Context: an optimization exercise on an open-source flow, tuned for a short achievable clock period and few clock cycles. The choices shown serve that exercise and are no tape-out recipe. Where RTL was checked, it was by simulation tests only, not by an equivalence proof against the original. Not every run is shown, and edits may drop behaviour that the tests do not exercise. For run 2, only the layout was checked, not whether the RTL still works.

**Run 1: met2 routing**

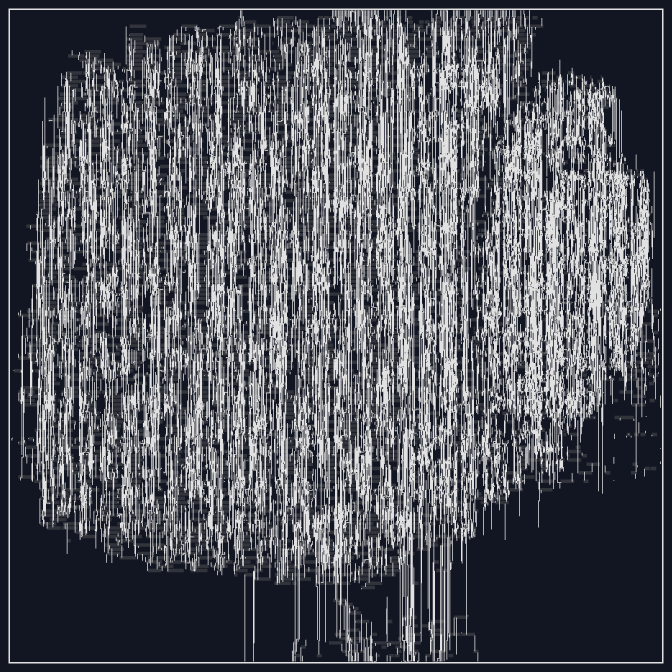
**Run 1: met4 routing**

Scale bar: 100 um.
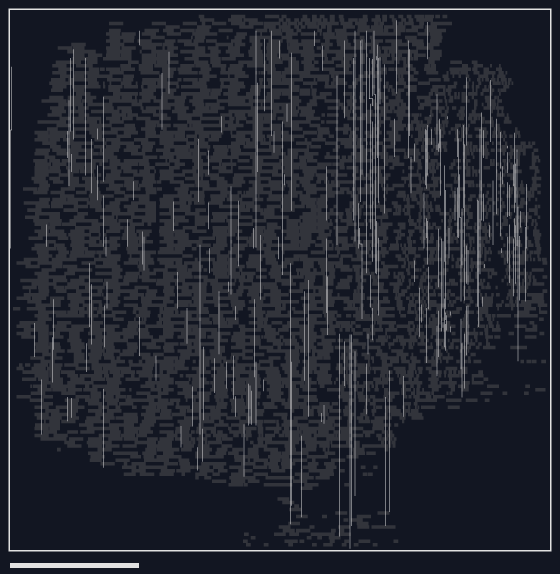
**Run 1: full-chip view from the flow's report step**

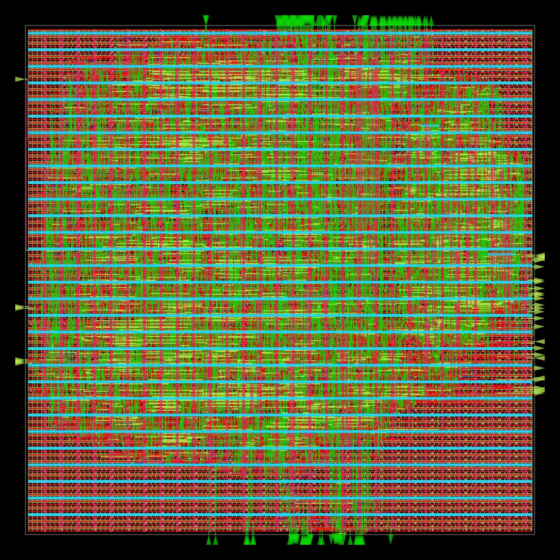
File: flow/design.v
`timescale 1ns / 1ps
module ControlUnit (
    input  logic        clk,
    input  logic        reset,
    input  logic [31:0] instrCode,
    output logic        regFileWe,
    output logic [ 3:0] aluControl,
    output logic        aluSrcMuxSel,
    output logic        dataWe,
    output logic [ 2:0] RFWDSrcMuxSel,
    output logic        branch,
    output logic        jal,
    output logic        jalr,
    output logic        PCEn,
    output logic        transfer,
    input  logic        ready
);
    wire [6:0] opcode = instrCode[6:0];
    wire [3:0] operators = {
        instrCode[30], instrCode[14:12]
    };   
    logic [10:0] signals;
    assign {PCEn, regFileWe, aluSrcMuxSel, dataWe, RFWDSrcMuxSel, branch, jal, jalr,transfer} = signals;
    typedef enum {
        FETCH,
        DECODE,
        R_EXE,
        I_EXE,
        B_EXE,
        LU_EXE,
        AU_EXE,
        J_EXE,
        JL_EXE,
        S_EXE,
        S_MEM,
        L_EXE,
        L_MEM,
        L_WB
    } state_e;
    state_e state, state_next;
    always_ff @(posedge clk, posedge reset) begin
        if (reset) state <= FETCH;
        else state <= state_next;
    end
    always_comb begin
        state_next = state;
        case (state)
            FETCH:  state_next = DECODE;
            DECODE: begin
                case (opcode)
                    7'b0110011:  state_next = R_EXE;
                    7'b0100011:  state_next = S_EXE;
                    7'b0000011:  state_next = L_EXE;
                    7'b0010011:  state_next = I_EXE;
                    7'b1100011:  state_next = B_EXE;
                    7'b0110111: state_next = LU_EXE;
                    7'b0010111: state_next = AU_EXE;
                    7'b1101111:  state_next = J_EXE;
                    7'b1100111: state_next = JL_EXE;
                endcase
            end
            R_EXE:  state_next = FETCH;
            S_EXE:  state_next = S_MEM;
            S_MEM:  if (ready) state_next = FETCH;
            L_EXE:  state_next = L_MEM;
            L_MEM:  if (ready) state_next = L_WB;
            L_WB:   state_next = FETCH;
            I_EXE:  state_next = FETCH;
            B_EXE:  state_next = FETCH;
            LU_EXE: state_next = FETCH;
            AU_EXE: state_next = FETCH;
            J_EXE:  state_next = FETCH;
            JL_EXE: state_next = FETCH;
        endcase
    end
    always_comb begin
        signals = 11'b0_0_0_0_000_0_0_0_0;
        aluControl = operators;
        case (state)
            FETCH:  signals = 11'b1_0_0_0_000_0_0_0_0;
            DECODE: signals = 11'b0_0_0_0_000_0_0_0_0;
            R_EXE:  signals = 11'b0_1_0_0_000_0_0_0_0;
            S_EXE: begin
                signals    = 11'b0_0_1_0_000_0_0_0_0;
                aluControl = 4'b0000;
            end
            S_MEM: begin
                signals    = 11'b0_0_1_1_000_0_0_0_1;
                aluControl = 4'b0000;
            end
            L_EXE: begin
                signals = 11'b0_0_1_0_001_0_0_0_0;
                aluControl = 4'b0000;
            end
            L_MEM: begin
                signals    = 11'b0_0_1_0_001_0_0_0_1;
                aluControl = 4'b0000;
            end
            L_WB:   signals = 11'b0_1_1_0_001_0_0_0_0;
            I_EXE: begin
                signals = 11'b0_1_1_0_000_0_0_0_0;
                if (operators == 4'b1101)
                    aluControl = operators;   
                else aluControl = {1'b0, operators[2:0]};   
            end
            B_EXE:  signals = 11'b0_0_0_0_000_1_0_0_0;
            LU_EXE: signals = 11'b0_1_0_0_010_0_0_0_0;
            AU_EXE: signals = 11'b0_1_0_0_011_0_0_0_0;
            J_EXE:  signals = 11'b0_1_0_0_100_0_1_0_0;
            JL_EXE: begin
                signals    = 11'b0_1_0_0_100_0_1_1_0;
                aluControl = 4'b0000;
            end
        endcase
    end
endmodule
`timescale 1ns / 1ps
module DataPath (
    input  logic        clk,
    input  logic        reset,
    input  logic        regFileWe,
    input  logic [ 3:0] aluControl,
    input  logic        aluSrcMuxSel,
    input  logic [ 2:0] RFWDSrcMuxSel,
    input  logic        branch,
    input  logic        jal,
    input  logic        jalr,
    input  logic        PCEn,
    output logic [31:0] instrMemAddr,
    input  logic [31:0] instrCode,
    output logic [31:0] dataAddr,
    output logic [31:0] dataWData,
    input  logic [31:0] dataRData
);
    logic [31:0] aluResult, RFData1, RFData2;
    logic [31:0] PCSrcData, PCOutData, PC_Imm_Adder_SrcMuxOut;
    logic [31:0] immExt, aluSrcMuxOut, RFWDSrcMuxOut;
    logic btaken, PCSrcMuxSel;
    logic [31:0] PC_Imm_AdderResult, PC_4_AdderResult, PCSrcMuxOut;
    logic [31:0] DecReg_RFData1, DecReg_RFData2, DecReg_immExt;
    logic [31:0] ExeReg_aluResult, ExeReg_RFData2, ExeReg_PCSrcMuxOut, MemAccReg_dataRData;
    assign instrMemAddr = PCOutData;
    assign dataAddr     = ExeReg_aluResult;
    assign dataWData    = ExeReg_RFData2;
    assign PCSrcMuxSel  = jal | (btaken & branch);
    RegisterFile U_RegFile (
        .clk(clk),
        .we(regFileWe),
        .RAddr1(instrCode[19:15]),
        .RAddr2(instrCode[24:20]),
        .WAddr(instrCode[11:7]),
        .WData(RFWDSrcMuxOut),
        .RData1(RFData1),
        .RData2(RFData2)
    );
    register U_DecReg_RFRD1 (
        .clk  (clk),
        .reset(reset),
        .d    (RFData1),
        .q    (DecReg_RFData1)
    );
    register U_DecReg_RFRD2 (
        .clk  (clk),
        .reset(reset),
        .d    (RFData2),
        .q    (DecReg_RFData2)
    );
    register U_ExeReg_RFRD2 (
        .clk  (clk),
        .reset(reset),
        .d    (DecReg_RFData2),
        .q    (ExeReg_RFData2)
    );
    mux_2x1 U_ALUSrcMux (
        .sel(aluSrcMuxSel),
        .x0 (DecReg_RFData2),
        .x1 (DecReg_immExt),
        .y  (aluSrcMuxOut)
    );
    register U_MemAccReg_dataRData (
        .clk  (clk),
        .reset(reset),
        .d    (dataRData),
        .q    (MemAccReg_dataRData)
    );
    mux_5x1 U_RFWDSrcMux (
        .sel(RFWDSrcMuxSel),
        .x0 (aluResult),
        .x1 (MemAccReg_dataRData),
        .x2 (DecReg_immExt),
        .x3 (PC_Imm_AdderResult),
        .x4 (PC_4_AdderResult),
        .y  (RFWDSrcMuxOut)
    );
    alu U_ALU (
        .aluControl(aluControl),
        .a(DecReg_RFData1),
        .b(aluSrcMuxOut),
        .btaken(btaken),
        .result(aluResult)
    );
    register U_ExeReg_ALU (
        .clk  (clk),
        .reset(reset),
        .d    (aluResult),
        .q    (ExeReg_aluResult)
    );
    extend U_ImmExtend (
        .instrCode(instrCode),
        .immExt(immExt)
    );
    register U_DecReg_ImmExtend (
        .clk  (clk),
        .reset(reset),
        .d    (immExt),
        .q    (DecReg_immExt)
    );
    mux_2x1 U_PC_Imm_Adder_SrcMux (
        .sel(jalr),
        .x0 (PCOutData),
        .x1 (RFData1),
        .y  (PC_Imm_Adder_SrcMuxOut)
    );
    adder U_PC_Imm_Adder (
        .a(DecReg_immExt),
        .b(PC_Imm_Adder_SrcMuxOut),
        .y(PC_Imm_AdderResult)
    );
    adder U_PC_4_Adder (
        .a(32'd4),
        .b(PCOutData),
        .y(PC_4_AdderResult)
    );
    mux_2x1 U_PCSrcMux (
        .sel(PCSrcMuxSel),
        .x0 (PC_4_AdderResult),
        .x1 (PC_Imm_AdderResult),
        .y  (PCSrcMuxOut)
    );
    register U_ExeReg_PCSrcMux (
        .clk  (clk),
        .reset(reset),
        .d    (PCSrcMuxOut),
        .q    (ExeReg_PCSrcMuxOut)
    );
    registerEn U_PC (
        .clk  (clk),
        .reset(reset),
        .en   (PCEn),
        .d    (ExeReg_PCSrcMuxOut),
        .q    (PCOutData)
    );
endmodule
module alu (
    input  logic [ 3:0] aluControl,
    input  logic [31:0] a,
    input  logic [31:0] b,
    output logic        btaken,
    output logic [31:0] result
);
    always_comb begin
        case (aluControl)
            4'b0000:    result = a + b;
            4'b1000:    result = a - b;
            4'b0001:    result = a << b[4:0];
            4'b0101:    result = a >> b[4:0];
            4'b1101:    result = $signed(a) >>> b[4:0];
            4'b0010:    result = ($signed(a) < $signed(b)) ? 1 : 0;
            4'b0011:   result = (a < b) ? 1 : 0;
            4'b0100:    result = a ^ b;
            4'b0110:     result = a | b;
            4'b0111:    result = a & b;
            default: result = 32'bx;
        endcase
    end
    always_comb begin : branch_processor
        btaken = 1'b0;
        case (aluControl[2:0])
            3'b000:    btaken = (a == b);
            3'b001:    btaken = (a != b);
            3'b100:    btaken = ($signed(a) < $signed(b));
            3'b101:    btaken = ($signed(a) >= $signed(b));
            3'b110:   btaken = (a < b);
            3'b111:   btaken = (a >= b);
            default: btaken = 1'b0;
        endcase
    end
endmodule
module register (
    input  logic        clk,
    input  logic        reset,
    input  logic [31:0] d,
    output logic [31:0] q
);
    always_ff @(posedge clk, posedge reset) begin
        if (reset) q <= 0;
        else q <= d;
    end
endmodule
module registerEn (
    input  logic        clk,
    input  logic        reset,
    input  logic        en,
    input  logic [31:0] d,
    output logic [31:0] q
);
    always_ff @(posedge clk, posedge reset) begin
        if (reset) q <= 0;
        else begin
            if (en) q <= d;
        end
    end
endmodule
module adder (
    input  logic [31:0] a,
    input  logic [31:0] b,
    output logic [31:0] y
);
    assign y = a + b;
endmodule
module RegisterFile (
    input  logic        clk,
    input  logic        we,
    input  logic [ 4:0] RAddr1,
    input  logic [ 4:0] RAddr2,
    input  logic [ 4:0] WAddr,
    input  logic [31:0] WData,
    output logic [31:0] RData1,
    output logic [31:0] RData2
);
    logic [31:0] RegFile[0:2**5-1];
    always_ff @(posedge clk) begin
        if (we) RegFile[WAddr] <= WData;
    end
    assign RData1 = (RAddr1 != 0) ? RegFile[RAddr1] : 32'b0;
    assign RData2 = (RAddr2 != 0) ? RegFile[RAddr2] : 32'b0;
endmodule
module mux_2x1 (
    input  logic        sel,
    input  logic [31:0] x0,
    input  logic [31:0] x1,
    output logic [31:0] y
);
    always_comb begin
        case (sel)
            1'b0:    y = x0;
            1'b1:    y = x1;
            default: y = 32'bx;
        endcase
    end
endmodule
module mux_5x1 (
    input  logic [ 2:0] sel,
    input  logic [31:0] x0,
    input  logic [31:0] x1,
    input  logic [31:0] x2,
    input  logic [31:0] x3,
    input  logic [31:0] x4,
    output logic [31:0] y
);
    always_comb begin
        y = 32'bx;
        case (sel)
            3'd0: y = x0;
            3'd1: y = x1;
            3'd2: y = x2;
            3'd3: y = x3;
            3'd4: y = x4;
        endcase
    end
endmodule
module extend (
    input  logic [31:0] instrCode,
    output logic [31:0] immExt
);
    wire [6:0] opcode = instrCode[6:0];
    wire [2:0] func3 = instrCode[14:12];
    always_comb begin
        immExt = 32'bx;
        case (opcode)
            7'b0110011: immExt = 32'bx;
            7'b0000011: immExt = {{20{instrCode[31]}}, instrCode[31:20]};
            7'b0100011:
            immExt = {{20{instrCode[31]}}, instrCode[31:25], instrCode[11:7]};
            7'b0010011: begin
                case (func3)
                    3'b001:  immExt = {27'b0, instrCode[24:20]};
                    3'b101:  immExt = {27'b0, instrCode[24:20]};
                    3'b011:  immExt = {{20{instrCode[31]}}, instrCode[31:20]};
                    default: immExt = {{20{instrCode[31]}}, instrCode[31:20]};
                endcase
            end
            7'b1100011:
            immExt = {
                {20{instrCode[31]}},
                instrCode[7],
                instrCode[30:25],
                instrCode[11:8],
                1'b0
            };
            7'b0110111: immExt = {instrCode[31:12], 12'b0};
            7'b0010111: immExt = {instrCode[31:12], 12'b0};
            7'b1101111:
            immExt = {
                {12{instrCode[31]}},
                instrCode[19:12],
                instrCode[20],
                instrCode[30:21],
                1'b0
            };
            7'b1100111: immExt = {{20{instrCode[31]}}, instrCode[31:20]};
            default: immExt = 32'bx;
        endcase
    end
endmodule
`timescale 1ns / 1ps
module RV32I_Core (
    input  logic        clk,
    input  logic        reset,
    input  logic [31:0] instrCode,
    output logic [31:0] instrMemAddr,
    output logic        dataWe,
    output logic [31:0] dataAddr,
    output logic [31:0] dataWData,
    input  logic [31:0] dataRData,
    output logic        transfer,
    input  logic        ready
);
    logic        regFileWe;
    logic [ 3:0] aluControl;
    logic        aluSrcMuxSel;
    logic [ 2:0] RFWDSrcMuxSel;
    logic        branch;
    logic        jal;
    logic        jalr;
    logic        PCEn;
    ControlUnit U_ControlUnit (.*);
    DataPath U_DataPath (.*);
endmodule
File: flow/run.sh
#!/bin/bash
# synth_recipe.tcl (not shown) runs the flow's synth.tcl, then flattens the netlist and writes it again
# the make line also repeats each setting of config.mk as NAME=value (left out here)
make -C /OpenROAD-flow-scripts/flow DESIGN_CONFIG=/design/flow/config.mk WORK_HOME=/design/flow/orfs CLKGATE_MAP_FILE= SYNTH_SCRIPT=/design/flow/synth_recipe.tcl finish
File: flow/config.mk
export PLATFORM = sky130hd
export DESIGN_NAME = RV32I_Core
export DESIGN_NICKNAME = RV32I_Core
export VERILOG_FILES = /design/flow/design.v
export SDC_FILE = /design/flow/constraint.sdc
export NUM_CORES = 4
export LEC_CHECK = 0
export CAP_MARGIN = 20
export CORE_MARGIN = 2
export CORE_UTILIZATION = 40
export SLEW_MARGIN = 20
File: flow/constraint.sdc
create_clock -name core_clock -period 12.0 [get_ports {clk}]
set_input_delay 2.4000 -clock core_clock [delete_from_list [all_inputs] [get_ports {clk}]]
set_output_delay 2.4000 -clock core_clock [all_outputs]
set_load 0.01 [all_outputs]
==> metrics.md, run 1 <==
| Metric | Value |
|---|---|
| Status | `timing/DRC/antenna clean` |
| Hold WS | `0.414 ns` |
| Number of cells on the worst reg-to-reg path | `17` |
| Hold Path Depth | `0` |
| Clock sink count | `1284` |
| Seq/Total Area, Yosys | `54.6%` |
| Worst Path Class, Setup | `in2reg` |
| Drt initial violations | `6188` |
| Inverters | `127` |
| CTS Buffer Depth | `3` |
| Ys async rst share | `20.2%` |
| Adder-cell share of the synthesized area | `2.30%` |
| Synth Instances | `4620` |
| Post-DP Area | `0.0726 sq mm` |
| Ys Warns | `8` |
| CP arrival | `9.09 ns` |
| Period minus WS final | `8.63 ns` |
| Setup WS pre-CTS | `1.89 ns` |
| Met3 Wirelength | `21000 um` |
| Max Clk Rate | `0.116 GHz` |
| Crit path top cell by count | `a21oi_1` |
| Rows | `151` |
| Crit-path cells | `buf_8, buf_4, buf_4, mux4_2, mux4_2, nand2b_1, a21oi_1, mux2_2, ha_1, nand2_1, o21ai_0, nand2_1, a31oi_1, a21oi_1, o41ai_1, a21o_1, mux2i_1, a21oi_1, o21ba_2` |
| Top-area cell type share of the netlist area | `45.1%` |
| Highest-count cells in the layout ignoring fill and taps | `edfxtp_1 (1024), mux4_2 (641), a21oi_1 (281)` |
| N_taps | `2218` |
| WHS Endpoint | `U_DataPath.U_ExeReg_RFRD2.q[0]` |
| Slowest cell delay on critical path | `0.79 ns` |
| Share of cells above drive strength 1 | `24.5%` |
| Yosys reg bits | `1284` |
| Final setup vio count | `0` |
| Slew @ Worst Pin | `1.27 ns` |
| CORE AREA | `0.169 sq mm` |
| Synth Area in Compound Gates | `9.34%` |
| Most common cell after layout, fill and taps aside | `edfxtp_1` |
| Syn_nets | `4811` |
| # hold bufs at CTS | `0` |
| Dominant synthesized flop cell | `edfxtp_1` |
| # DRC | `0` |
| RSZ-0062 raised after global routing | `no` |
| Gr ovfl total | `0` |
| DRT met1 WL | `89400 um` |
| CTS Buf Count | `142` |
| Distinct cell type count after synthesis | `95` |
| Post-Syn Area per Cell | `14.8 sq um` |
| GRT Total Usage | `26.8%` |
| Fin. max-slew vios | `0` |
| Reg2reg setup slack | `3.58 ns` |
| Worst r2r dst | `U_DataPath.U_RegFile.RegFile[8][12]` |
| Vias in the first global route | `45114` |
Testbench counts for the RTL of run 1, summed over its fixed seeds: cycles 110,900.
Back to the opening pictures, 'met2 routing':
The layer holds 49% of the routed length. The wires run mostly vertical. The layer carries 114 mm of wire. The longest straight run is 166 um. 4339 nets have wire on it.

Back to the opening pictures, 'met4 routing':
148 nets have wire on it. The layer holds 4.3% of the routed length.
total number of vias: 46111
DRT Wirelength: 235000 um

Back to the opening pictures, 'full-chip view from the flow's report step':
Final Cell Area: 0.0773 sq mm
boundary pin count: 165
Finished Layout Cells: 7039
Die Wd: 417 um

**Run 1: the metal 1 layer**

Scale bar: 100 um.
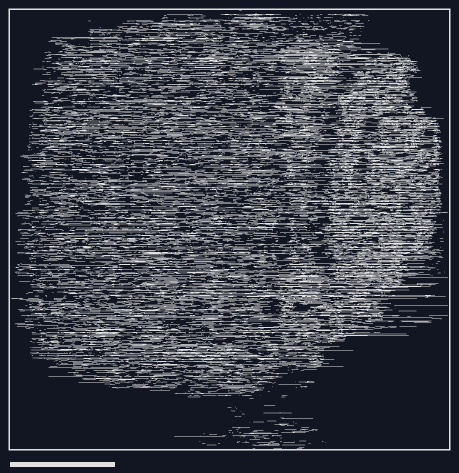

==> run 2: a larger rewrite; changed files in full <==
==> flow/design.v <==
`timescale 1ns / 1ps
module RV32I_Core (
    input  logic        clk,
    input  logic        reset,
    input  logic [31:0] instrCode,
    output logic [31:0] instrMemAddr,
    output logic        dataWe,
    output logic [31:0] dataAddr,
    output logic [31:0] dataWData,
    input  logic [31:0] dataRData,
    output logic        transfer,
    input  logic        ready
);
    logic [31:0] pc;
    logic        d_valid;
    logic [31:0] d_instr, d_pc;
    logic        e_wen, e_load, e_mem, e_store, e_br, e_jalr;
    logic [ 4:0] e_rd;
    logic [31:0] e_opA, e_opB, e_sdata, e_alt, e_altPC;
    logic        e_sAdd, e_sSub, e_sSll, e_sSrl, e_sSra, e_sSlt, e_sSltu;
    logic        e_sXor, e_sOr, e_sAnd, e_sAlt;
    logic        e_rEq, e_rNe, e_rLt, e_rGe, e_rLtu, e_rGeu;
    logic        m_mem, m_we, m_load, m_wen;
    logic [ 4:0] m_rd;
    logic [31:0] m_result, m_wdata;
    logic        w_wen;
    logic [ 4:0] w_rd;
    logic [31:0] w_result;
    logic [31:0] rf[1:31];
    assign instrMemAddr = pc;
    wire [6:0] op = d_instr[6:0];
    wire [2:0] f3 = d_instr[14:12];
    wire       f7b5 = d_instr[30];
    wire [4:0] rs1 = d_instr[19:15];
    wire [4:0] rs2 = d_instr[24:20];
    wire [4:0] rd = d_instr[11:7];
    wire isR = (op == 7'b0110011);
    wire isI = (op == 7'b0010011);
    wire isL = (op == 7'b0000011);
    wire isS = (op == 7'b0100011);
    wire isB = (op == 7'b1100011);
    wire isLUI = (op == 7'b0110111);
    wire isAUIPC = (op == 7'b0010111);
    wire isJAL = (op == 7'b1101111);
    wire isJALR = (op == 7'b1100111);
    wire useRs1 = isR | isI | isL | isS | isB | isJALR;
    wire useRs2 = isR | isS | isB;
    wire dWen = (isR | isI | isL | isLUI | isAUIPC | isJAL | isJALR) & (rd != 5'd0);
    wire [31:0] immI = {{20{d_instr[31]}}, d_instr[31:20]};
    wire [31:0] immS = {{20{d_instr[31]}}, d_instr[31:25], d_instr[11:7]};
    wire [31:0] immB = {{20{d_instr[31]}}, d_instr[7], d_instr[30:25], d_instr[11:8], 1'b0};
    wire [31:0] immJ = {{12{d_instr[31]}}, d_instr[19:12], d_instr[20], d_instr[30:21], 1'b0};
    wire [31:0] immU = {d_instr[31:12], 12'b0};
    wire [31:0] pcImm = d_pc + (isJAL ? immJ : isAUIPC ? immU : immB);
    wire [31:0] pc4 = d_pc + 32'd4;
    wire predT = isB & d_instr[31];
    wire redirectD = d_valid & (isJAL | predT);
    wire [31:0] sum = e_opA + e_opB;
    wire [31:0] diff = e_opA - e_opB;
    wire [4:0] sh = e_opB[4:0];
    wire [31:0] sllv = e_opA << sh;
    wire [31:0] srlv = e_opA >> sh;
    wire [31:0] srav = $signed(e_opA) >>> sh;
    wire eq = (e_opA == e_opB);
    wire lt = ($signed(e_opA) < $signed(e_opB));
    wire ltu = (e_opA < e_opB);
    wire [31:0] eResult =
        ({32{e_sAdd}} & sum) |
        ({32{e_sSub}} & diff) |
        ({32{e_sSll}} & sllv) |
        ({32{e_sSrl}} & srlv) |
        ({32{e_sSra}} & srav) |
        ({32{e_sSlt}} & {31'b0, lt}) |
        ({32{e_sSltu}} & {31'b0, ltu}) |
        ({32{e_sXor}} & (e_opA ^ e_opB)) |
        ({32{e_sOr}} & (e_opA | e_opB)) |
        ({32{e_sAnd}} & (e_opA & e_opB)) |
        ({32{e_sAlt}} & e_alt);
    wire brRedirect = (e_rEq & eq) | (e_rNe & ~eq) | (e_rLt & lt) | (e_rGe & ~lt) |
                      (e_rLtu & ltu) | (e_rGeu & ~ltu);
    wire redirectE = e_jalr | brRedirect;
    wire [31:0] targetE = e_jalr ? {sum[31:1], 1'b0} : e_altPC;
    assign transfer = m_mem;
    assign dataWe = m_we;
    assign dataAddr = m_result;
    assign dataWData = m_wdata;
    wire mstall = m_mem & ~ready;
    wire [31:0] mFwd = m_load ? dataRData : m_result;
    wire e1 = e_wen & (e_rd == rs1);
    wire m1 = m_wen & (m_rd == rs1);
    wire w1 = w_wen & (w_rd == rs1);
    wire e2 = e_wen & (e_rd == rs2);
    wire m2 = m_wen & (m_rd == rs2);
    wire w2 = w_wen & (w_rd == rs2);
    wire [31:0] rf1 = (rs1 == 5'd0) ? 32'd0 : rf[rs1];
    wire [31:0] rf2 = (rs2 == 5'd0) ? 32'd0 : rf[rs2];
    wire [31:0] v1o = m1 ? mFwd : w1 ? w_result : rf1;
    wire [31:0] v2o = m2 ? mFwd : w2 ? w_result : rf2;
    wire [31:0] v1 = e1 ? eResult : v1o;
    wire [31:0] v2 = e2 ? eResult : v2o;
    wire hazard = d_valid & e_load & ((useRs1 & e1) | (useRs2 & e2));
    wire holdD = mstall | hazard;
    wire goE = d_valid & ~hazard & ~redirectE;
    wire bImm = isI | isL | isS | isJALR;
    wire [31:0] imm = isS ? immS : immI;
    always_ff @(posedge clk, posedge reset) begin
        if (reset) begin
            pc <= 32'd0;
            d_valid <= 1'b0;
        end else begin
            if (redirectE) pc <= targetE;
            else if (!holdD) pc <= redirectD ? pcImm : pc + 32'd4;
            if (redirectE) d_valid <= 1'b0;
            else if (!holdD) d_valid <= ~redirectD;
        end
    end
    always_ff @(posedge clk) begin
        if (!holdD) begin
            d_instr <= instrCode;
            d_pc <= pc;
        end
    end
    always_ff @(posedge clk, posedge reset) begin
        if (reset) begin
            e_wen <= 1'b0;
            e_load <= 1'b0;
            e_mem <= 1'b0;
            e_br <= 1'b0;
            e_jalr <= 1'b0;
            e_rEq <= 1'b0;
            e_rNe <= 1'b0;
            e_rLt <= 1'b0;
            e_rGe <= 1'b0;
            e_rLtu <= 1'b0;
            e_rGeu <= 1'b0;
        end else if (!mstall) begin
            e_wen <= goE & dWen;
            e_load <= goE & isL;
            e_mem <= goE & (isL | isS);
            e_br <= goE & isB;
            e_jalr <= goE & isJALR;
            e_rEq <= goE & isB & (f3 == 3'b000) & ~predT | goE & isB & (f3 == 3'b001) & predT;
            e_rNe <= goE & isB & (f3 == 3'b001) & ~predT | goE & isB & (f3 == 3'b000) & predT;
            e_rLt <= goE & isB & (f3 == 3'b100) & ~predT | goE & isB & (f3 == 3'b101) & predT;
            e_rGe <= goE & isB & (f3 == 3'b101) & ~predT | goE & isB & (f3 == 3'b100) & predT;
            e_rLtu <= goE & isB & (f3 == 3'b110) & ~predT | goE & isB & (f3 == 3'b111) & predT;
            e_rGeu <= goE & isB & (f3 == 3'b111) & ~predT | goE & isB & (f3 == 3'b110) & predT;
        end else if (redirectE) begin
            e_jalr <= 1'b0;
            e_rEq <= 1'b0;
            e_rNe <= 1'b0;
            e_rLt <= 1'b0;
            e_rGe <= 1'b0;
            e_rLtu <= 1'b0;
            e_rGeu <= 1'b0;
        end
    end
    always_ff @(posedge clk) begin
        if (!mstall) begin
            e_store <= isS;
            e_rd <= rd;
            e_opA <= v1;
            e_opB <= bImm ? imm : v2;
            e_sdata <= v2;
            e_alt <= isLUI ? immU : isAUIPC ? pcImm : pc4;
            e_altPC <= predT ? pc4 : pcImm;
            e_sAdd <= ((isR | isI) & f3 == 3'b000 & ~(isR & f7b5)) | isL | isS;
            e_sSub <= isR & f3 == 3'b000 & f7b5;
            e_sSll <= (isR | isI) & f3 == 3'b001;
            e_sSrl <= (isR | isI) & f3 == 3'b101 & ~f7b5;
            e_sSra <= (isR | isI) & f3 == 3'b101 & f7b5;
            e_sSlt <= (isR | isI) & f3 == 3'b010;
            e_sSltu <= (isR | isI) & f3 == 3'b011;
            e_sXor <= (isR | isI) & f3 == 3'b100;
            e_sOr <= (isR | isI) & f3 == 3'b110;
            e_sAnd <= (isR | isI) & f3 == 3'b111;
            e_sAlt <= isLUI | isAUIPC | isJAL | isJALR;
        end
    end
    always_ff @(posedge clk, posedge reset) begin
        if (reset) begin
            m_mem <= 1'b0;
            m_wen <= 1'b0;
            m_load <= 1'b0;
        end else if (!mstall) begin
            m_mem <= e_mem;
            m_wen <= e_wen;
            m_load <= e_load;
        end
    end
    always_ff @(posedge clk) begin
        if (!mstall) begin
            m_we <= e_store;
            m_rd <= e_rd;
            m_result <= eResult;
            m_wdata <= e_sdata;
        end
    end
    always_ff @(posedge clk, posedge reset) begin
        if (reset) w_wen <= 1'b0;
        else w_wen <= m_wen & ~mstall;
    end
    always_ff @(posedge clk) begin
        w_rd <= m_rd;
        w_result <= mFwd;
    end
    always_ff @(posedge clk) begin
        if (w_wen) rf[w_rd] <= w_result;
    end
endmodule
**Run 2: the metal 1 layer**

Scale bar: 100 um.
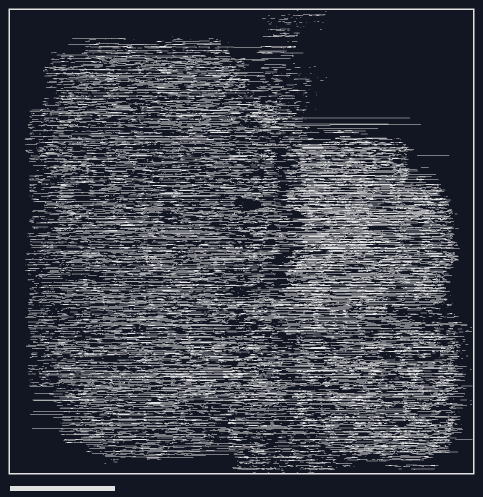
The layer holds 38% of the routed length. The longest straight run is 122 um. The wires run mostly horizontal. The layer carries 102 mm of wire. 5266 nets have wire on it.

==> run 2 against run 1 <==
Hold slack improved by 0.0054 ns. Cell count increased by 13%. Design area grew 10%. Critical path type is now reg2reg. Critical endpoint is now e_alt[31]. Largest cell class unchanged.
==> metrics.md, run 2 <==
| Metric | Value |
|---|---|
| Vias in the first global route | `50498 (+12%)` |
| Gr ovfl total | `0 (unchanged)` |
| Routed vias/inst | `6.45` |
| Met3 Wirelength | `20100 um (-4.3%)` |
| Global routing's busiest layer | `met2` |
| Post-DP Area | `0.0802 sq mm (+11%)` |
| Worst r2r dst | `e_alt[31]` |
| Die Footprint | `0.193 sq mm` |
| Boundary pin count | `165 (unchanged)` |
| Share of cells above drive strength 1 | `21.0% (-3.5 points)` |
| Setup Buffers After CTS | `0` |
| Total number of vias | `51402 (+11%)` |
| Inverters | `148 (+17%)` |
| Status | `timing/DRC/antenna clean` |
| FFs & Latches | `1397` |
| Dominant synthesized flop cell | `edfxtp_1` |
| CORE AREA | `0.188 sq mm (+11%)` |
| Routability cong. | `0.995` |
| Drt initial violations | `6210 (+0.36%)` |
| DRT Wirelength | `267000 um (+14%)` |
| Most common cell after layout, fill and taps aside | `edfxtp_1` |
| Finished Layout Cells | `7966 (+13%)` |
| CTS Buf Count | `152 (+7.0%)` |
| Max reg flops | `992` |
| Die Wd | `439 um (+5.3%)` |
| Adder-cell share of the synthesized area | `2.41% (+0.11 points)` |
| Hold Path Depth | `0 (unchanged)` |
| # DRC | `0 (unchanged)` |
| RSZ-0062 raised after global routing | `no` |
| Synth Area in Simple Gates | `6.34%` |
| Layout Area Growth over Synthesis | `12.4%` |
| Syn_nets | `5504 (+14%)` |
| Synth Area in Compound Gates | `10.1% (+0.72 points)` |
| Worst setup EP type | `register` |
| Reg2reg setup slack | `6.64 ns (+3.06 ns)` |
| Hold WS | `0.419 ns (+0.00540 ns)` |
| Ys async rst share | `3.36% (-17 points)` |
| Ys Warns | `1 (-7)` |
| Fin. max-slew vios | `0 (unchanged)` |
| Clock sink count | `1397 (+8.8%)` |
| CTS Buffer Depth | `3 (unchanged)` |
| Met2 WL post-DR | `130000 um` |
| Distinct cell type count after synthesis | `89 (-6.3%)` |
| Max Clk Rate | `0.187 GHz (+61%)` |
| Rows | `159 (+5.3%)` |
| Yosys reg bits | `1397 (+8.8%)` |
| Slew @ Worst Pin | `1.15 ns (-0.122 ns)` |
| Fillers | `16529` |
| Crit-path cells | `inv_1, nor2_1, and3_1, buf_4, nand2b_1, and2_1, a21o_1, ha_1, nand4_1, nor2_1, nand2_1, o32ai_1, o2111ai_1, and3_1, nor3_1, xnor2_1, mux2i_1` |
| DRT met1 WL | `102000 um (+14%)` |
| CP arrival | `5.90 ns (-3.19 ns)` |
| Seq/Total Area, Yosys | `54.4% (-0.16 points)` |
| Period minus WS final | `5.36 ns (-3.27 ns)` |
| # hold bufs at CTS | `0 (unchanged)` |
| Top-area cell type share of the netlist area | `51.6% (+6.6 points)` |
| Final Cell Area | `0.0851 sq mm (+10%)` |
| N_taps | `2495 (+12%)` |
| Worst Path Class, Setup | `reg2reg` |
| Highest-count cells in the layout ignoring fill and taps | `edfxtp_1 (1303), mux4_2 (610), nor2_1 (312)` |
| Post-Syn Area per Cell | `14.3 sq um (-3.1%)` |
| Final setup vio count | `0 (unchanged)` |
| WHS Endpoint | `m_wdata[11]` |
| Setup WS pre-CTS | `6.04 ns (+4.15 ns)` |
**Run 2: met4 routing**

Scale bar: 100 um.
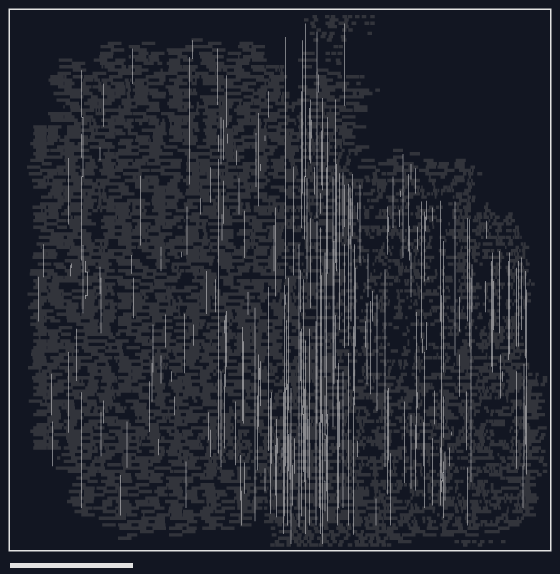
The wires run mostly vertical. The layer holds 5.7% of the routed length. 180 nets have wire on it. The layer carries 15100 um of wire. The longest straight run is 249 um.

## Run 3: files that changed since run 2, shown whole
removed: flow/run.sh
==> flow/design.v <==
`timescale 1ns / 1ps
module ks_add #(
    parameter int W = 32
) (
    input  logic [W-1:0] a,
    input  logic [W-1:0] b,
    input  logic         cin,
    output logic [W-1:0] s,
    output logic         cout
);
    localparam int L = 5;   
    logic [L:0][W-1:0] g;
    logic [L:0][W-1:0] p;
    logic [W-1:0] x;
    assign x = a ^ b;
    always_comb begin
        g[0] = a & b;
        p[0] = x;
        g[0][0] = (a[0] & b[0]) | (x[0] & cin);
        for (int l = 0; l < L; l++) begin
            for (int i = 0; i < W; i++) begin
                if (i >= (1 << l)) begin
                    g[l+1][i] = g[l][i] | (p[l][i] & g[l][i-(1<<l)]);
                    p[l+1][i] = p[l][i] & p[l][i-(1<<l)];
                end else begin
                    g[l+1][i] = g[l][i];
                    p[l+1][i] = p[l][i];
                end
            end
        end
    end
    assign s = x ^ {g[L][W-2:0], cin};
    assign cout = g[L][W-1];
endmodule
`timescale 1ns / 1ps
module RV32I_Core (
    input  logic        clk,
    input  logic        reset,
    input  logic [31:0] instrCode,
    output logic [31:0] instrMemAddr,
    output logic        dataWe,
    output logic [31:0] dataAddr,
    output logic [31:0] dataWData,
    input  logic [31:0] dataRData,
    output logic        transfer,
    input  logic        ready
);
    localparam int NB = 4;   
    localparam int NQ = 3;   
    logic [31:0] pc;
    logic [NB-1:0] b_valid;
    logic [31:2] b_pc[NB];
    logic [31:0] b_tgt[NB];
    logic [1:0] b_ptr;
    logic        bw_v, bw_inv;
    logic [NB-1:0] bw_invVec;
    logic [31:2] bw_pc;
    logic [31:0] bw_tgt;
    logic        d_valid, d_hit;
    logic [31:0] d_instr, d_pc;
    logic [NB-1:0] d_hitVec;
    logic        e_wen, e_load, e_mem, e_store, e_jalr;
    logic [ 4:0] e_rd;
    logic [31:0] e_opA, e_opB, e_sdata, e_alt;
    logic [ 3:0] e_shA;
    logic [ 7:0] e_shB;
    logic        e_sAdd, e_sSub, e_sSll, e_sSr, e_sSra, e_sSlt, e_sSltu;
    logic        e_sXor, e_sOr, e_sAnd, e_sAlt;
    logic        e_rEq, e_rNe, e_rLt, e_rGe, e_rLtu, e_rGeu;
    logic        w_wen;
    logic [ 4:0] w_rd;
    logic [31:0] w_result;
    logic [NQ-1:0] q_v;
    logic [NQ-1:0] q_we, q_ld;
    logic [ 4:0] q_rd[NQ];
    logic [31:0] q_addr[NQ];
    logic [31:0] q_wdata[NQ];
    logic [ 1:0] q_cnt;
    logic        w2_wen;
    logic [ 4:0] w2_rd;
    logic [31:0] w2_data;
    logic [31:0] rf[1:31];
    assign instrMemAddr = pc;
    logic [NB-1:0] bHitVec;
    logic [31:0] bTgt;
    always_comb begin
        bTgt = '0;
        for (int i = 0; i < NB; i++) begin
            bHitVec[i] = b_valid[i] & (b_pc[i] == pc[31:2]);
            bTgt = bTgt | ({32{bHitVec[i]}} & b_tgt[i]);
        end
    end
    wire bHit = |bHitVec;
    wire [31:0] pcNext4 = {pc[31:2] + 30'd1, pc[1:0]};
    wire [6:0] op = d_instr[6:0];
    wire [2:0] f3 = d_instr[14:12];
    wire       f7b5 = d_instr[30];
    wire [4:0] rs1 = d_instr[19:15];
    wire [4:0] rs2 = d_instr[24:20];
    wire [4:0] rd = d_instr[11:7];
    wire isR = (op == 7'b0110011);
    wire isI = (op == 7'b0010011);
    wire isL = (op == 7'b0000011);
    wire isS = (op == 7'b0100011);
    wire isB = (op == 7'b1100011);
    wire isLUI = (op == 7'b0110111);
    wire isAUIPC = (op == 7'b0010111);
    wire isJAL = (op == 7'b1101111);
    wire isJALR = (op == 7'b1100111);
    wire useRs1 = isR | isI | isL | isS | isB | isJALR;
    wire useRs2 = isR | isS | isB;
    wire rdNZ = (rd != 5'd0);
    wire dWen = (isR | isI | isLUI | isAUIPC | isJAL | isJALR) & rdNZ;
    wire dLdw = isL & rdNZ;
    wire dMem = isL | isS;
    wire [31:0] immI = {{20{d_instr[31]}}, d_instr[31:20]};
    wire [31:0] immS = {{20{d_instr[31]}}, d_instr[31:25], d_instr[11:7]};
    wire [31:0] immB = {{20{d_instr[31]}}, d_instr[7], d_instr[30:25], d_instr[11:8], 1'b0};
    wire [31:0] immJ = {{12{d_instr[31]}}, d_instr[19:12], d_instr[20], d_instr[30:21], 1'b0};
    wire [31:0] immU = {d_instr[31:12], 12'b0};
    logic [31:0] tgtB, tgtJ;
    logic [31:12] auiHi;
    ks_add #(32) u_tgtB (.a(d_pc), .b(immB), .cin(1'b0), .s(tgtB), .cout());
    ks_add #(32) u_tgtJ (.a(d_pc), .b(immJ), .cin(1'b0), .s(tgtJ), .cout());
    ks_add #(20) u_auipc (.a(d_pc[31:12]), .b(d_instr[31:12]), .cin(1'b0), .s(auiHi), .cout());
    wire [31:0] pc4 = {d_pc[31:2] + 30'd1, d_pc[1:0]};
    wire predT = isB & d_instr[31];
    wire wantT = isJAL | predT;
    wire redirectD = d_valid & (wantT ^ d_hit);
    wire [31:0] targetD = isJAL ? tgtJ : predT ? tgtB : pc4;
    logic [31:0] sum, diff;
    logic        noBorrow;
    ks_add #(32) u_sum (.a(e_opA), .b(e_opB), .cin(1'b0), .s(sum), .cout());
    ks_add #(32) u_diff (.a(e_opA), .b(~e_opB), .cin(1'b1), .s(diff), .cout(noBorrow));
    wire ltu = ~noBorrow;
    wire lt = ltu ^ e_opA[31] ^ e_opB[31];
    wire eq = (e_opA == e_opB);
    logic [31:0] sr1, sr2, sl1, sl2;
    wire fill = e_sSra & e_opA[31];
    always_comb begin
        for (int i = 0; i < 32; i++) begin
            sr1[i] = 1'b0;
            sl1[i] = 1'b0;
            for (int k = 0; k < 4; k++) begin
                sr1[i] = sr1[i] | (e_shA[k] & ((i + k < 32) ? e_opA[(i+k)%32] : fill));
                sl1[i] = sl1[i] | (e_shA[k] & ((i >= k) ? e_opA[(i-k+32)%32] : 1'b0));
            end
        end
        for (int i = 0; i < 32; i++) begin
            sr2[i] = 1'b0;
            sl2[i] = 1'b0;
            for (int j = 0; j < 8; j++) begin
                sr2[i] = sr2[i] | (e_shB[j] & ((i + 4 * j < 32) ? sr1[(i+4*j)%32] : fill));
                sl2[i] = sl2[i] | (e_shB[j] & ((i >= 4 * j) ? sl1[(i-4*j+32)%32] : 1'b0));
            end
        end
    end
    wire [31:0] eResult =
        ({32{e_sAdd}} & sum) |
        ({32{e_sSub}} & diff) |
        ({32{e_sSll}} & sl2) |
        ({32{e_sSr}} & sr2) |
        ({32{e_sSlt}} & {31'b0, lt}) |
        ({32{e_sSltu}} & {31'b0, ltu}) |
        ({32{e_sXor}} & (e_opA ^ e_opB)) |
        ({32{e_sOr}} & (e_opA | e_opB)) |
        ({32{e_sAnd}} & (e_opA & e_opB)) |
        ({32{e_sAlt}} & e_alt);
    wire brRedirect = (e_rEq & eq) | (e_rNe & ~eq) | (e_rLt & lt) | (e_rGe & ~lt) |
                      (e_rLtu & ltu) | (e_rGeu & ~ltu);
    wire redirectE = e_jalr | brRedirect;
    wire [31:0] targetE = e_jalr ? {sum[31:1], 1'b0} : e_alt;
    assign transfer = q_v[0];
    assign dataWe = q_we[0];
    assign dataAddr = q_addr[0];
    assign dataWData = q_wdata[0];
    wire pop = q_v[0] & ready;
    wire e1 = e_wen & (e_rd == rs1);
    wire w1 = w_wen & (w_rd == rs1);
    wire l1 = w2_wen & (w2_rd == rs1);
    wire e2 = e_wen & (e_rd == rs2);
    wire w2 = w_wen & (w_rd == rs2);
    wire l2 = w2_wen & (w2_rd == rs2);
    wire [31:0] rf1 = (rs1 == 5'd0) ? 32'd0 : rf[rs1];
    wire [31:0] rf2 = (rs2 == 5'd0) ? 32'd0 : rf[rs2];
    wire [31:0] v1o = w1 ? w_result : l1 ? w2_data : rf1;
    wire [31:0] v2o = w2 ? w_result : l2 ? w2_data : rf2;
    wire [31:0] v1 = e1 ? eResult : v1o;
    wire [31:0] v2 = e2 ? eResult : v2o;
    logic p1, p2, pd;
    always_comb begin
        p1 = e_load & (e_rd == rs1);
        p2 = e_load & (e_rd == rs2);
        pd = e_load & (e_rd == rd);
        for (int k = 0; k < NQ; k++) begin
            p1 = p1 | (q_v[k] & q_ld[k] & (q_rd[k] == rs1));
            p2 = p2 | (q_v[k] & q_ld[k] & (q_rd[k] == rs2));
            pd = pd | (q_v[k] & q_ld[k] & (q_rd[k] == rd));
        end
    end
    wire qFull = (q_cnt == 2'd3) | ((q_cnt == 2'd2) & e_mem);
    wire hazard = d_valid & ((useRs1 & p1) | (useRs2 & p2) | ((dWen | dLdw) & pd) |
                             (dMem & qFull));
    wire goE = d_valid & ~hazard & ~redirectE;
    wire bImm = isI | isL | isS | isJALR;
    wire [31:0] imm = isS ? immS : immI;
    wire [31:0] opB = bImm ? imm : v2;
    wire [31:0] pcNext = redirectE ? targetE :
                         hazard ? pc : redirectD ? targetD : bHit ? bTgt : pcNext4;
    always_ff @(posedge clk, posedge reset) begin
        if (reset) begin
            pc <= 32'd0;
            d_valid <= 1'b0;
        end else begin
            pc <= pcNext;
            d_valid <= ~redirectE & (hazard ? d_valid : ~redirectD);
        end
    end
    wire takeD = ~hazard;
    always_ff @(posedge clk) begin
        d_instr <= ({32{takeD}} & instrCode) | ({32{~takeD}} & d_instr);
        d_pc <= ({32{takeD}} & pc) | ({32{~takeD}} & d_pc);
        d_hit <= (takeD & bHit) | (~takeD & d_hit);
        d_hitVec <= ({NB{takeD}} & bHitVec) | ({NB{~takeD}} & d_hitVec);
    end
    always_ff @(posedge clk, posedge reset) begin
        if (reset) begin
            bw_v <= 1'b0;
            bw_inv <= 1'b0;
            b_valid <= '0;
            b_ptr <= '0;
        end else begin
            bw_v <= redirectD & ~hazard & wantT;
            bw_inv <= redirectD & ~hazard & d_hit;
            b_valid <= (b_valid & ~(bw_inv ? bw_invVec : '0)) |
                       (bw_v ? (NB'(1) << b_ptr) : '0);
            if (bw_v) b_ptr <= b_ptr + 1'b1;
        end
    end
    always_ff @(posedge clk) begin
        bw_invVec <= d_hitVec;
        bw_pc <= d_pc[31:2];
        bw_tgt <= targetD;
        for (int i = 0; i < NB; i++) begin
            if (bw_v && b_ptr == i) begin
                b_pc[i] <= bw_pc;
                b_tgt[i] <= bw_tgt;
            end
        end
    end
    always_ff @(posedge clk, posedge reset) begin
        if (reset) begin
            e_wen <= 1'b0;
            e_load <= 1'b0;
            e_mem <= 1'b0;
            e_jalr <= 1'b0;
            e_rEq <= 1'b0;
            e_rNe <= 1'b0;
            e_rLt <= 1'b0;
            e_rGe <= 1'b0;
            e_rLtu <= 1'b0;
            e_rGeu <= 1'b0;
        end else begin
            e_wen <= goE & dWen;
            e_load <= goE & dLdw;
            e_mem <= goE & dMem;
            e_jalr <= goE & isJALR;
            e_rEq <= goE & isB & ((f3 == 3'b000) & ~predT | (f3 == 3'b001) & predT);
            e_rNe <= goE & isB & ((f3 == 3'b001) & ~predT | (f3 == 3'b000) & predT);
            e_rLt <= goE & isB & ((f3 == 3'b100) & ~predT | (f3 == 3'b101) & predT);
            e_rGe <= goE & isB & ((f3 == 3'b101) & ~predT | (f3 == 3'b100) & predT);
            e_rLtu <= goE & isB & ((f3 == 3'b110) & ~predT | (f3 == 3'b111) & predT);
            e_rGeu <= goE & isB & ((f3 == 3'b111) & ~predT | (f3 == 3'b110) & predT);
        end
    end
    always_ff @(posedge clk) begin
        e_store <= isS;
        e_rd <= rd;
        e_opA <= v1;
        e_opB <= opB;
        e_sdata <= v2;
        for (int k = 0; k < 4; k++) e_shA[k] <= (opB[1:0] == k);
        for (int j = 0; j < 8; j++) e_shB[j] <= (opB[4:2] == j);
        e_alt <= isB ? (predT ? pc4 : tgtB) :
                 isLUI ? immU : isAUIPC ? {auiHi, d_pc[11:0]} : pc4;
        e_sAdd <= ((isR | isI) & f3 == 3'b000 & ~(isR & f7b5)) | isL | isS;
        e_sSub <= isR & f3 == 3'b000 & f7b5;
        e_sSll <= (isR | isI) & f3 == 3'b001;
        e_sSr <= (isR | isI) & f3 == 3'b101;
        e_sSra <= (isR | isI) & f3 == 3'b101 & f7b5;
        e_sSlt <= (isR | isI) & f3 == 3'b010;
        e_sSltu <= (isR | isI) & f3 == 3'b011;
        e_sXor <= (isR | isI) & f3 == 3'b100;
        e_sOr <= (isR | isI) & f3 == 3'b110;
        e_sAnd <= (isR | isI) & f3 == 3'b111;
        e_sAlt <= isLUI | isAUIPC | isJAL | isJALR;
    end
    always_ff @(posedge clk, posedge reset) begin
        if (reset) w_wen <= 1'b0;
        else w_wen <= e_wen;
    end
    always_ff @(posedge clk) begin
        w_rd <= e_rd;
        w_result <= eResult;
    end
    logic [NQ-1:0] bv, take, nv;
    always_comb begin
        for (int k = 0; k < NQ; k++) begin
            bv[k] = pop ? ((k + 1 < NQ) ? q_v[(k+1)%NQ] : 1'b0) : q_v[k];
            take[k] = e_mem & ~bv[k] & ((k == 0) ? 1'b1 : bv[(k+NQ-1)%NQ]);
            nv[k] = bv[k] | take[k];
        end
    end
    always_ff @(posedge clk, posedge reset) begin
        if (reset) begin
            q_v <= '0;
            q_cnt <= '0;
            w2_wen <= 1'b0;
        end else begin
            q_v <= nv;
            q_cnt <= q_cnt + {1'b0, e_mem} - {1'b0, pop};
            w2_wen <= pop & q_ld[0];
        end
    end
    always_ff @(posedge clk) begin
        for (int k = 0; k < NQ; k++) begin
            logic sh, tk, hd;
            sh = pop & ((k + 1 < NQ) ? q_v[(k+1)%NQ] : 1'b0);
            tk = take[k];
            hd = ~sh & ~tk;
            q_we[k] <= (sh & ((k + 1 < NQ) ? q_we[(k+1)%NQ] : 1'b0)) | (tk & e_store) | (hd & q_we[k]);
            q_ld[k] <= (sh & ((k + 1 < NQ) ? q_ld[(k+1)%NQ] : 1'b0)) | (tk & e_load) | (hd & q_ld[k]);
            q_rd[k] <= ({5{sh}} & ((k + 1 < NQ) ? q_rd[(k+1)%NQ] : 5'd0)) | ({5{tk}} & e_rd) |
                       ({5{hd}} & q_rd[k]);
            q_addr[k] <= ({32{sh}} & ((k + 1 < NQ) ? q_addr[(k+1)%NQ] : 32'd0)) | ({32{tk}} & sum) |
                         ({32{hd}} & q_addr[k]);
            q_wdata[k] <= ({32{sh}} & ((k + 1 < NQ) ? q_wdata[(k+1)%NQ] : 32'd0)) |
                          ({32{tk}} & e_sdata) | ({32{hd}} & q_wdata[k]);
        end
        w2_rd <= q_rd[0];
        w2_data <= dataRData;
    end
    always_ff @(posedge clk) begin
        for (int i = 1; i < 32; i++) begin
            logic a2, a1;
            a2 = w2_wen & (w2_rd == i);
            a1 = w_wen & (w_rd == i);
            rf[i] <= ({32{a2}} & w2_data) | ({32{a1 & ~a2}} & w_result) |
                     ({32{~a1 & ~a2}} & rf[i]);
        end
    end
endmodule
==> flow/flow/run.sh <==
#!/bin/bash
# Standard layout (standard synthesis unchanged), with repair_timing asked to
# leave extra setup slack so that the achieved period (12 ns less slack) is
# pushed down. make's full output goes to standard_make.log.
set -euo pipefail
bash standard.sh SETUP_SLACK_MARGIN=8.6 finish > standard_make.log 2>&1
==> flow/standard.sh <==
#!/bin/bash
# synth_recipe.tcl (not shown) runs the flow's synth.tcl, then flattens the netlist and writes it again
# the make line also repeats each setting of config.mk as NAME=value (left out here)
make -C /OpenROAD-flow-scripts/flow DESIGN_CONFIG=/design/flow/config.mk WORK_HOME=/design/flow/orfs CLKGATE_MAP_FILE= SYNTH_SCRIPT=/design/flow/synth_recipe.tcl "${@:-finish}"
==> flow/config.mk <==
export PLATFORM = sky130hd
export DESIGN_NAME = RV32I_Core
export DESIGN_NICKNAME = RV32I_Core
export VERILOG_FILES = /design/flow/design.v
export SDC_FILE = /design/flow/constraint.sdc
export NUM_CORES = 4
export LEC_CHECK = 0
export ABC_CLOCK_PERIOD_IN_PS = 3000
export CAP_MARGIN = 20
export CORE_MARGIN = 2
export CORE_UTILIZATION = 65
export SLEW_MARGIN = 20
==> run 3 against run 2 <==
The flow now stops in global routing (5_1_grt). Synthesized area grew 31%. Synthesized cell count grew 110%.
==> metrics.md, run 3 <==
| Metric | Value |
|---|---|
| Post-Syn Area per Cell | `8.80 sq um (-39%)` |
| CTS resizes | `1265` |
| Dominant synthesized flop cell | `dfxtp_1` |
| Synth Area in Compound Gates | `22.6% (+13 points)` |
| Syn_nets | `11499 (+110%)` |
| Most numerous cell in the Yosys netlist | `dfxtp_1` |
| Commonest cells post-synth | `dfxtp_1 (1431), nand2_1 (1321), mux2i_1 (1038)` |
| Error msg | `[ERROR GRT-0232] Routing congestion too high. Check the congestion heatmap in the GUI.` |
| Die H | `395 um` |
| Mux contribution to synthesized area | `11.1%` |
| Post-synthesis xor/xnor area fraction | `3.21%` |
| Port bufs | `164` |
| Synth Instances | `11269` |
| Post-synth EDFFs | `388` |
| Global routing's busiest layer | `met2` |
| Top-area cell type share of the netlist area | `28.9% (-23 points)` |
| Largest cells by area after synthesis | `dfxtp_1 (29%), edfxtp_1 (12%), mux2i_1 (10%)` |
| GRT Total Usage | `75.5%` |
| CTS Buffer Depth | `3 (unchanged)` |
| Rows | `143 (-10%)` |
| Ys async rst share | `3.09% (-0.27 points)` |
| Die Wd | `395 um (-10%)` |
| Synth area leader | `dfxtp_1` |
| Distinct cell type count after synthesis | `102 (+15%)` |
| Status | `did not finish` |
| Post-DP Area | `0.102 sq mm (+27%)` |
| H-tree levels | `4` |
| Largest family of logic cells by synthesized area | `compound AO/OA/AOI/OAI gates` |
| Fail Step | `global routing (5_1_grt)` |
| Ys Warns | `41 (+40)` |
| Placed Cells | `12601` |
| Setup WS pre-CTS | `6.63 ns (+0.589 ns)` |
| Synthesized area | `0.0991 sq mm` |
| Post-DP HPWL | `292000 um` |
| Clock sink count | `1877 (+34%)` |
| Type of pin the worst path ends at | `primary output` |
| Seq/Total Area, Yosys | `42.1% (-12 points)` |
| Adder-cell share of the synthesized area | `2.10% (-0.31 points)` |
| Yosys reg bits | `1877 (+34%)` |
| Synth Area in Simple Gates | `13.8% (+7.5 points)` |
| Largest net degree at the start of global routing | `72` |
| # hold bufs at CTS | `0 (unchanged)` |
| Routability cong. | `1.07 (+7.5%)` |
| GRT worst endpoint | `instrMemAddr[25]` |
| CTS Buf Count | `187 (+23%)` |
| Gr ovfl total | `154` |
| Initial Util | `65.3%` |
| Boundary pin count | `165 (unchanged)` |
| CTS root buf | `clkbuf_16` |
| Met3 GRT Util | `59.9%` |
| Setup Buffers After CTS | `300 (+300)` |
| M2 GR Usage | `89.4%` |
| Met1 Use GR | `79.6%` |
Testbench counts for the RTL of run 3, summed over its fixed seeds: cycles 38,967.
==> inputs of run 4 (changes only) <==
--- a/flow/design.v
+++ b/flow/design.v
@@ -52,21 +52,39 @@
     logic [31:2] b_pc[NB];
     logic [31:0] b_tgt[NB];
     logic [1:0] b_ptr;
-    logic        bw_v, bw_inv;
+    logic        bw_v, bw_inv, be_v, be_inv;
+    logic [NB-1:0] be_invVec;
+    logic [31:2] be_pc;
+    logic [31:0] be_tgt;
     logic [NB-1:0] bw_invVec;
     logic [31:2] bw_pc;
     logic [31:0] bw_tgt;
     logic        d_valid, d_hit;
     logic [31:0] d_instr, d_pc;
     logic [NB-1:0] d_hitVec;
-    logic        e_wen, e_load, e_mem, e_store, e_jalr;
+    logic        e_store, e_kill;
+    logic        e_wen_q, e_load_q, e_mem_q, e_jalr_q, e_fwdNT_q, e_fwdHit_q;
+    logic        e_rEq_q, e_rNe_q, e_rLt_q, e_rGe_q, e_rLtu_q, e_rGeu_q;
+    wire         e_wen = e_wen_q & ~e_kill;
+    wire         e_load = e_load_q & ~e_kill;
+    wire         e_mem = e_mem_q & ~e_kill;
+    wire         e_jalr = e_jalr_q & ~e_kill;
+    wire         e_fwdNT = e_fwdNT_q & ~e_kill;
+    wire         e_fwdHit = e_fwdHit_q & ~e_kill;
+    logic [31:2] e_pcw;
+    logic [NB-1:0] e_hitVec;
     logic [ 4:0] e_rd;
     logic [31:0] e_opA, e_opB, e_sdata, e_alt;
     logic [ 3:0] e_shA;
     logic [ 7:0] e_shB;
     logic        e_sAdd, e_sSub, e_sSll, e_sSr, e_sSra, e_sSlt, e_sSltu;
     logic        e_sXor, e_sOr, e_sAnd, e_sAlt;
-    logic        e_rEq, e_rNe, e_rLt, e_rGe, e_rLtu, e_rGeu;
+    wire         e_rEq = e_rEq_q & ~e_kill;
+    wire         e_rNe = e_rNe_q & ~e_kill;
+    wire         e_rLt = e_rLt_q & ~e_kill;
+    wire         e_rGe = e_rGe_q & ~e_kill;
+    wire         e_rLtu = e_rLtu_q & ~e_kill;
+    wire         e_rGeu = e_rGeu_q & ~e_kill;
     logic        w_wen;
     logic [ 4:0] w_rd;
     logic [31:0] w_result;
@@ -124,7 +142,7 @@
     ks_add #(32) u_tgtJ (.a(d_pc), .b(immJ), .cin(1'b0), .s(tgtJ), .cout());
     ks_add #(20) u_auipc (.a(d_pc[31:12]), .b(d_instr[31:12]), .cin(1'b0), .s(auiHi), .cout());
     wire [31:0] pc4 = {d_pc[31:2] + 30'd1, d_pc[1:0]};
-    wire predT = isB & d_instr[31];
+    wire predT = isB & (d_instr[31] | d_hit);
     wire wantT = isJAL | predT;
     wire redirectD = d_valid & (wantT ^ d_hit);
     wire [31:0] targetD = isJAL ? tgtJ : predT ? tgtB : pc4;
@@ -201,18 +219,20 @@
     wire qFull = (q_cnt == 2'd3) | ((q_cnt == 2'd2) & e_mem);
     wire hazard = d_valid & ((useRs1 & p1) | (useRs2 & p2) | ((dWen | dLdw) & pd) |
                              (dMem & qFull));
-    wire goE = d_valid & ~hazard & ~redirectE;
+    wire goD = d_valid & ~hazard;
     wire bImm = isI | isL | isS | isJALR;
     wire [31:0] imm = isS ? immS : immI;
     wire [31:0] opB = bImm ? imm : v2;
     wire [31:0] pcNext = redirectE ? targetE :
                          hazard ? pc : redirectD ? targetD : bHit ? bTgt : pcNext4;
+    always_ff @(posedge clk) begin
+        pc <= reset ? 32'd0 : pcNext;
+        q_v <= reset ? '0 : nv;
+    end
     always_ff @(posedge clk, posedge reset) begin
         if (reset) begin
-            pc <= 32'd0;
             d_valid <= 1'b0;
         end else begin
-            pc <= pcNext;
             d_valid <= ~redirectE & (hazard ? d_valid : ~redirectD);
         end
     end
@@ -227,54 +247,69 @@
         if (reset) begin
             bw_v <= 1'b0;
             bw_inv <= 1'b0;
+            be_v <= 1'b0;
+            be_inv <= 1'b0;
             b_valid <= '0;
             b_ptr <= '0;
         end else begin
             bw_v <= redirectD & ~hazard & wantT;
             bw_inv <= redirectD & ~hazard & d_hit;
-            b_valid <= (b_valid & ~(bw_inv ? bw_invVec : '0)) |
-                       (bw_v ? (NB'(1) << b_ptr) : '0);
-            if (bw_v) b_ptr <= b_ptr + 1'b1;
+            be_v <= (e_rEq | e_rNe | e_rLt | e_rGe | e_rLtu | e_rGeu) & e_fwdNT & brRedirect;
+            be_inv <= e_fwdHit & brRedirect;
+            b_valid <= (b_valid & ~(bw_inv ? bw_invVec : '0) & ~(be_inv ? be_invVec : '0)) |
+                       ((bw_v | be_v) ? (NB'(1) << b_ptr) : '0);
+            if (bw_v | be_v) b_ptr <= b_ptr + 1'b1;
         end
     end
     always_ff @(posedge clk) begin
         bw_invVec <= d_hitVec;
+        be_invVec <= e_hitVec;
+        be_pc <= e_pcw;
+        be_tgt <= e_alt;
         bw_pc <= d_pc[31:2];
         bw_tgt <= targetD;
         for (int i = 0; i < NB; i++) begin
-            if (bw_v && b_ptr == i) begin
-                b_pc[i] <= bw_pc;
-                b_tgt[i] <= bw_tgt;
+            if ((bw_v | be_v) && b_ptr == i) begin
+                b_pc[i] <= be_v ? be_pc : bw_pc;
+                b_tgt[i] <= be_v ? be_tgt : bw_tgt;
             end
         end
     end
     always_ff @(posedge clk, posedge reset) begin
         if (reset) begin
-            e_wen <= 1'b0;
-            e_load <= 1'b0;
-            e_mem <= 1'b0;
-            e_jalr <= 1'b0;
-            e_rEq <= 1'b0;
-            e_rNe <= 1'b0;
-            e_rLt <= 1'b0;
-            e_rGe <= 1'b0;
-            e_rLtu <= 1'b0;
-            e_rGeu <= 1'b0;
+            e_kill <= 1'b0;
+            e_wen_q <= 1'b0;
+            e_load_q <= 1'b0;
+            e_mem_q <= 1'b0;
+            e_jalr_q <= 1'b0;
+            e_fwdNT_q <= 1'b0;
+            e_fwdHit_q <= 1'b0;
+            e_rEq_q <= 1'b0;
+            e_rNe_q <= 1'b0;
+            e_rLt_q <= 1'b0;
+            e_rGe_q <= 1'b0;
+            e_rLtu_q <= 1'b0;
+            e_rGeu_q <= 1'b0;
         end else begin
-            e_wen <= goE & dWen;
-            e_load <= goE & dLdw;
-            e_mem <= goE & dMem;
-            e_jalr <= goE & isJALR;
-            e_rEq <= goE & isB & ((f3 == 3'b000) & ~predT | (f3 == 3'b001) & predT);
-            e_rNe <= goE & isB & ((f3 == 3'b001) & ~predT | (f3 == 3'b000) & predT);
-            e_rLt <= goE & isB & ((f3 == 3'b100) & ~predT | (f3 == 3'b101) & predT);
-            e_rGe <= goE & isB & ((f3 == 3'b101) & ~predT | (f3 == 3'b100) & predT);
-            e_rLtu <= goE & isB & ((f3 == 3'b110) & ~predT | (f3 == 3'b111) & predT);
-            e_rGeu <= goE & isB & ((f3 == 3'b111) & ~predT | (f3 == 3'b110) & predT);
+            e_kill <= redirectE;
+            e_wen_q <= goD & dWen;
+            e_load_q <= goD & dLdw;
+            e_mem_q <= goD & dMem;
+            e_jalr_q <= goD & isJALR;
+            e_fwdNT_q <= goD & isB & ~d_instr[31] & ~d_hit;
+            e_fwdHit_q <= goD & isB & ~d_instr[31] & d_hit;
+            e_rEq_q <= goD & isB & ((f3 == 3'b000) & ~predT | (f3 == 3'b001) & predT);
+            e_rNe_q <= goD & isB & ((f3 == 3'b001) & ~predT | (f3 == 3'b000) & predT);
+            e_rLt_q <= goD & isB & ((f3 == 3'b100) & ~predT | (f3 == 3'b101) & predT);
+            e_rGe_q <= goD & isB & ((f3 == 3'b101) & ~predT | (f3 == 3'b100) & predT);
+            e_rLtu_q <= goD & isB & ((f3 == 3'b110) & ~predT | (f3 == 3'b111) & predT);
+            e_rGeu_q <= goD & isB & ((f3 == 3'b111) & ~predT | (f3 == 3'b110) & predT);
         end
     end
     always_ff @(posedge clk) begin
         e_store <= isS;
+        e_pcw <= d_pc[31:2];
+        e_hitVec <= d_hitVec;
         e_rd <= rd;
         e_opA <= v1;
         e_opB <= opB;
@@ -313,11 +348,9 @@
     end
     always_ff @(posedge clk, posedge reset) begin
         if (reset) begin
-            q_v <= '0;
             q_cnt <= '0;
             w2_wen <= 1'b0;
         end else begin
-            q_v <= nv;
             q_cnt <= q_cnt + {1'b0, e_mem} - {1'b0, pop};
             w2_wen <= pop & q_ld[0];
         end
==> flow/flow/run.sh (replaced) <==
#!/bin/bash
# Standard layout (standard synthesis unchanged), with repair_timing asked to
# leave extra setup slack so that the achieved period (12 ns less slack) is
# pushed down. make's full output goes to standard_make.log.
set -euo pipefail
bash standard.sh SETUP_SLACK_MARGIN=8.2 finish > standard_make.log 2>&1
--- a/flow/config.mk
+++ b/flow/config.mk
@@ -8,5 +8,8 @@
 export ABC_CLOCK_PERIOD_IN_PS = 3000
 export CAP_MARGIN = 20
 export CORE_MARGIN = 2
-export CORE_UTILIZATION = 65
+export CORE_UTILIZATION = 35
+export CTS_CLUSTER_DIAMETER = 100
+export CTS_CLUSTER_SIZE = 25
+export PLACE_DENSITY = 0.5
 export SLEW_MARGIN = 20
**Run 4: met4 routing**

Scale bar: 200 um.
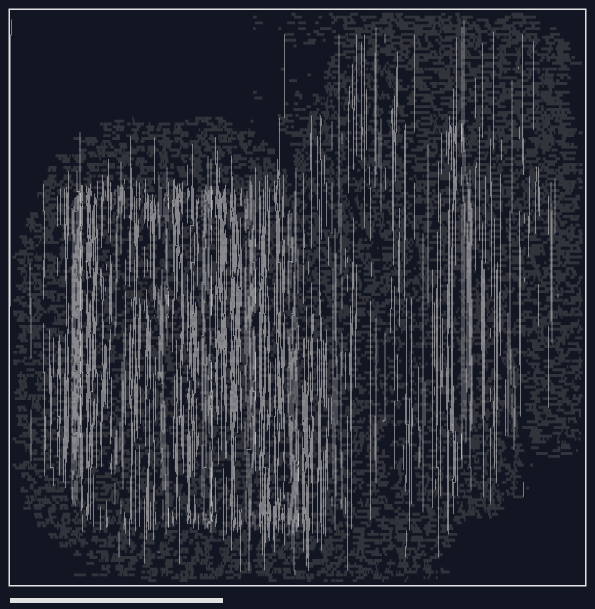
The wires run mostly vertical. The layer holds 8.8% of the routed length.
total number of vias: 101419
DRT Wirelength: 576000 um

==> run 4 against run 3 <==
Now clean on timing, DRC and antenna. Synthesized cell count increased by 1.8%. Synthesized area increased by 1.9%.
==> metrics.md, run 4 <==
| Metric | Value |
|---|---|
| Ys async rst share | `1.44% (-1.7 points)` |
| Post-synth EDFFs | `388 (unchanged)` |
| Share of cells above drive strength 1 | `15.4%` |
| Status | `timing/DRC/antenna clean` |
| Hold Path Depth | `0` |
| Mux contribution to synthesized area | `11.0% (-0.081 points)` |
| Met3 GRT Util | `12.2%` |
| Worst setup EP type | `output pin` |
| CP max-delay cell | `dfxtp_4` |
| Setup WS pre-CTS | `6.26 ns (-0.369 ns)` |
| CTS resizes | `1072 (-15%)` |
| Critical path's top delay family | `flip-flops` |
| Die Wd | `541 um (+37%)` |
| Highest-count cells in the layout ignoring fill and taps | `dfxtp_1 (1375), nand2_1 (1277), a22oi_1 (1072)` |
| Routability cong. | `1.01 (-5.5%)` |
| Slowest cell delay on critical path | `0.47 ns` |
| Adder-cell share of the synthesized area | `2.06% (-0.039 points)` |
| Bufs w/o clock | `869` |
| CP bufs+invs | `1` |
| Max-cap viol count | `0` |
| Post-DP HPWL | `352000 um (+20%)` |
| Yosys reg bits | `1948 (+3.8%)` |
| Global routing's busiest layer | `met2` |
| Setup Skew | `0.109 ns` |
| Placed Cells | `14639 (+16%)` |
| Synthesized area | `0.101 sq mm (+1.9%)` |
| Boundary pin count | `165 (unchanged)` |
| CP arrival | `1.58 ns` |
| Max Clk Rate | `0.251 GHz` |
| H-tree levels | `3 (-1)` |
| Synth Area in Simple Gates | `14.0% (+0.18 points)` |
| Initial Util | `35.1% (-30 points)` |
| Layout Area Growth over Synthesis | `16.2%` |
| CTS Buffer Depth | `4 (+1)` |
| CP Depth | `1` |
| Post-route core utilization | `40.8%` |
| CTS root buf | `clkbuf_16` |
| Largest net degree at the start of global routing | `75` |
| Inverters | `172` |
| Die H | `541 um (+37%)` |
| Period minus WS final | `3.98 ns` |
| Multi-input gates | `8233` |
| Rows | `197 (+38%)` |
| Met2 WL post-DR | `234000 um` |
| Commonest cells post-synth | `dfxtp_1 (1532), nand2_1 (1312), a22oi_1 (1075)` |
| Largest cells by area after synthesis | `dfxtp_1 (30%), edfxtp_1 (12%), mux2i_1 (9.9%)` |
| Worst-path fanout max | `3` |
| Post-Syn Area per Cell | `8.81 sq um (+0.11%)` |
| GRT Total Usage | `37.3%` |
| DRT met1 WL | `217000 um` |
| Final Cell Area | `0.117 sq mm` |
| Setup Buffers After CTS | `228 (-24%)` |
| Post-DP Area | `0.107 sq mm (+4.8%)` |
| Synth area leader | `dfxtp_1` |
| Synth Area in Compound Gates | `22.1% (-0.43 points)` |
| Crit-path cells | `buf_6` |
| N_taps | `3781` |
| Syn_nets | `11698 (+1.7%)` |
| Drt initial violations | `18570` |
| Synth Instances | `11468 (+1.8%)` |
| CTS Buf Count | `111 (-41%)` |
| Seq area share | `36.9%` |
| Port bufs | `164 (unchanged)` |
| # hold bufs at CTS | `0 (unchanged)` |
| Dominant synthesized flop cell | `dfxtp_1` |
| Gr ovfl total | `0` |
| Post-Route Setup TNS | `0 ns` |
| Largest family of logic cells by synthesized area | `compound AO/OA/AOI/OAI gates` |
| Seq/Total Area, Yosys | `42.6% (+0.48 points)` |
| Worst Path Class, Setup | `reg2out` |
| Top-area cell type share of the netlist area | `30.4% (+1.5 points)` |
| Post-synthesis xor/xnor area fraction | `3.15% (-0.060 points)` |
| Clock sink count | `1948 (+3.8%)` |
| Worst r2r dst | `e_opB[6]` |
| Distinct cell type count after synthesis | `120 (+18%)` |
| Ys Warns | `41 (unchanged)` |
| Vias in the first global route | `92306` |
| Top Registers | `rf (992), b_tgt (128), b_pc (120)` |
| Most numerous cell in the Yosys netlist | `dfxtp_1` |
| Initial antenna violation count | `22` |
| Worst Setup Start Kind | `register` |
| M2 GR Usage | `53.9%` |
Testbench counts for the RTL of run 4, summed over its fixed seeds: cycles 38,227.
**Run 4: the metal 1 layer**

Scale bar: 200 um.
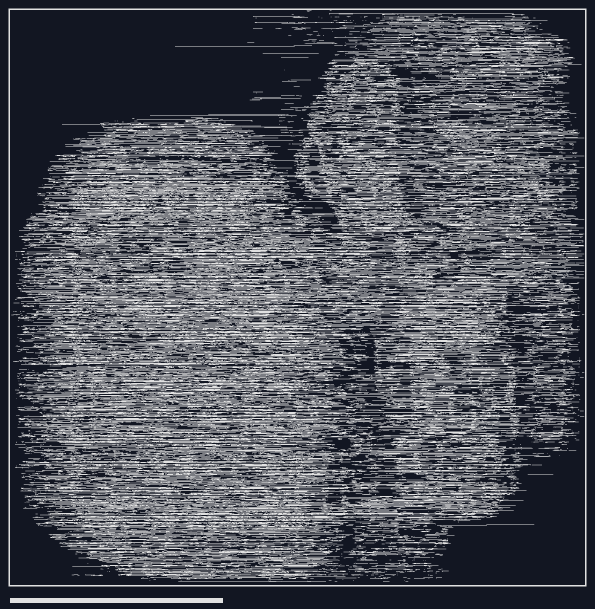
met1 Use GR: 46.9%

**Run 4: full-chip view from the flow's report step**

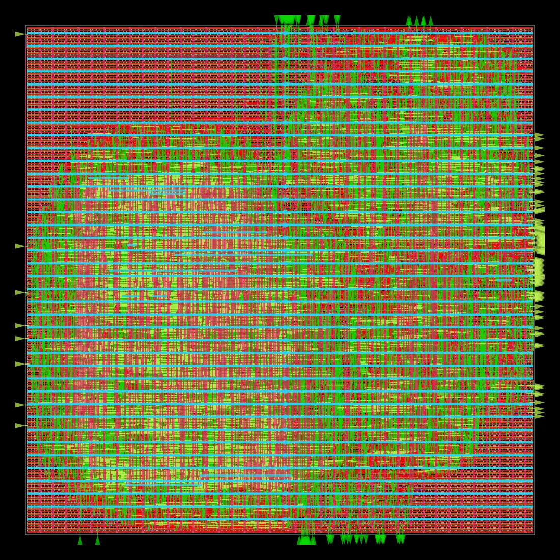

==> inputs of run 5 (changes only) <==
==> flow/flow/run.sh (replaced) <==
#!/bin/bash
# Standard layout (standard synthesis unchanged), with repair_timing asked to
# leave extra setup slack so that the achieved period (12 ns less slack) is
# pushed down. make's full output goes to standard_make.log.
set -euo pipefail
bash standard.sh SETUP_SLACK_MARGIN=8.1 finish > standard_make.log 2>&1
--- a/flow/config.mk
+++ b/flow/config.mk
@@ -8,8 +8,8 @@
 export ABC_CLOCK_PERIOD_IN_PS = 3000
 export CAP_MARGIN = 20
 export CORE_MARGIN = 2
-export CORE_UTILIZATION = 35
+export CORE_UTILIZATION = 30
 export CTS_CLUSTER_DIAMETER = 100
 export CTS_CLUSTER_SIZE = 25
-export PLACE_DENSITY = 0.5
+export PLACE_DENSITY = 0.45
 export SLEW_MARGIN = 20
**Run 5: full-chip view from the flow's report step**

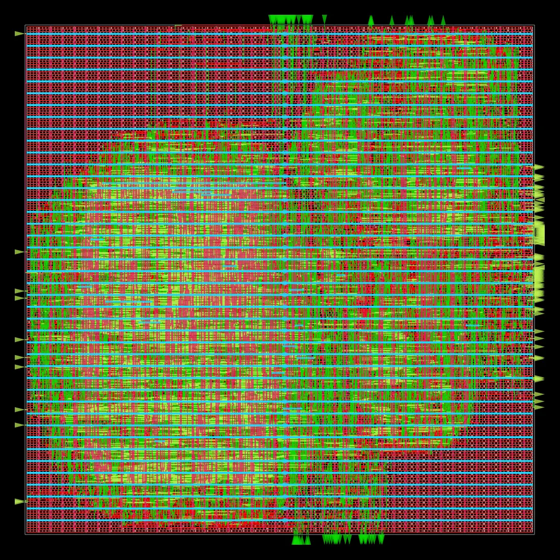
Final Cell Area: 0.116 sq mm
post-route core utilization: 34.5%
Die Wd: 584 um

**Run 5: metal 3**

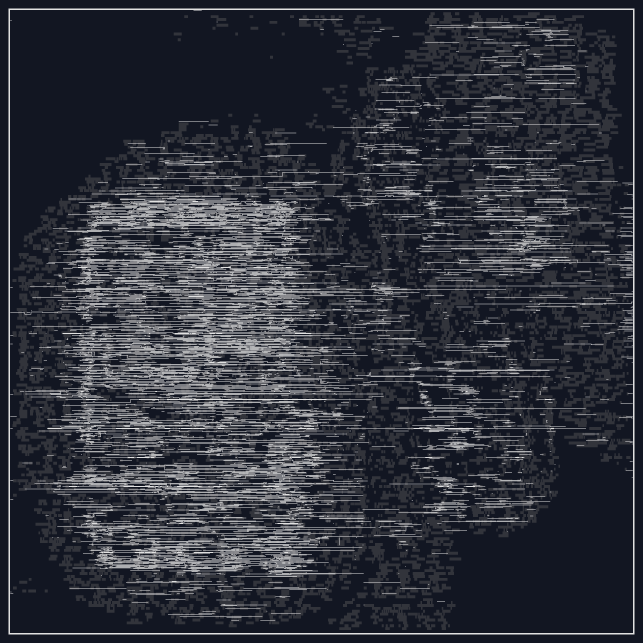
The layer holds 12% of the routed length. The longest straight run is 231 um. The wires run mostly horizontal.

==> run 5 against run 4 <==
Still clean. Count of clock-buffer cells in the layout fell by 3. Sequential share of layout area rose by 0.41 points. Global-route usage fell by 4.0 points. Critical path type is now reg2reg. Largest cell class unchanged.
==> metrics.md, run 5 <==
| Metric | Value |
|---|---|
| Status | `timing/DRC/antenna clean` |
| Post-Syn Area per Cell | `8.81 sq um (unchanged)` |
| Share of cells above drive strength 1 | `14.0% (-1.5 points)` |
| Dominant synthesized flop cell | `dfxtp_1` |
| Initial Util | `30.1% (-5.0 points)` |
| Period utilization | `34.0%` |
| Largest cells by area after synthesis | `dfxtp_1 (30%), edfxtp_1 (12%), mux2i_1 (9.9%)` |
| Worst Path Class, Setup | `reg2reg` |
| Met2 WL post-DR | `245000 um (+4.9%)` |
| H-tree levels | `3 (unchanged)` |
| CTS root buf | `clkbuf_16` |
| Worst Setup Start Kind | `register` |
| Max-cap viol count | `0 (unchanged)` |
| Setup Buffers After CTS | `169 (-26%)` |
| Rows | `213 (+8.1%)` |
| GRT Total Usage | `33.3% (-4.0 points)` |
| Largest net degree at the start of global routing | `74 (-1.3%)` |
| Inverters | `172 (unchanged)` |
| Highest-count cells in the layout ignoring fill and taps | `dfxtp_1 (1382), nand2_1 (1280), a22oi_1 (1073)` |
| Final setup vio count | `0` |
| Drt initial violations | `17682 (-4.8%)` |
| Layout Area Growth over Synthesis | `14.8%` |
| Multi-input combinational area share | `48.1%` |
| Clock sink count | `1948 (unchanged)` |
| CP max-delay cell | `or3b_2` |
| Ys Warns | `41 (unchanged)` |
| Crit-path cells | `buf_6, or3b_2, nor2_4, buf_4, buf_6, a22oi_1, nand4_1, or3_1, nor4_2, nor3_2, a21oi_1, nor2_1, a21oi_1, o21ai_0` |
| Post-synthesis xor/xnor area fraction | `3.15% (unchanged)` |
| Synth area leader | `dfxtp_1` |
| Seq/Total Area, Yosys | `42.6% (unchanged)` |
| Distinct cell type count after synthesis | `120 (unchanged)` |
| CP arrival | `4.89 ns (+3.31 ns)` |
| Port bufs | `164 (unchanged)` |
| Post-DP Area | `0.108 sq mm (+0.94%)` |
| Critical path's top delay family | `simple AND/OR/NAND/NOR gates` |
| CTS resizes | `923 (-14%)` |
| N_taps | `4407 (+17%)` |
| Met3 GRT Util | `10.0% (-2.2 points)` |
| Slowest cell delay on critical path | `0.63 ns (+0.16 ns)` |
| Top Registers | `rf (992), b_tgt (128), b_pc (120)` |
| Post-DP HPWL | `373000 um (+5.9%)` |
| Largest family of logic cells by synthesized area | `compound AO/OA/AOI/OAI gates` |
| Max Clk Rate | `0.245 GHz (-2.6%)` |
| Worst setup path endpoint | `e_opA[9]` |
| CTS Buf Count | `108 (-2.7%)` |
| Synth Area in Compound Gates | `22.1% (unchanged)` |
| Initial antenna violation count | `33 (+50%)` |
| Placed Cells | `15287 (+4.4%)` |
| M2 GR Usage | `48.9% (-5.0 points)` |
| Commonest cells post-synth | `dfxtp_1 (1532), nand2_1 (1312), a22oi_1 (1075)` |
| DRT Wirelength | `595000 um (+3.3%)` |
| Most numerous cell in the Yosys netlist | `dfxtp_1` |
| DRT met1 WL | `234000 um (+7.8%)` |
| Post-synth EDFFs | `388 (unchanged)` |
| # hold bufs at CTS | `0 (unchanged)` |
| Routability cong. | `0.974 (-3.6%)` |
| Seq area share | `37.4% (+0.41 points)` |
| Worst-path fanout max | `23 (+20)` |
| Gr ovfl total | `0 (unchanged)` |
| Ys async rst share | `1.44% (unchanged)` |
| Setup WS pre-CTS | `6.23 ns (-0.0356 ns)` |
| Worst setup EP type | `register` |
| Worst r2r dst | `e_opA[9]` |
| Global routing's busiest layer | `met2` |
| Setup Skew | `0.111 ns (+0.00178 ns)` |
| Syn_nets | `11698 (unchanged)` |
| Bufs w/o clock | `772 (-11%)` |
| Top-area cell type share of the netlist area | `30.4% (unchanged)` |
| Yosys reg bits | `1948 (unchanged)` |
| Post-Route Setup TNS | `0 ns (unchanged)` |
| Synth Instances | `11468 (unchanged)` |
| Period minus WS final | `4.09 ns (+0.107 ns)` |
| Met1 Use GR | `43.0% (-3.9 points)` |
| Wire per inst | `37.8 um` |
| CP Depth | `14 (+13)` |
| Total number of vias | `100483 (-0.92%)` |
| Slew @ Worst Pin | `1.29 ns` |
| Synth Area in Simple Gates | `14.0% (unchanged)` |
| Adder-cell share of the synthesized area | `2.06% (unchanged)` |
| CTS Buffer Depth | `4 (unchanged)` |
| Vias in the first global route | `91446 (-0.93%)` |
| Boundary pin count | `165 (unchanged)` |
| FFs & Latches | `1948` |

## Gallery

Met2 routing.
image #1
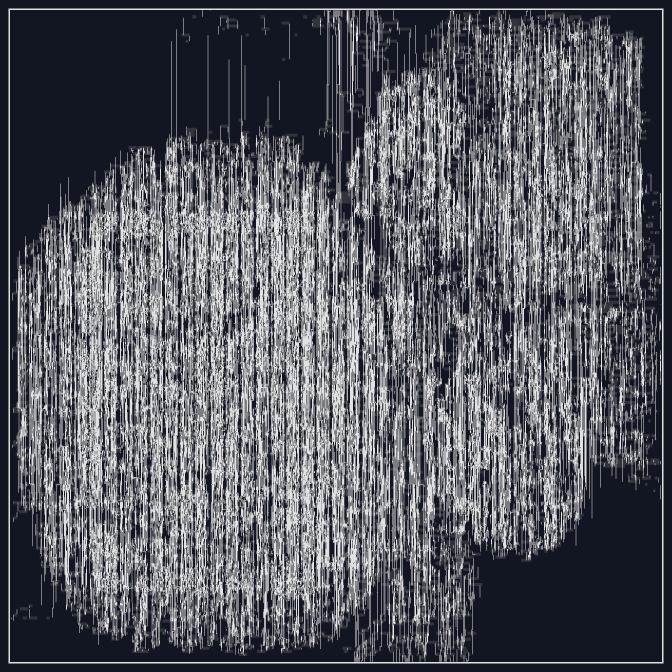
image #2
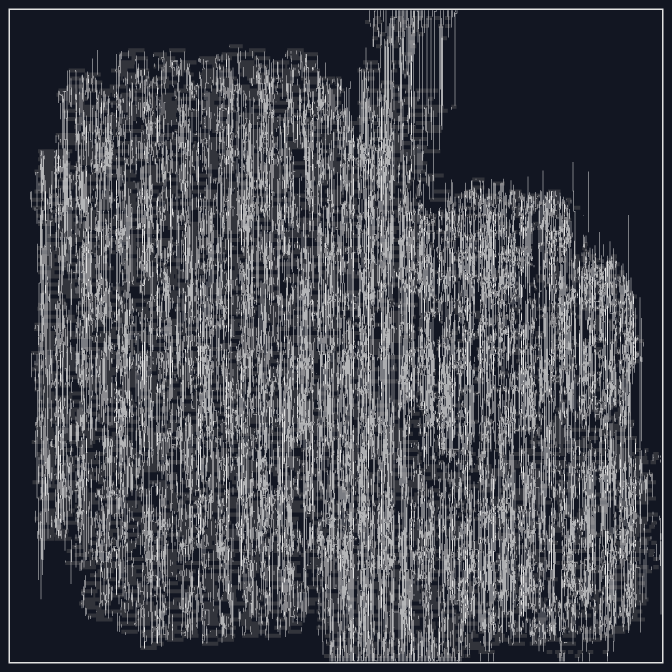
Image #2 comes from run 2.
Image #1 comes from run 5.

Key to image #2:
4801 nets have wire on it. The wires run mostly vertical. The layer holds 49% of the routed length.


==> screenshots <==
Metal 3.
(a)
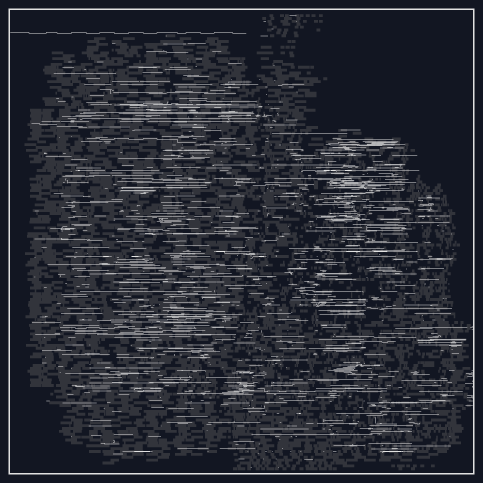
(b)
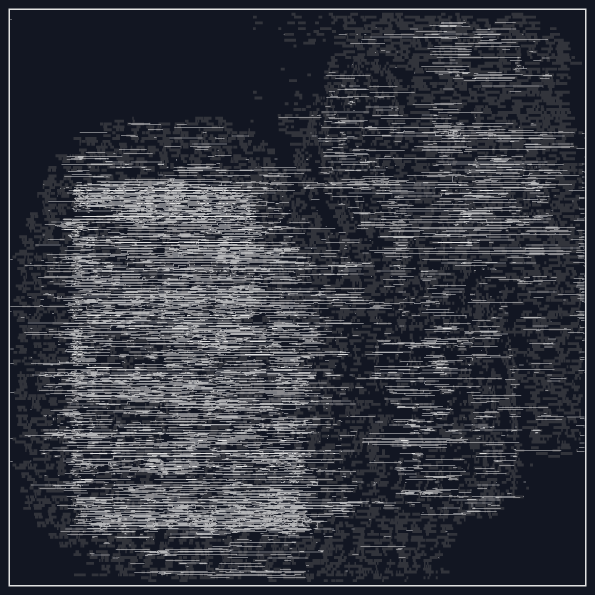
(c)
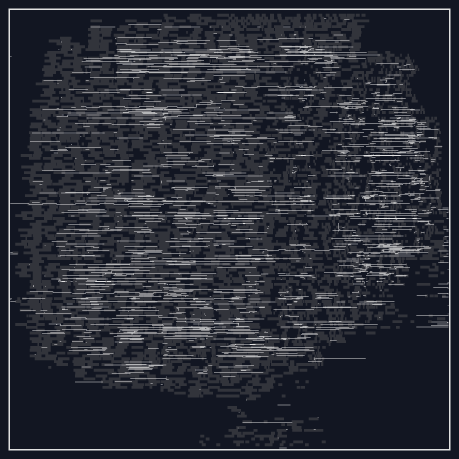
(b) is run 4.
(c) is run 1.
(a) is run 2.

[what the ideal ports hide]
The flow's constraints put no driver on any port. The routed layouts listed below were extracted and timed again, unchanged, in two steps. Step 1: set_driving_cell puts a clkbuf_16 on clk and a buf_2 on each other input, an assumption about the parent block. Step 2 times the ports against the registers' clock, not the clock port: input delays grow and output delays shrink by t, the midpoint of the rising clock arrivals with the driver on. Three values: ideal, step 1, step 2; two values: the first two.
| run | shift t [ns] | setup WS [ns] | slew at the worst register clock pin (ns) |
|---|---|---|---|
| run 1 | 0.850 | 3.375 / 3.406 / 2.556 | 0.08 / 0.08 |
| run 2 | 0.856 | 6.643 / 6.643 / 6.081 | 0.07 / 0.07 |
| run 4 | 1.026 | 8.022 / 7.916 / 7.466 | 0.12 / 0.12 |
| run 5 | 1.010 | 7.915 / 7.915 / 7.197 | 0.12 / 0.12 |
After both steps every run listed still meets setup and hold. For run 1, which loses most, drivers alone change the setup slack by +0.031 ns; drivers and shift together by -0.819 ns.
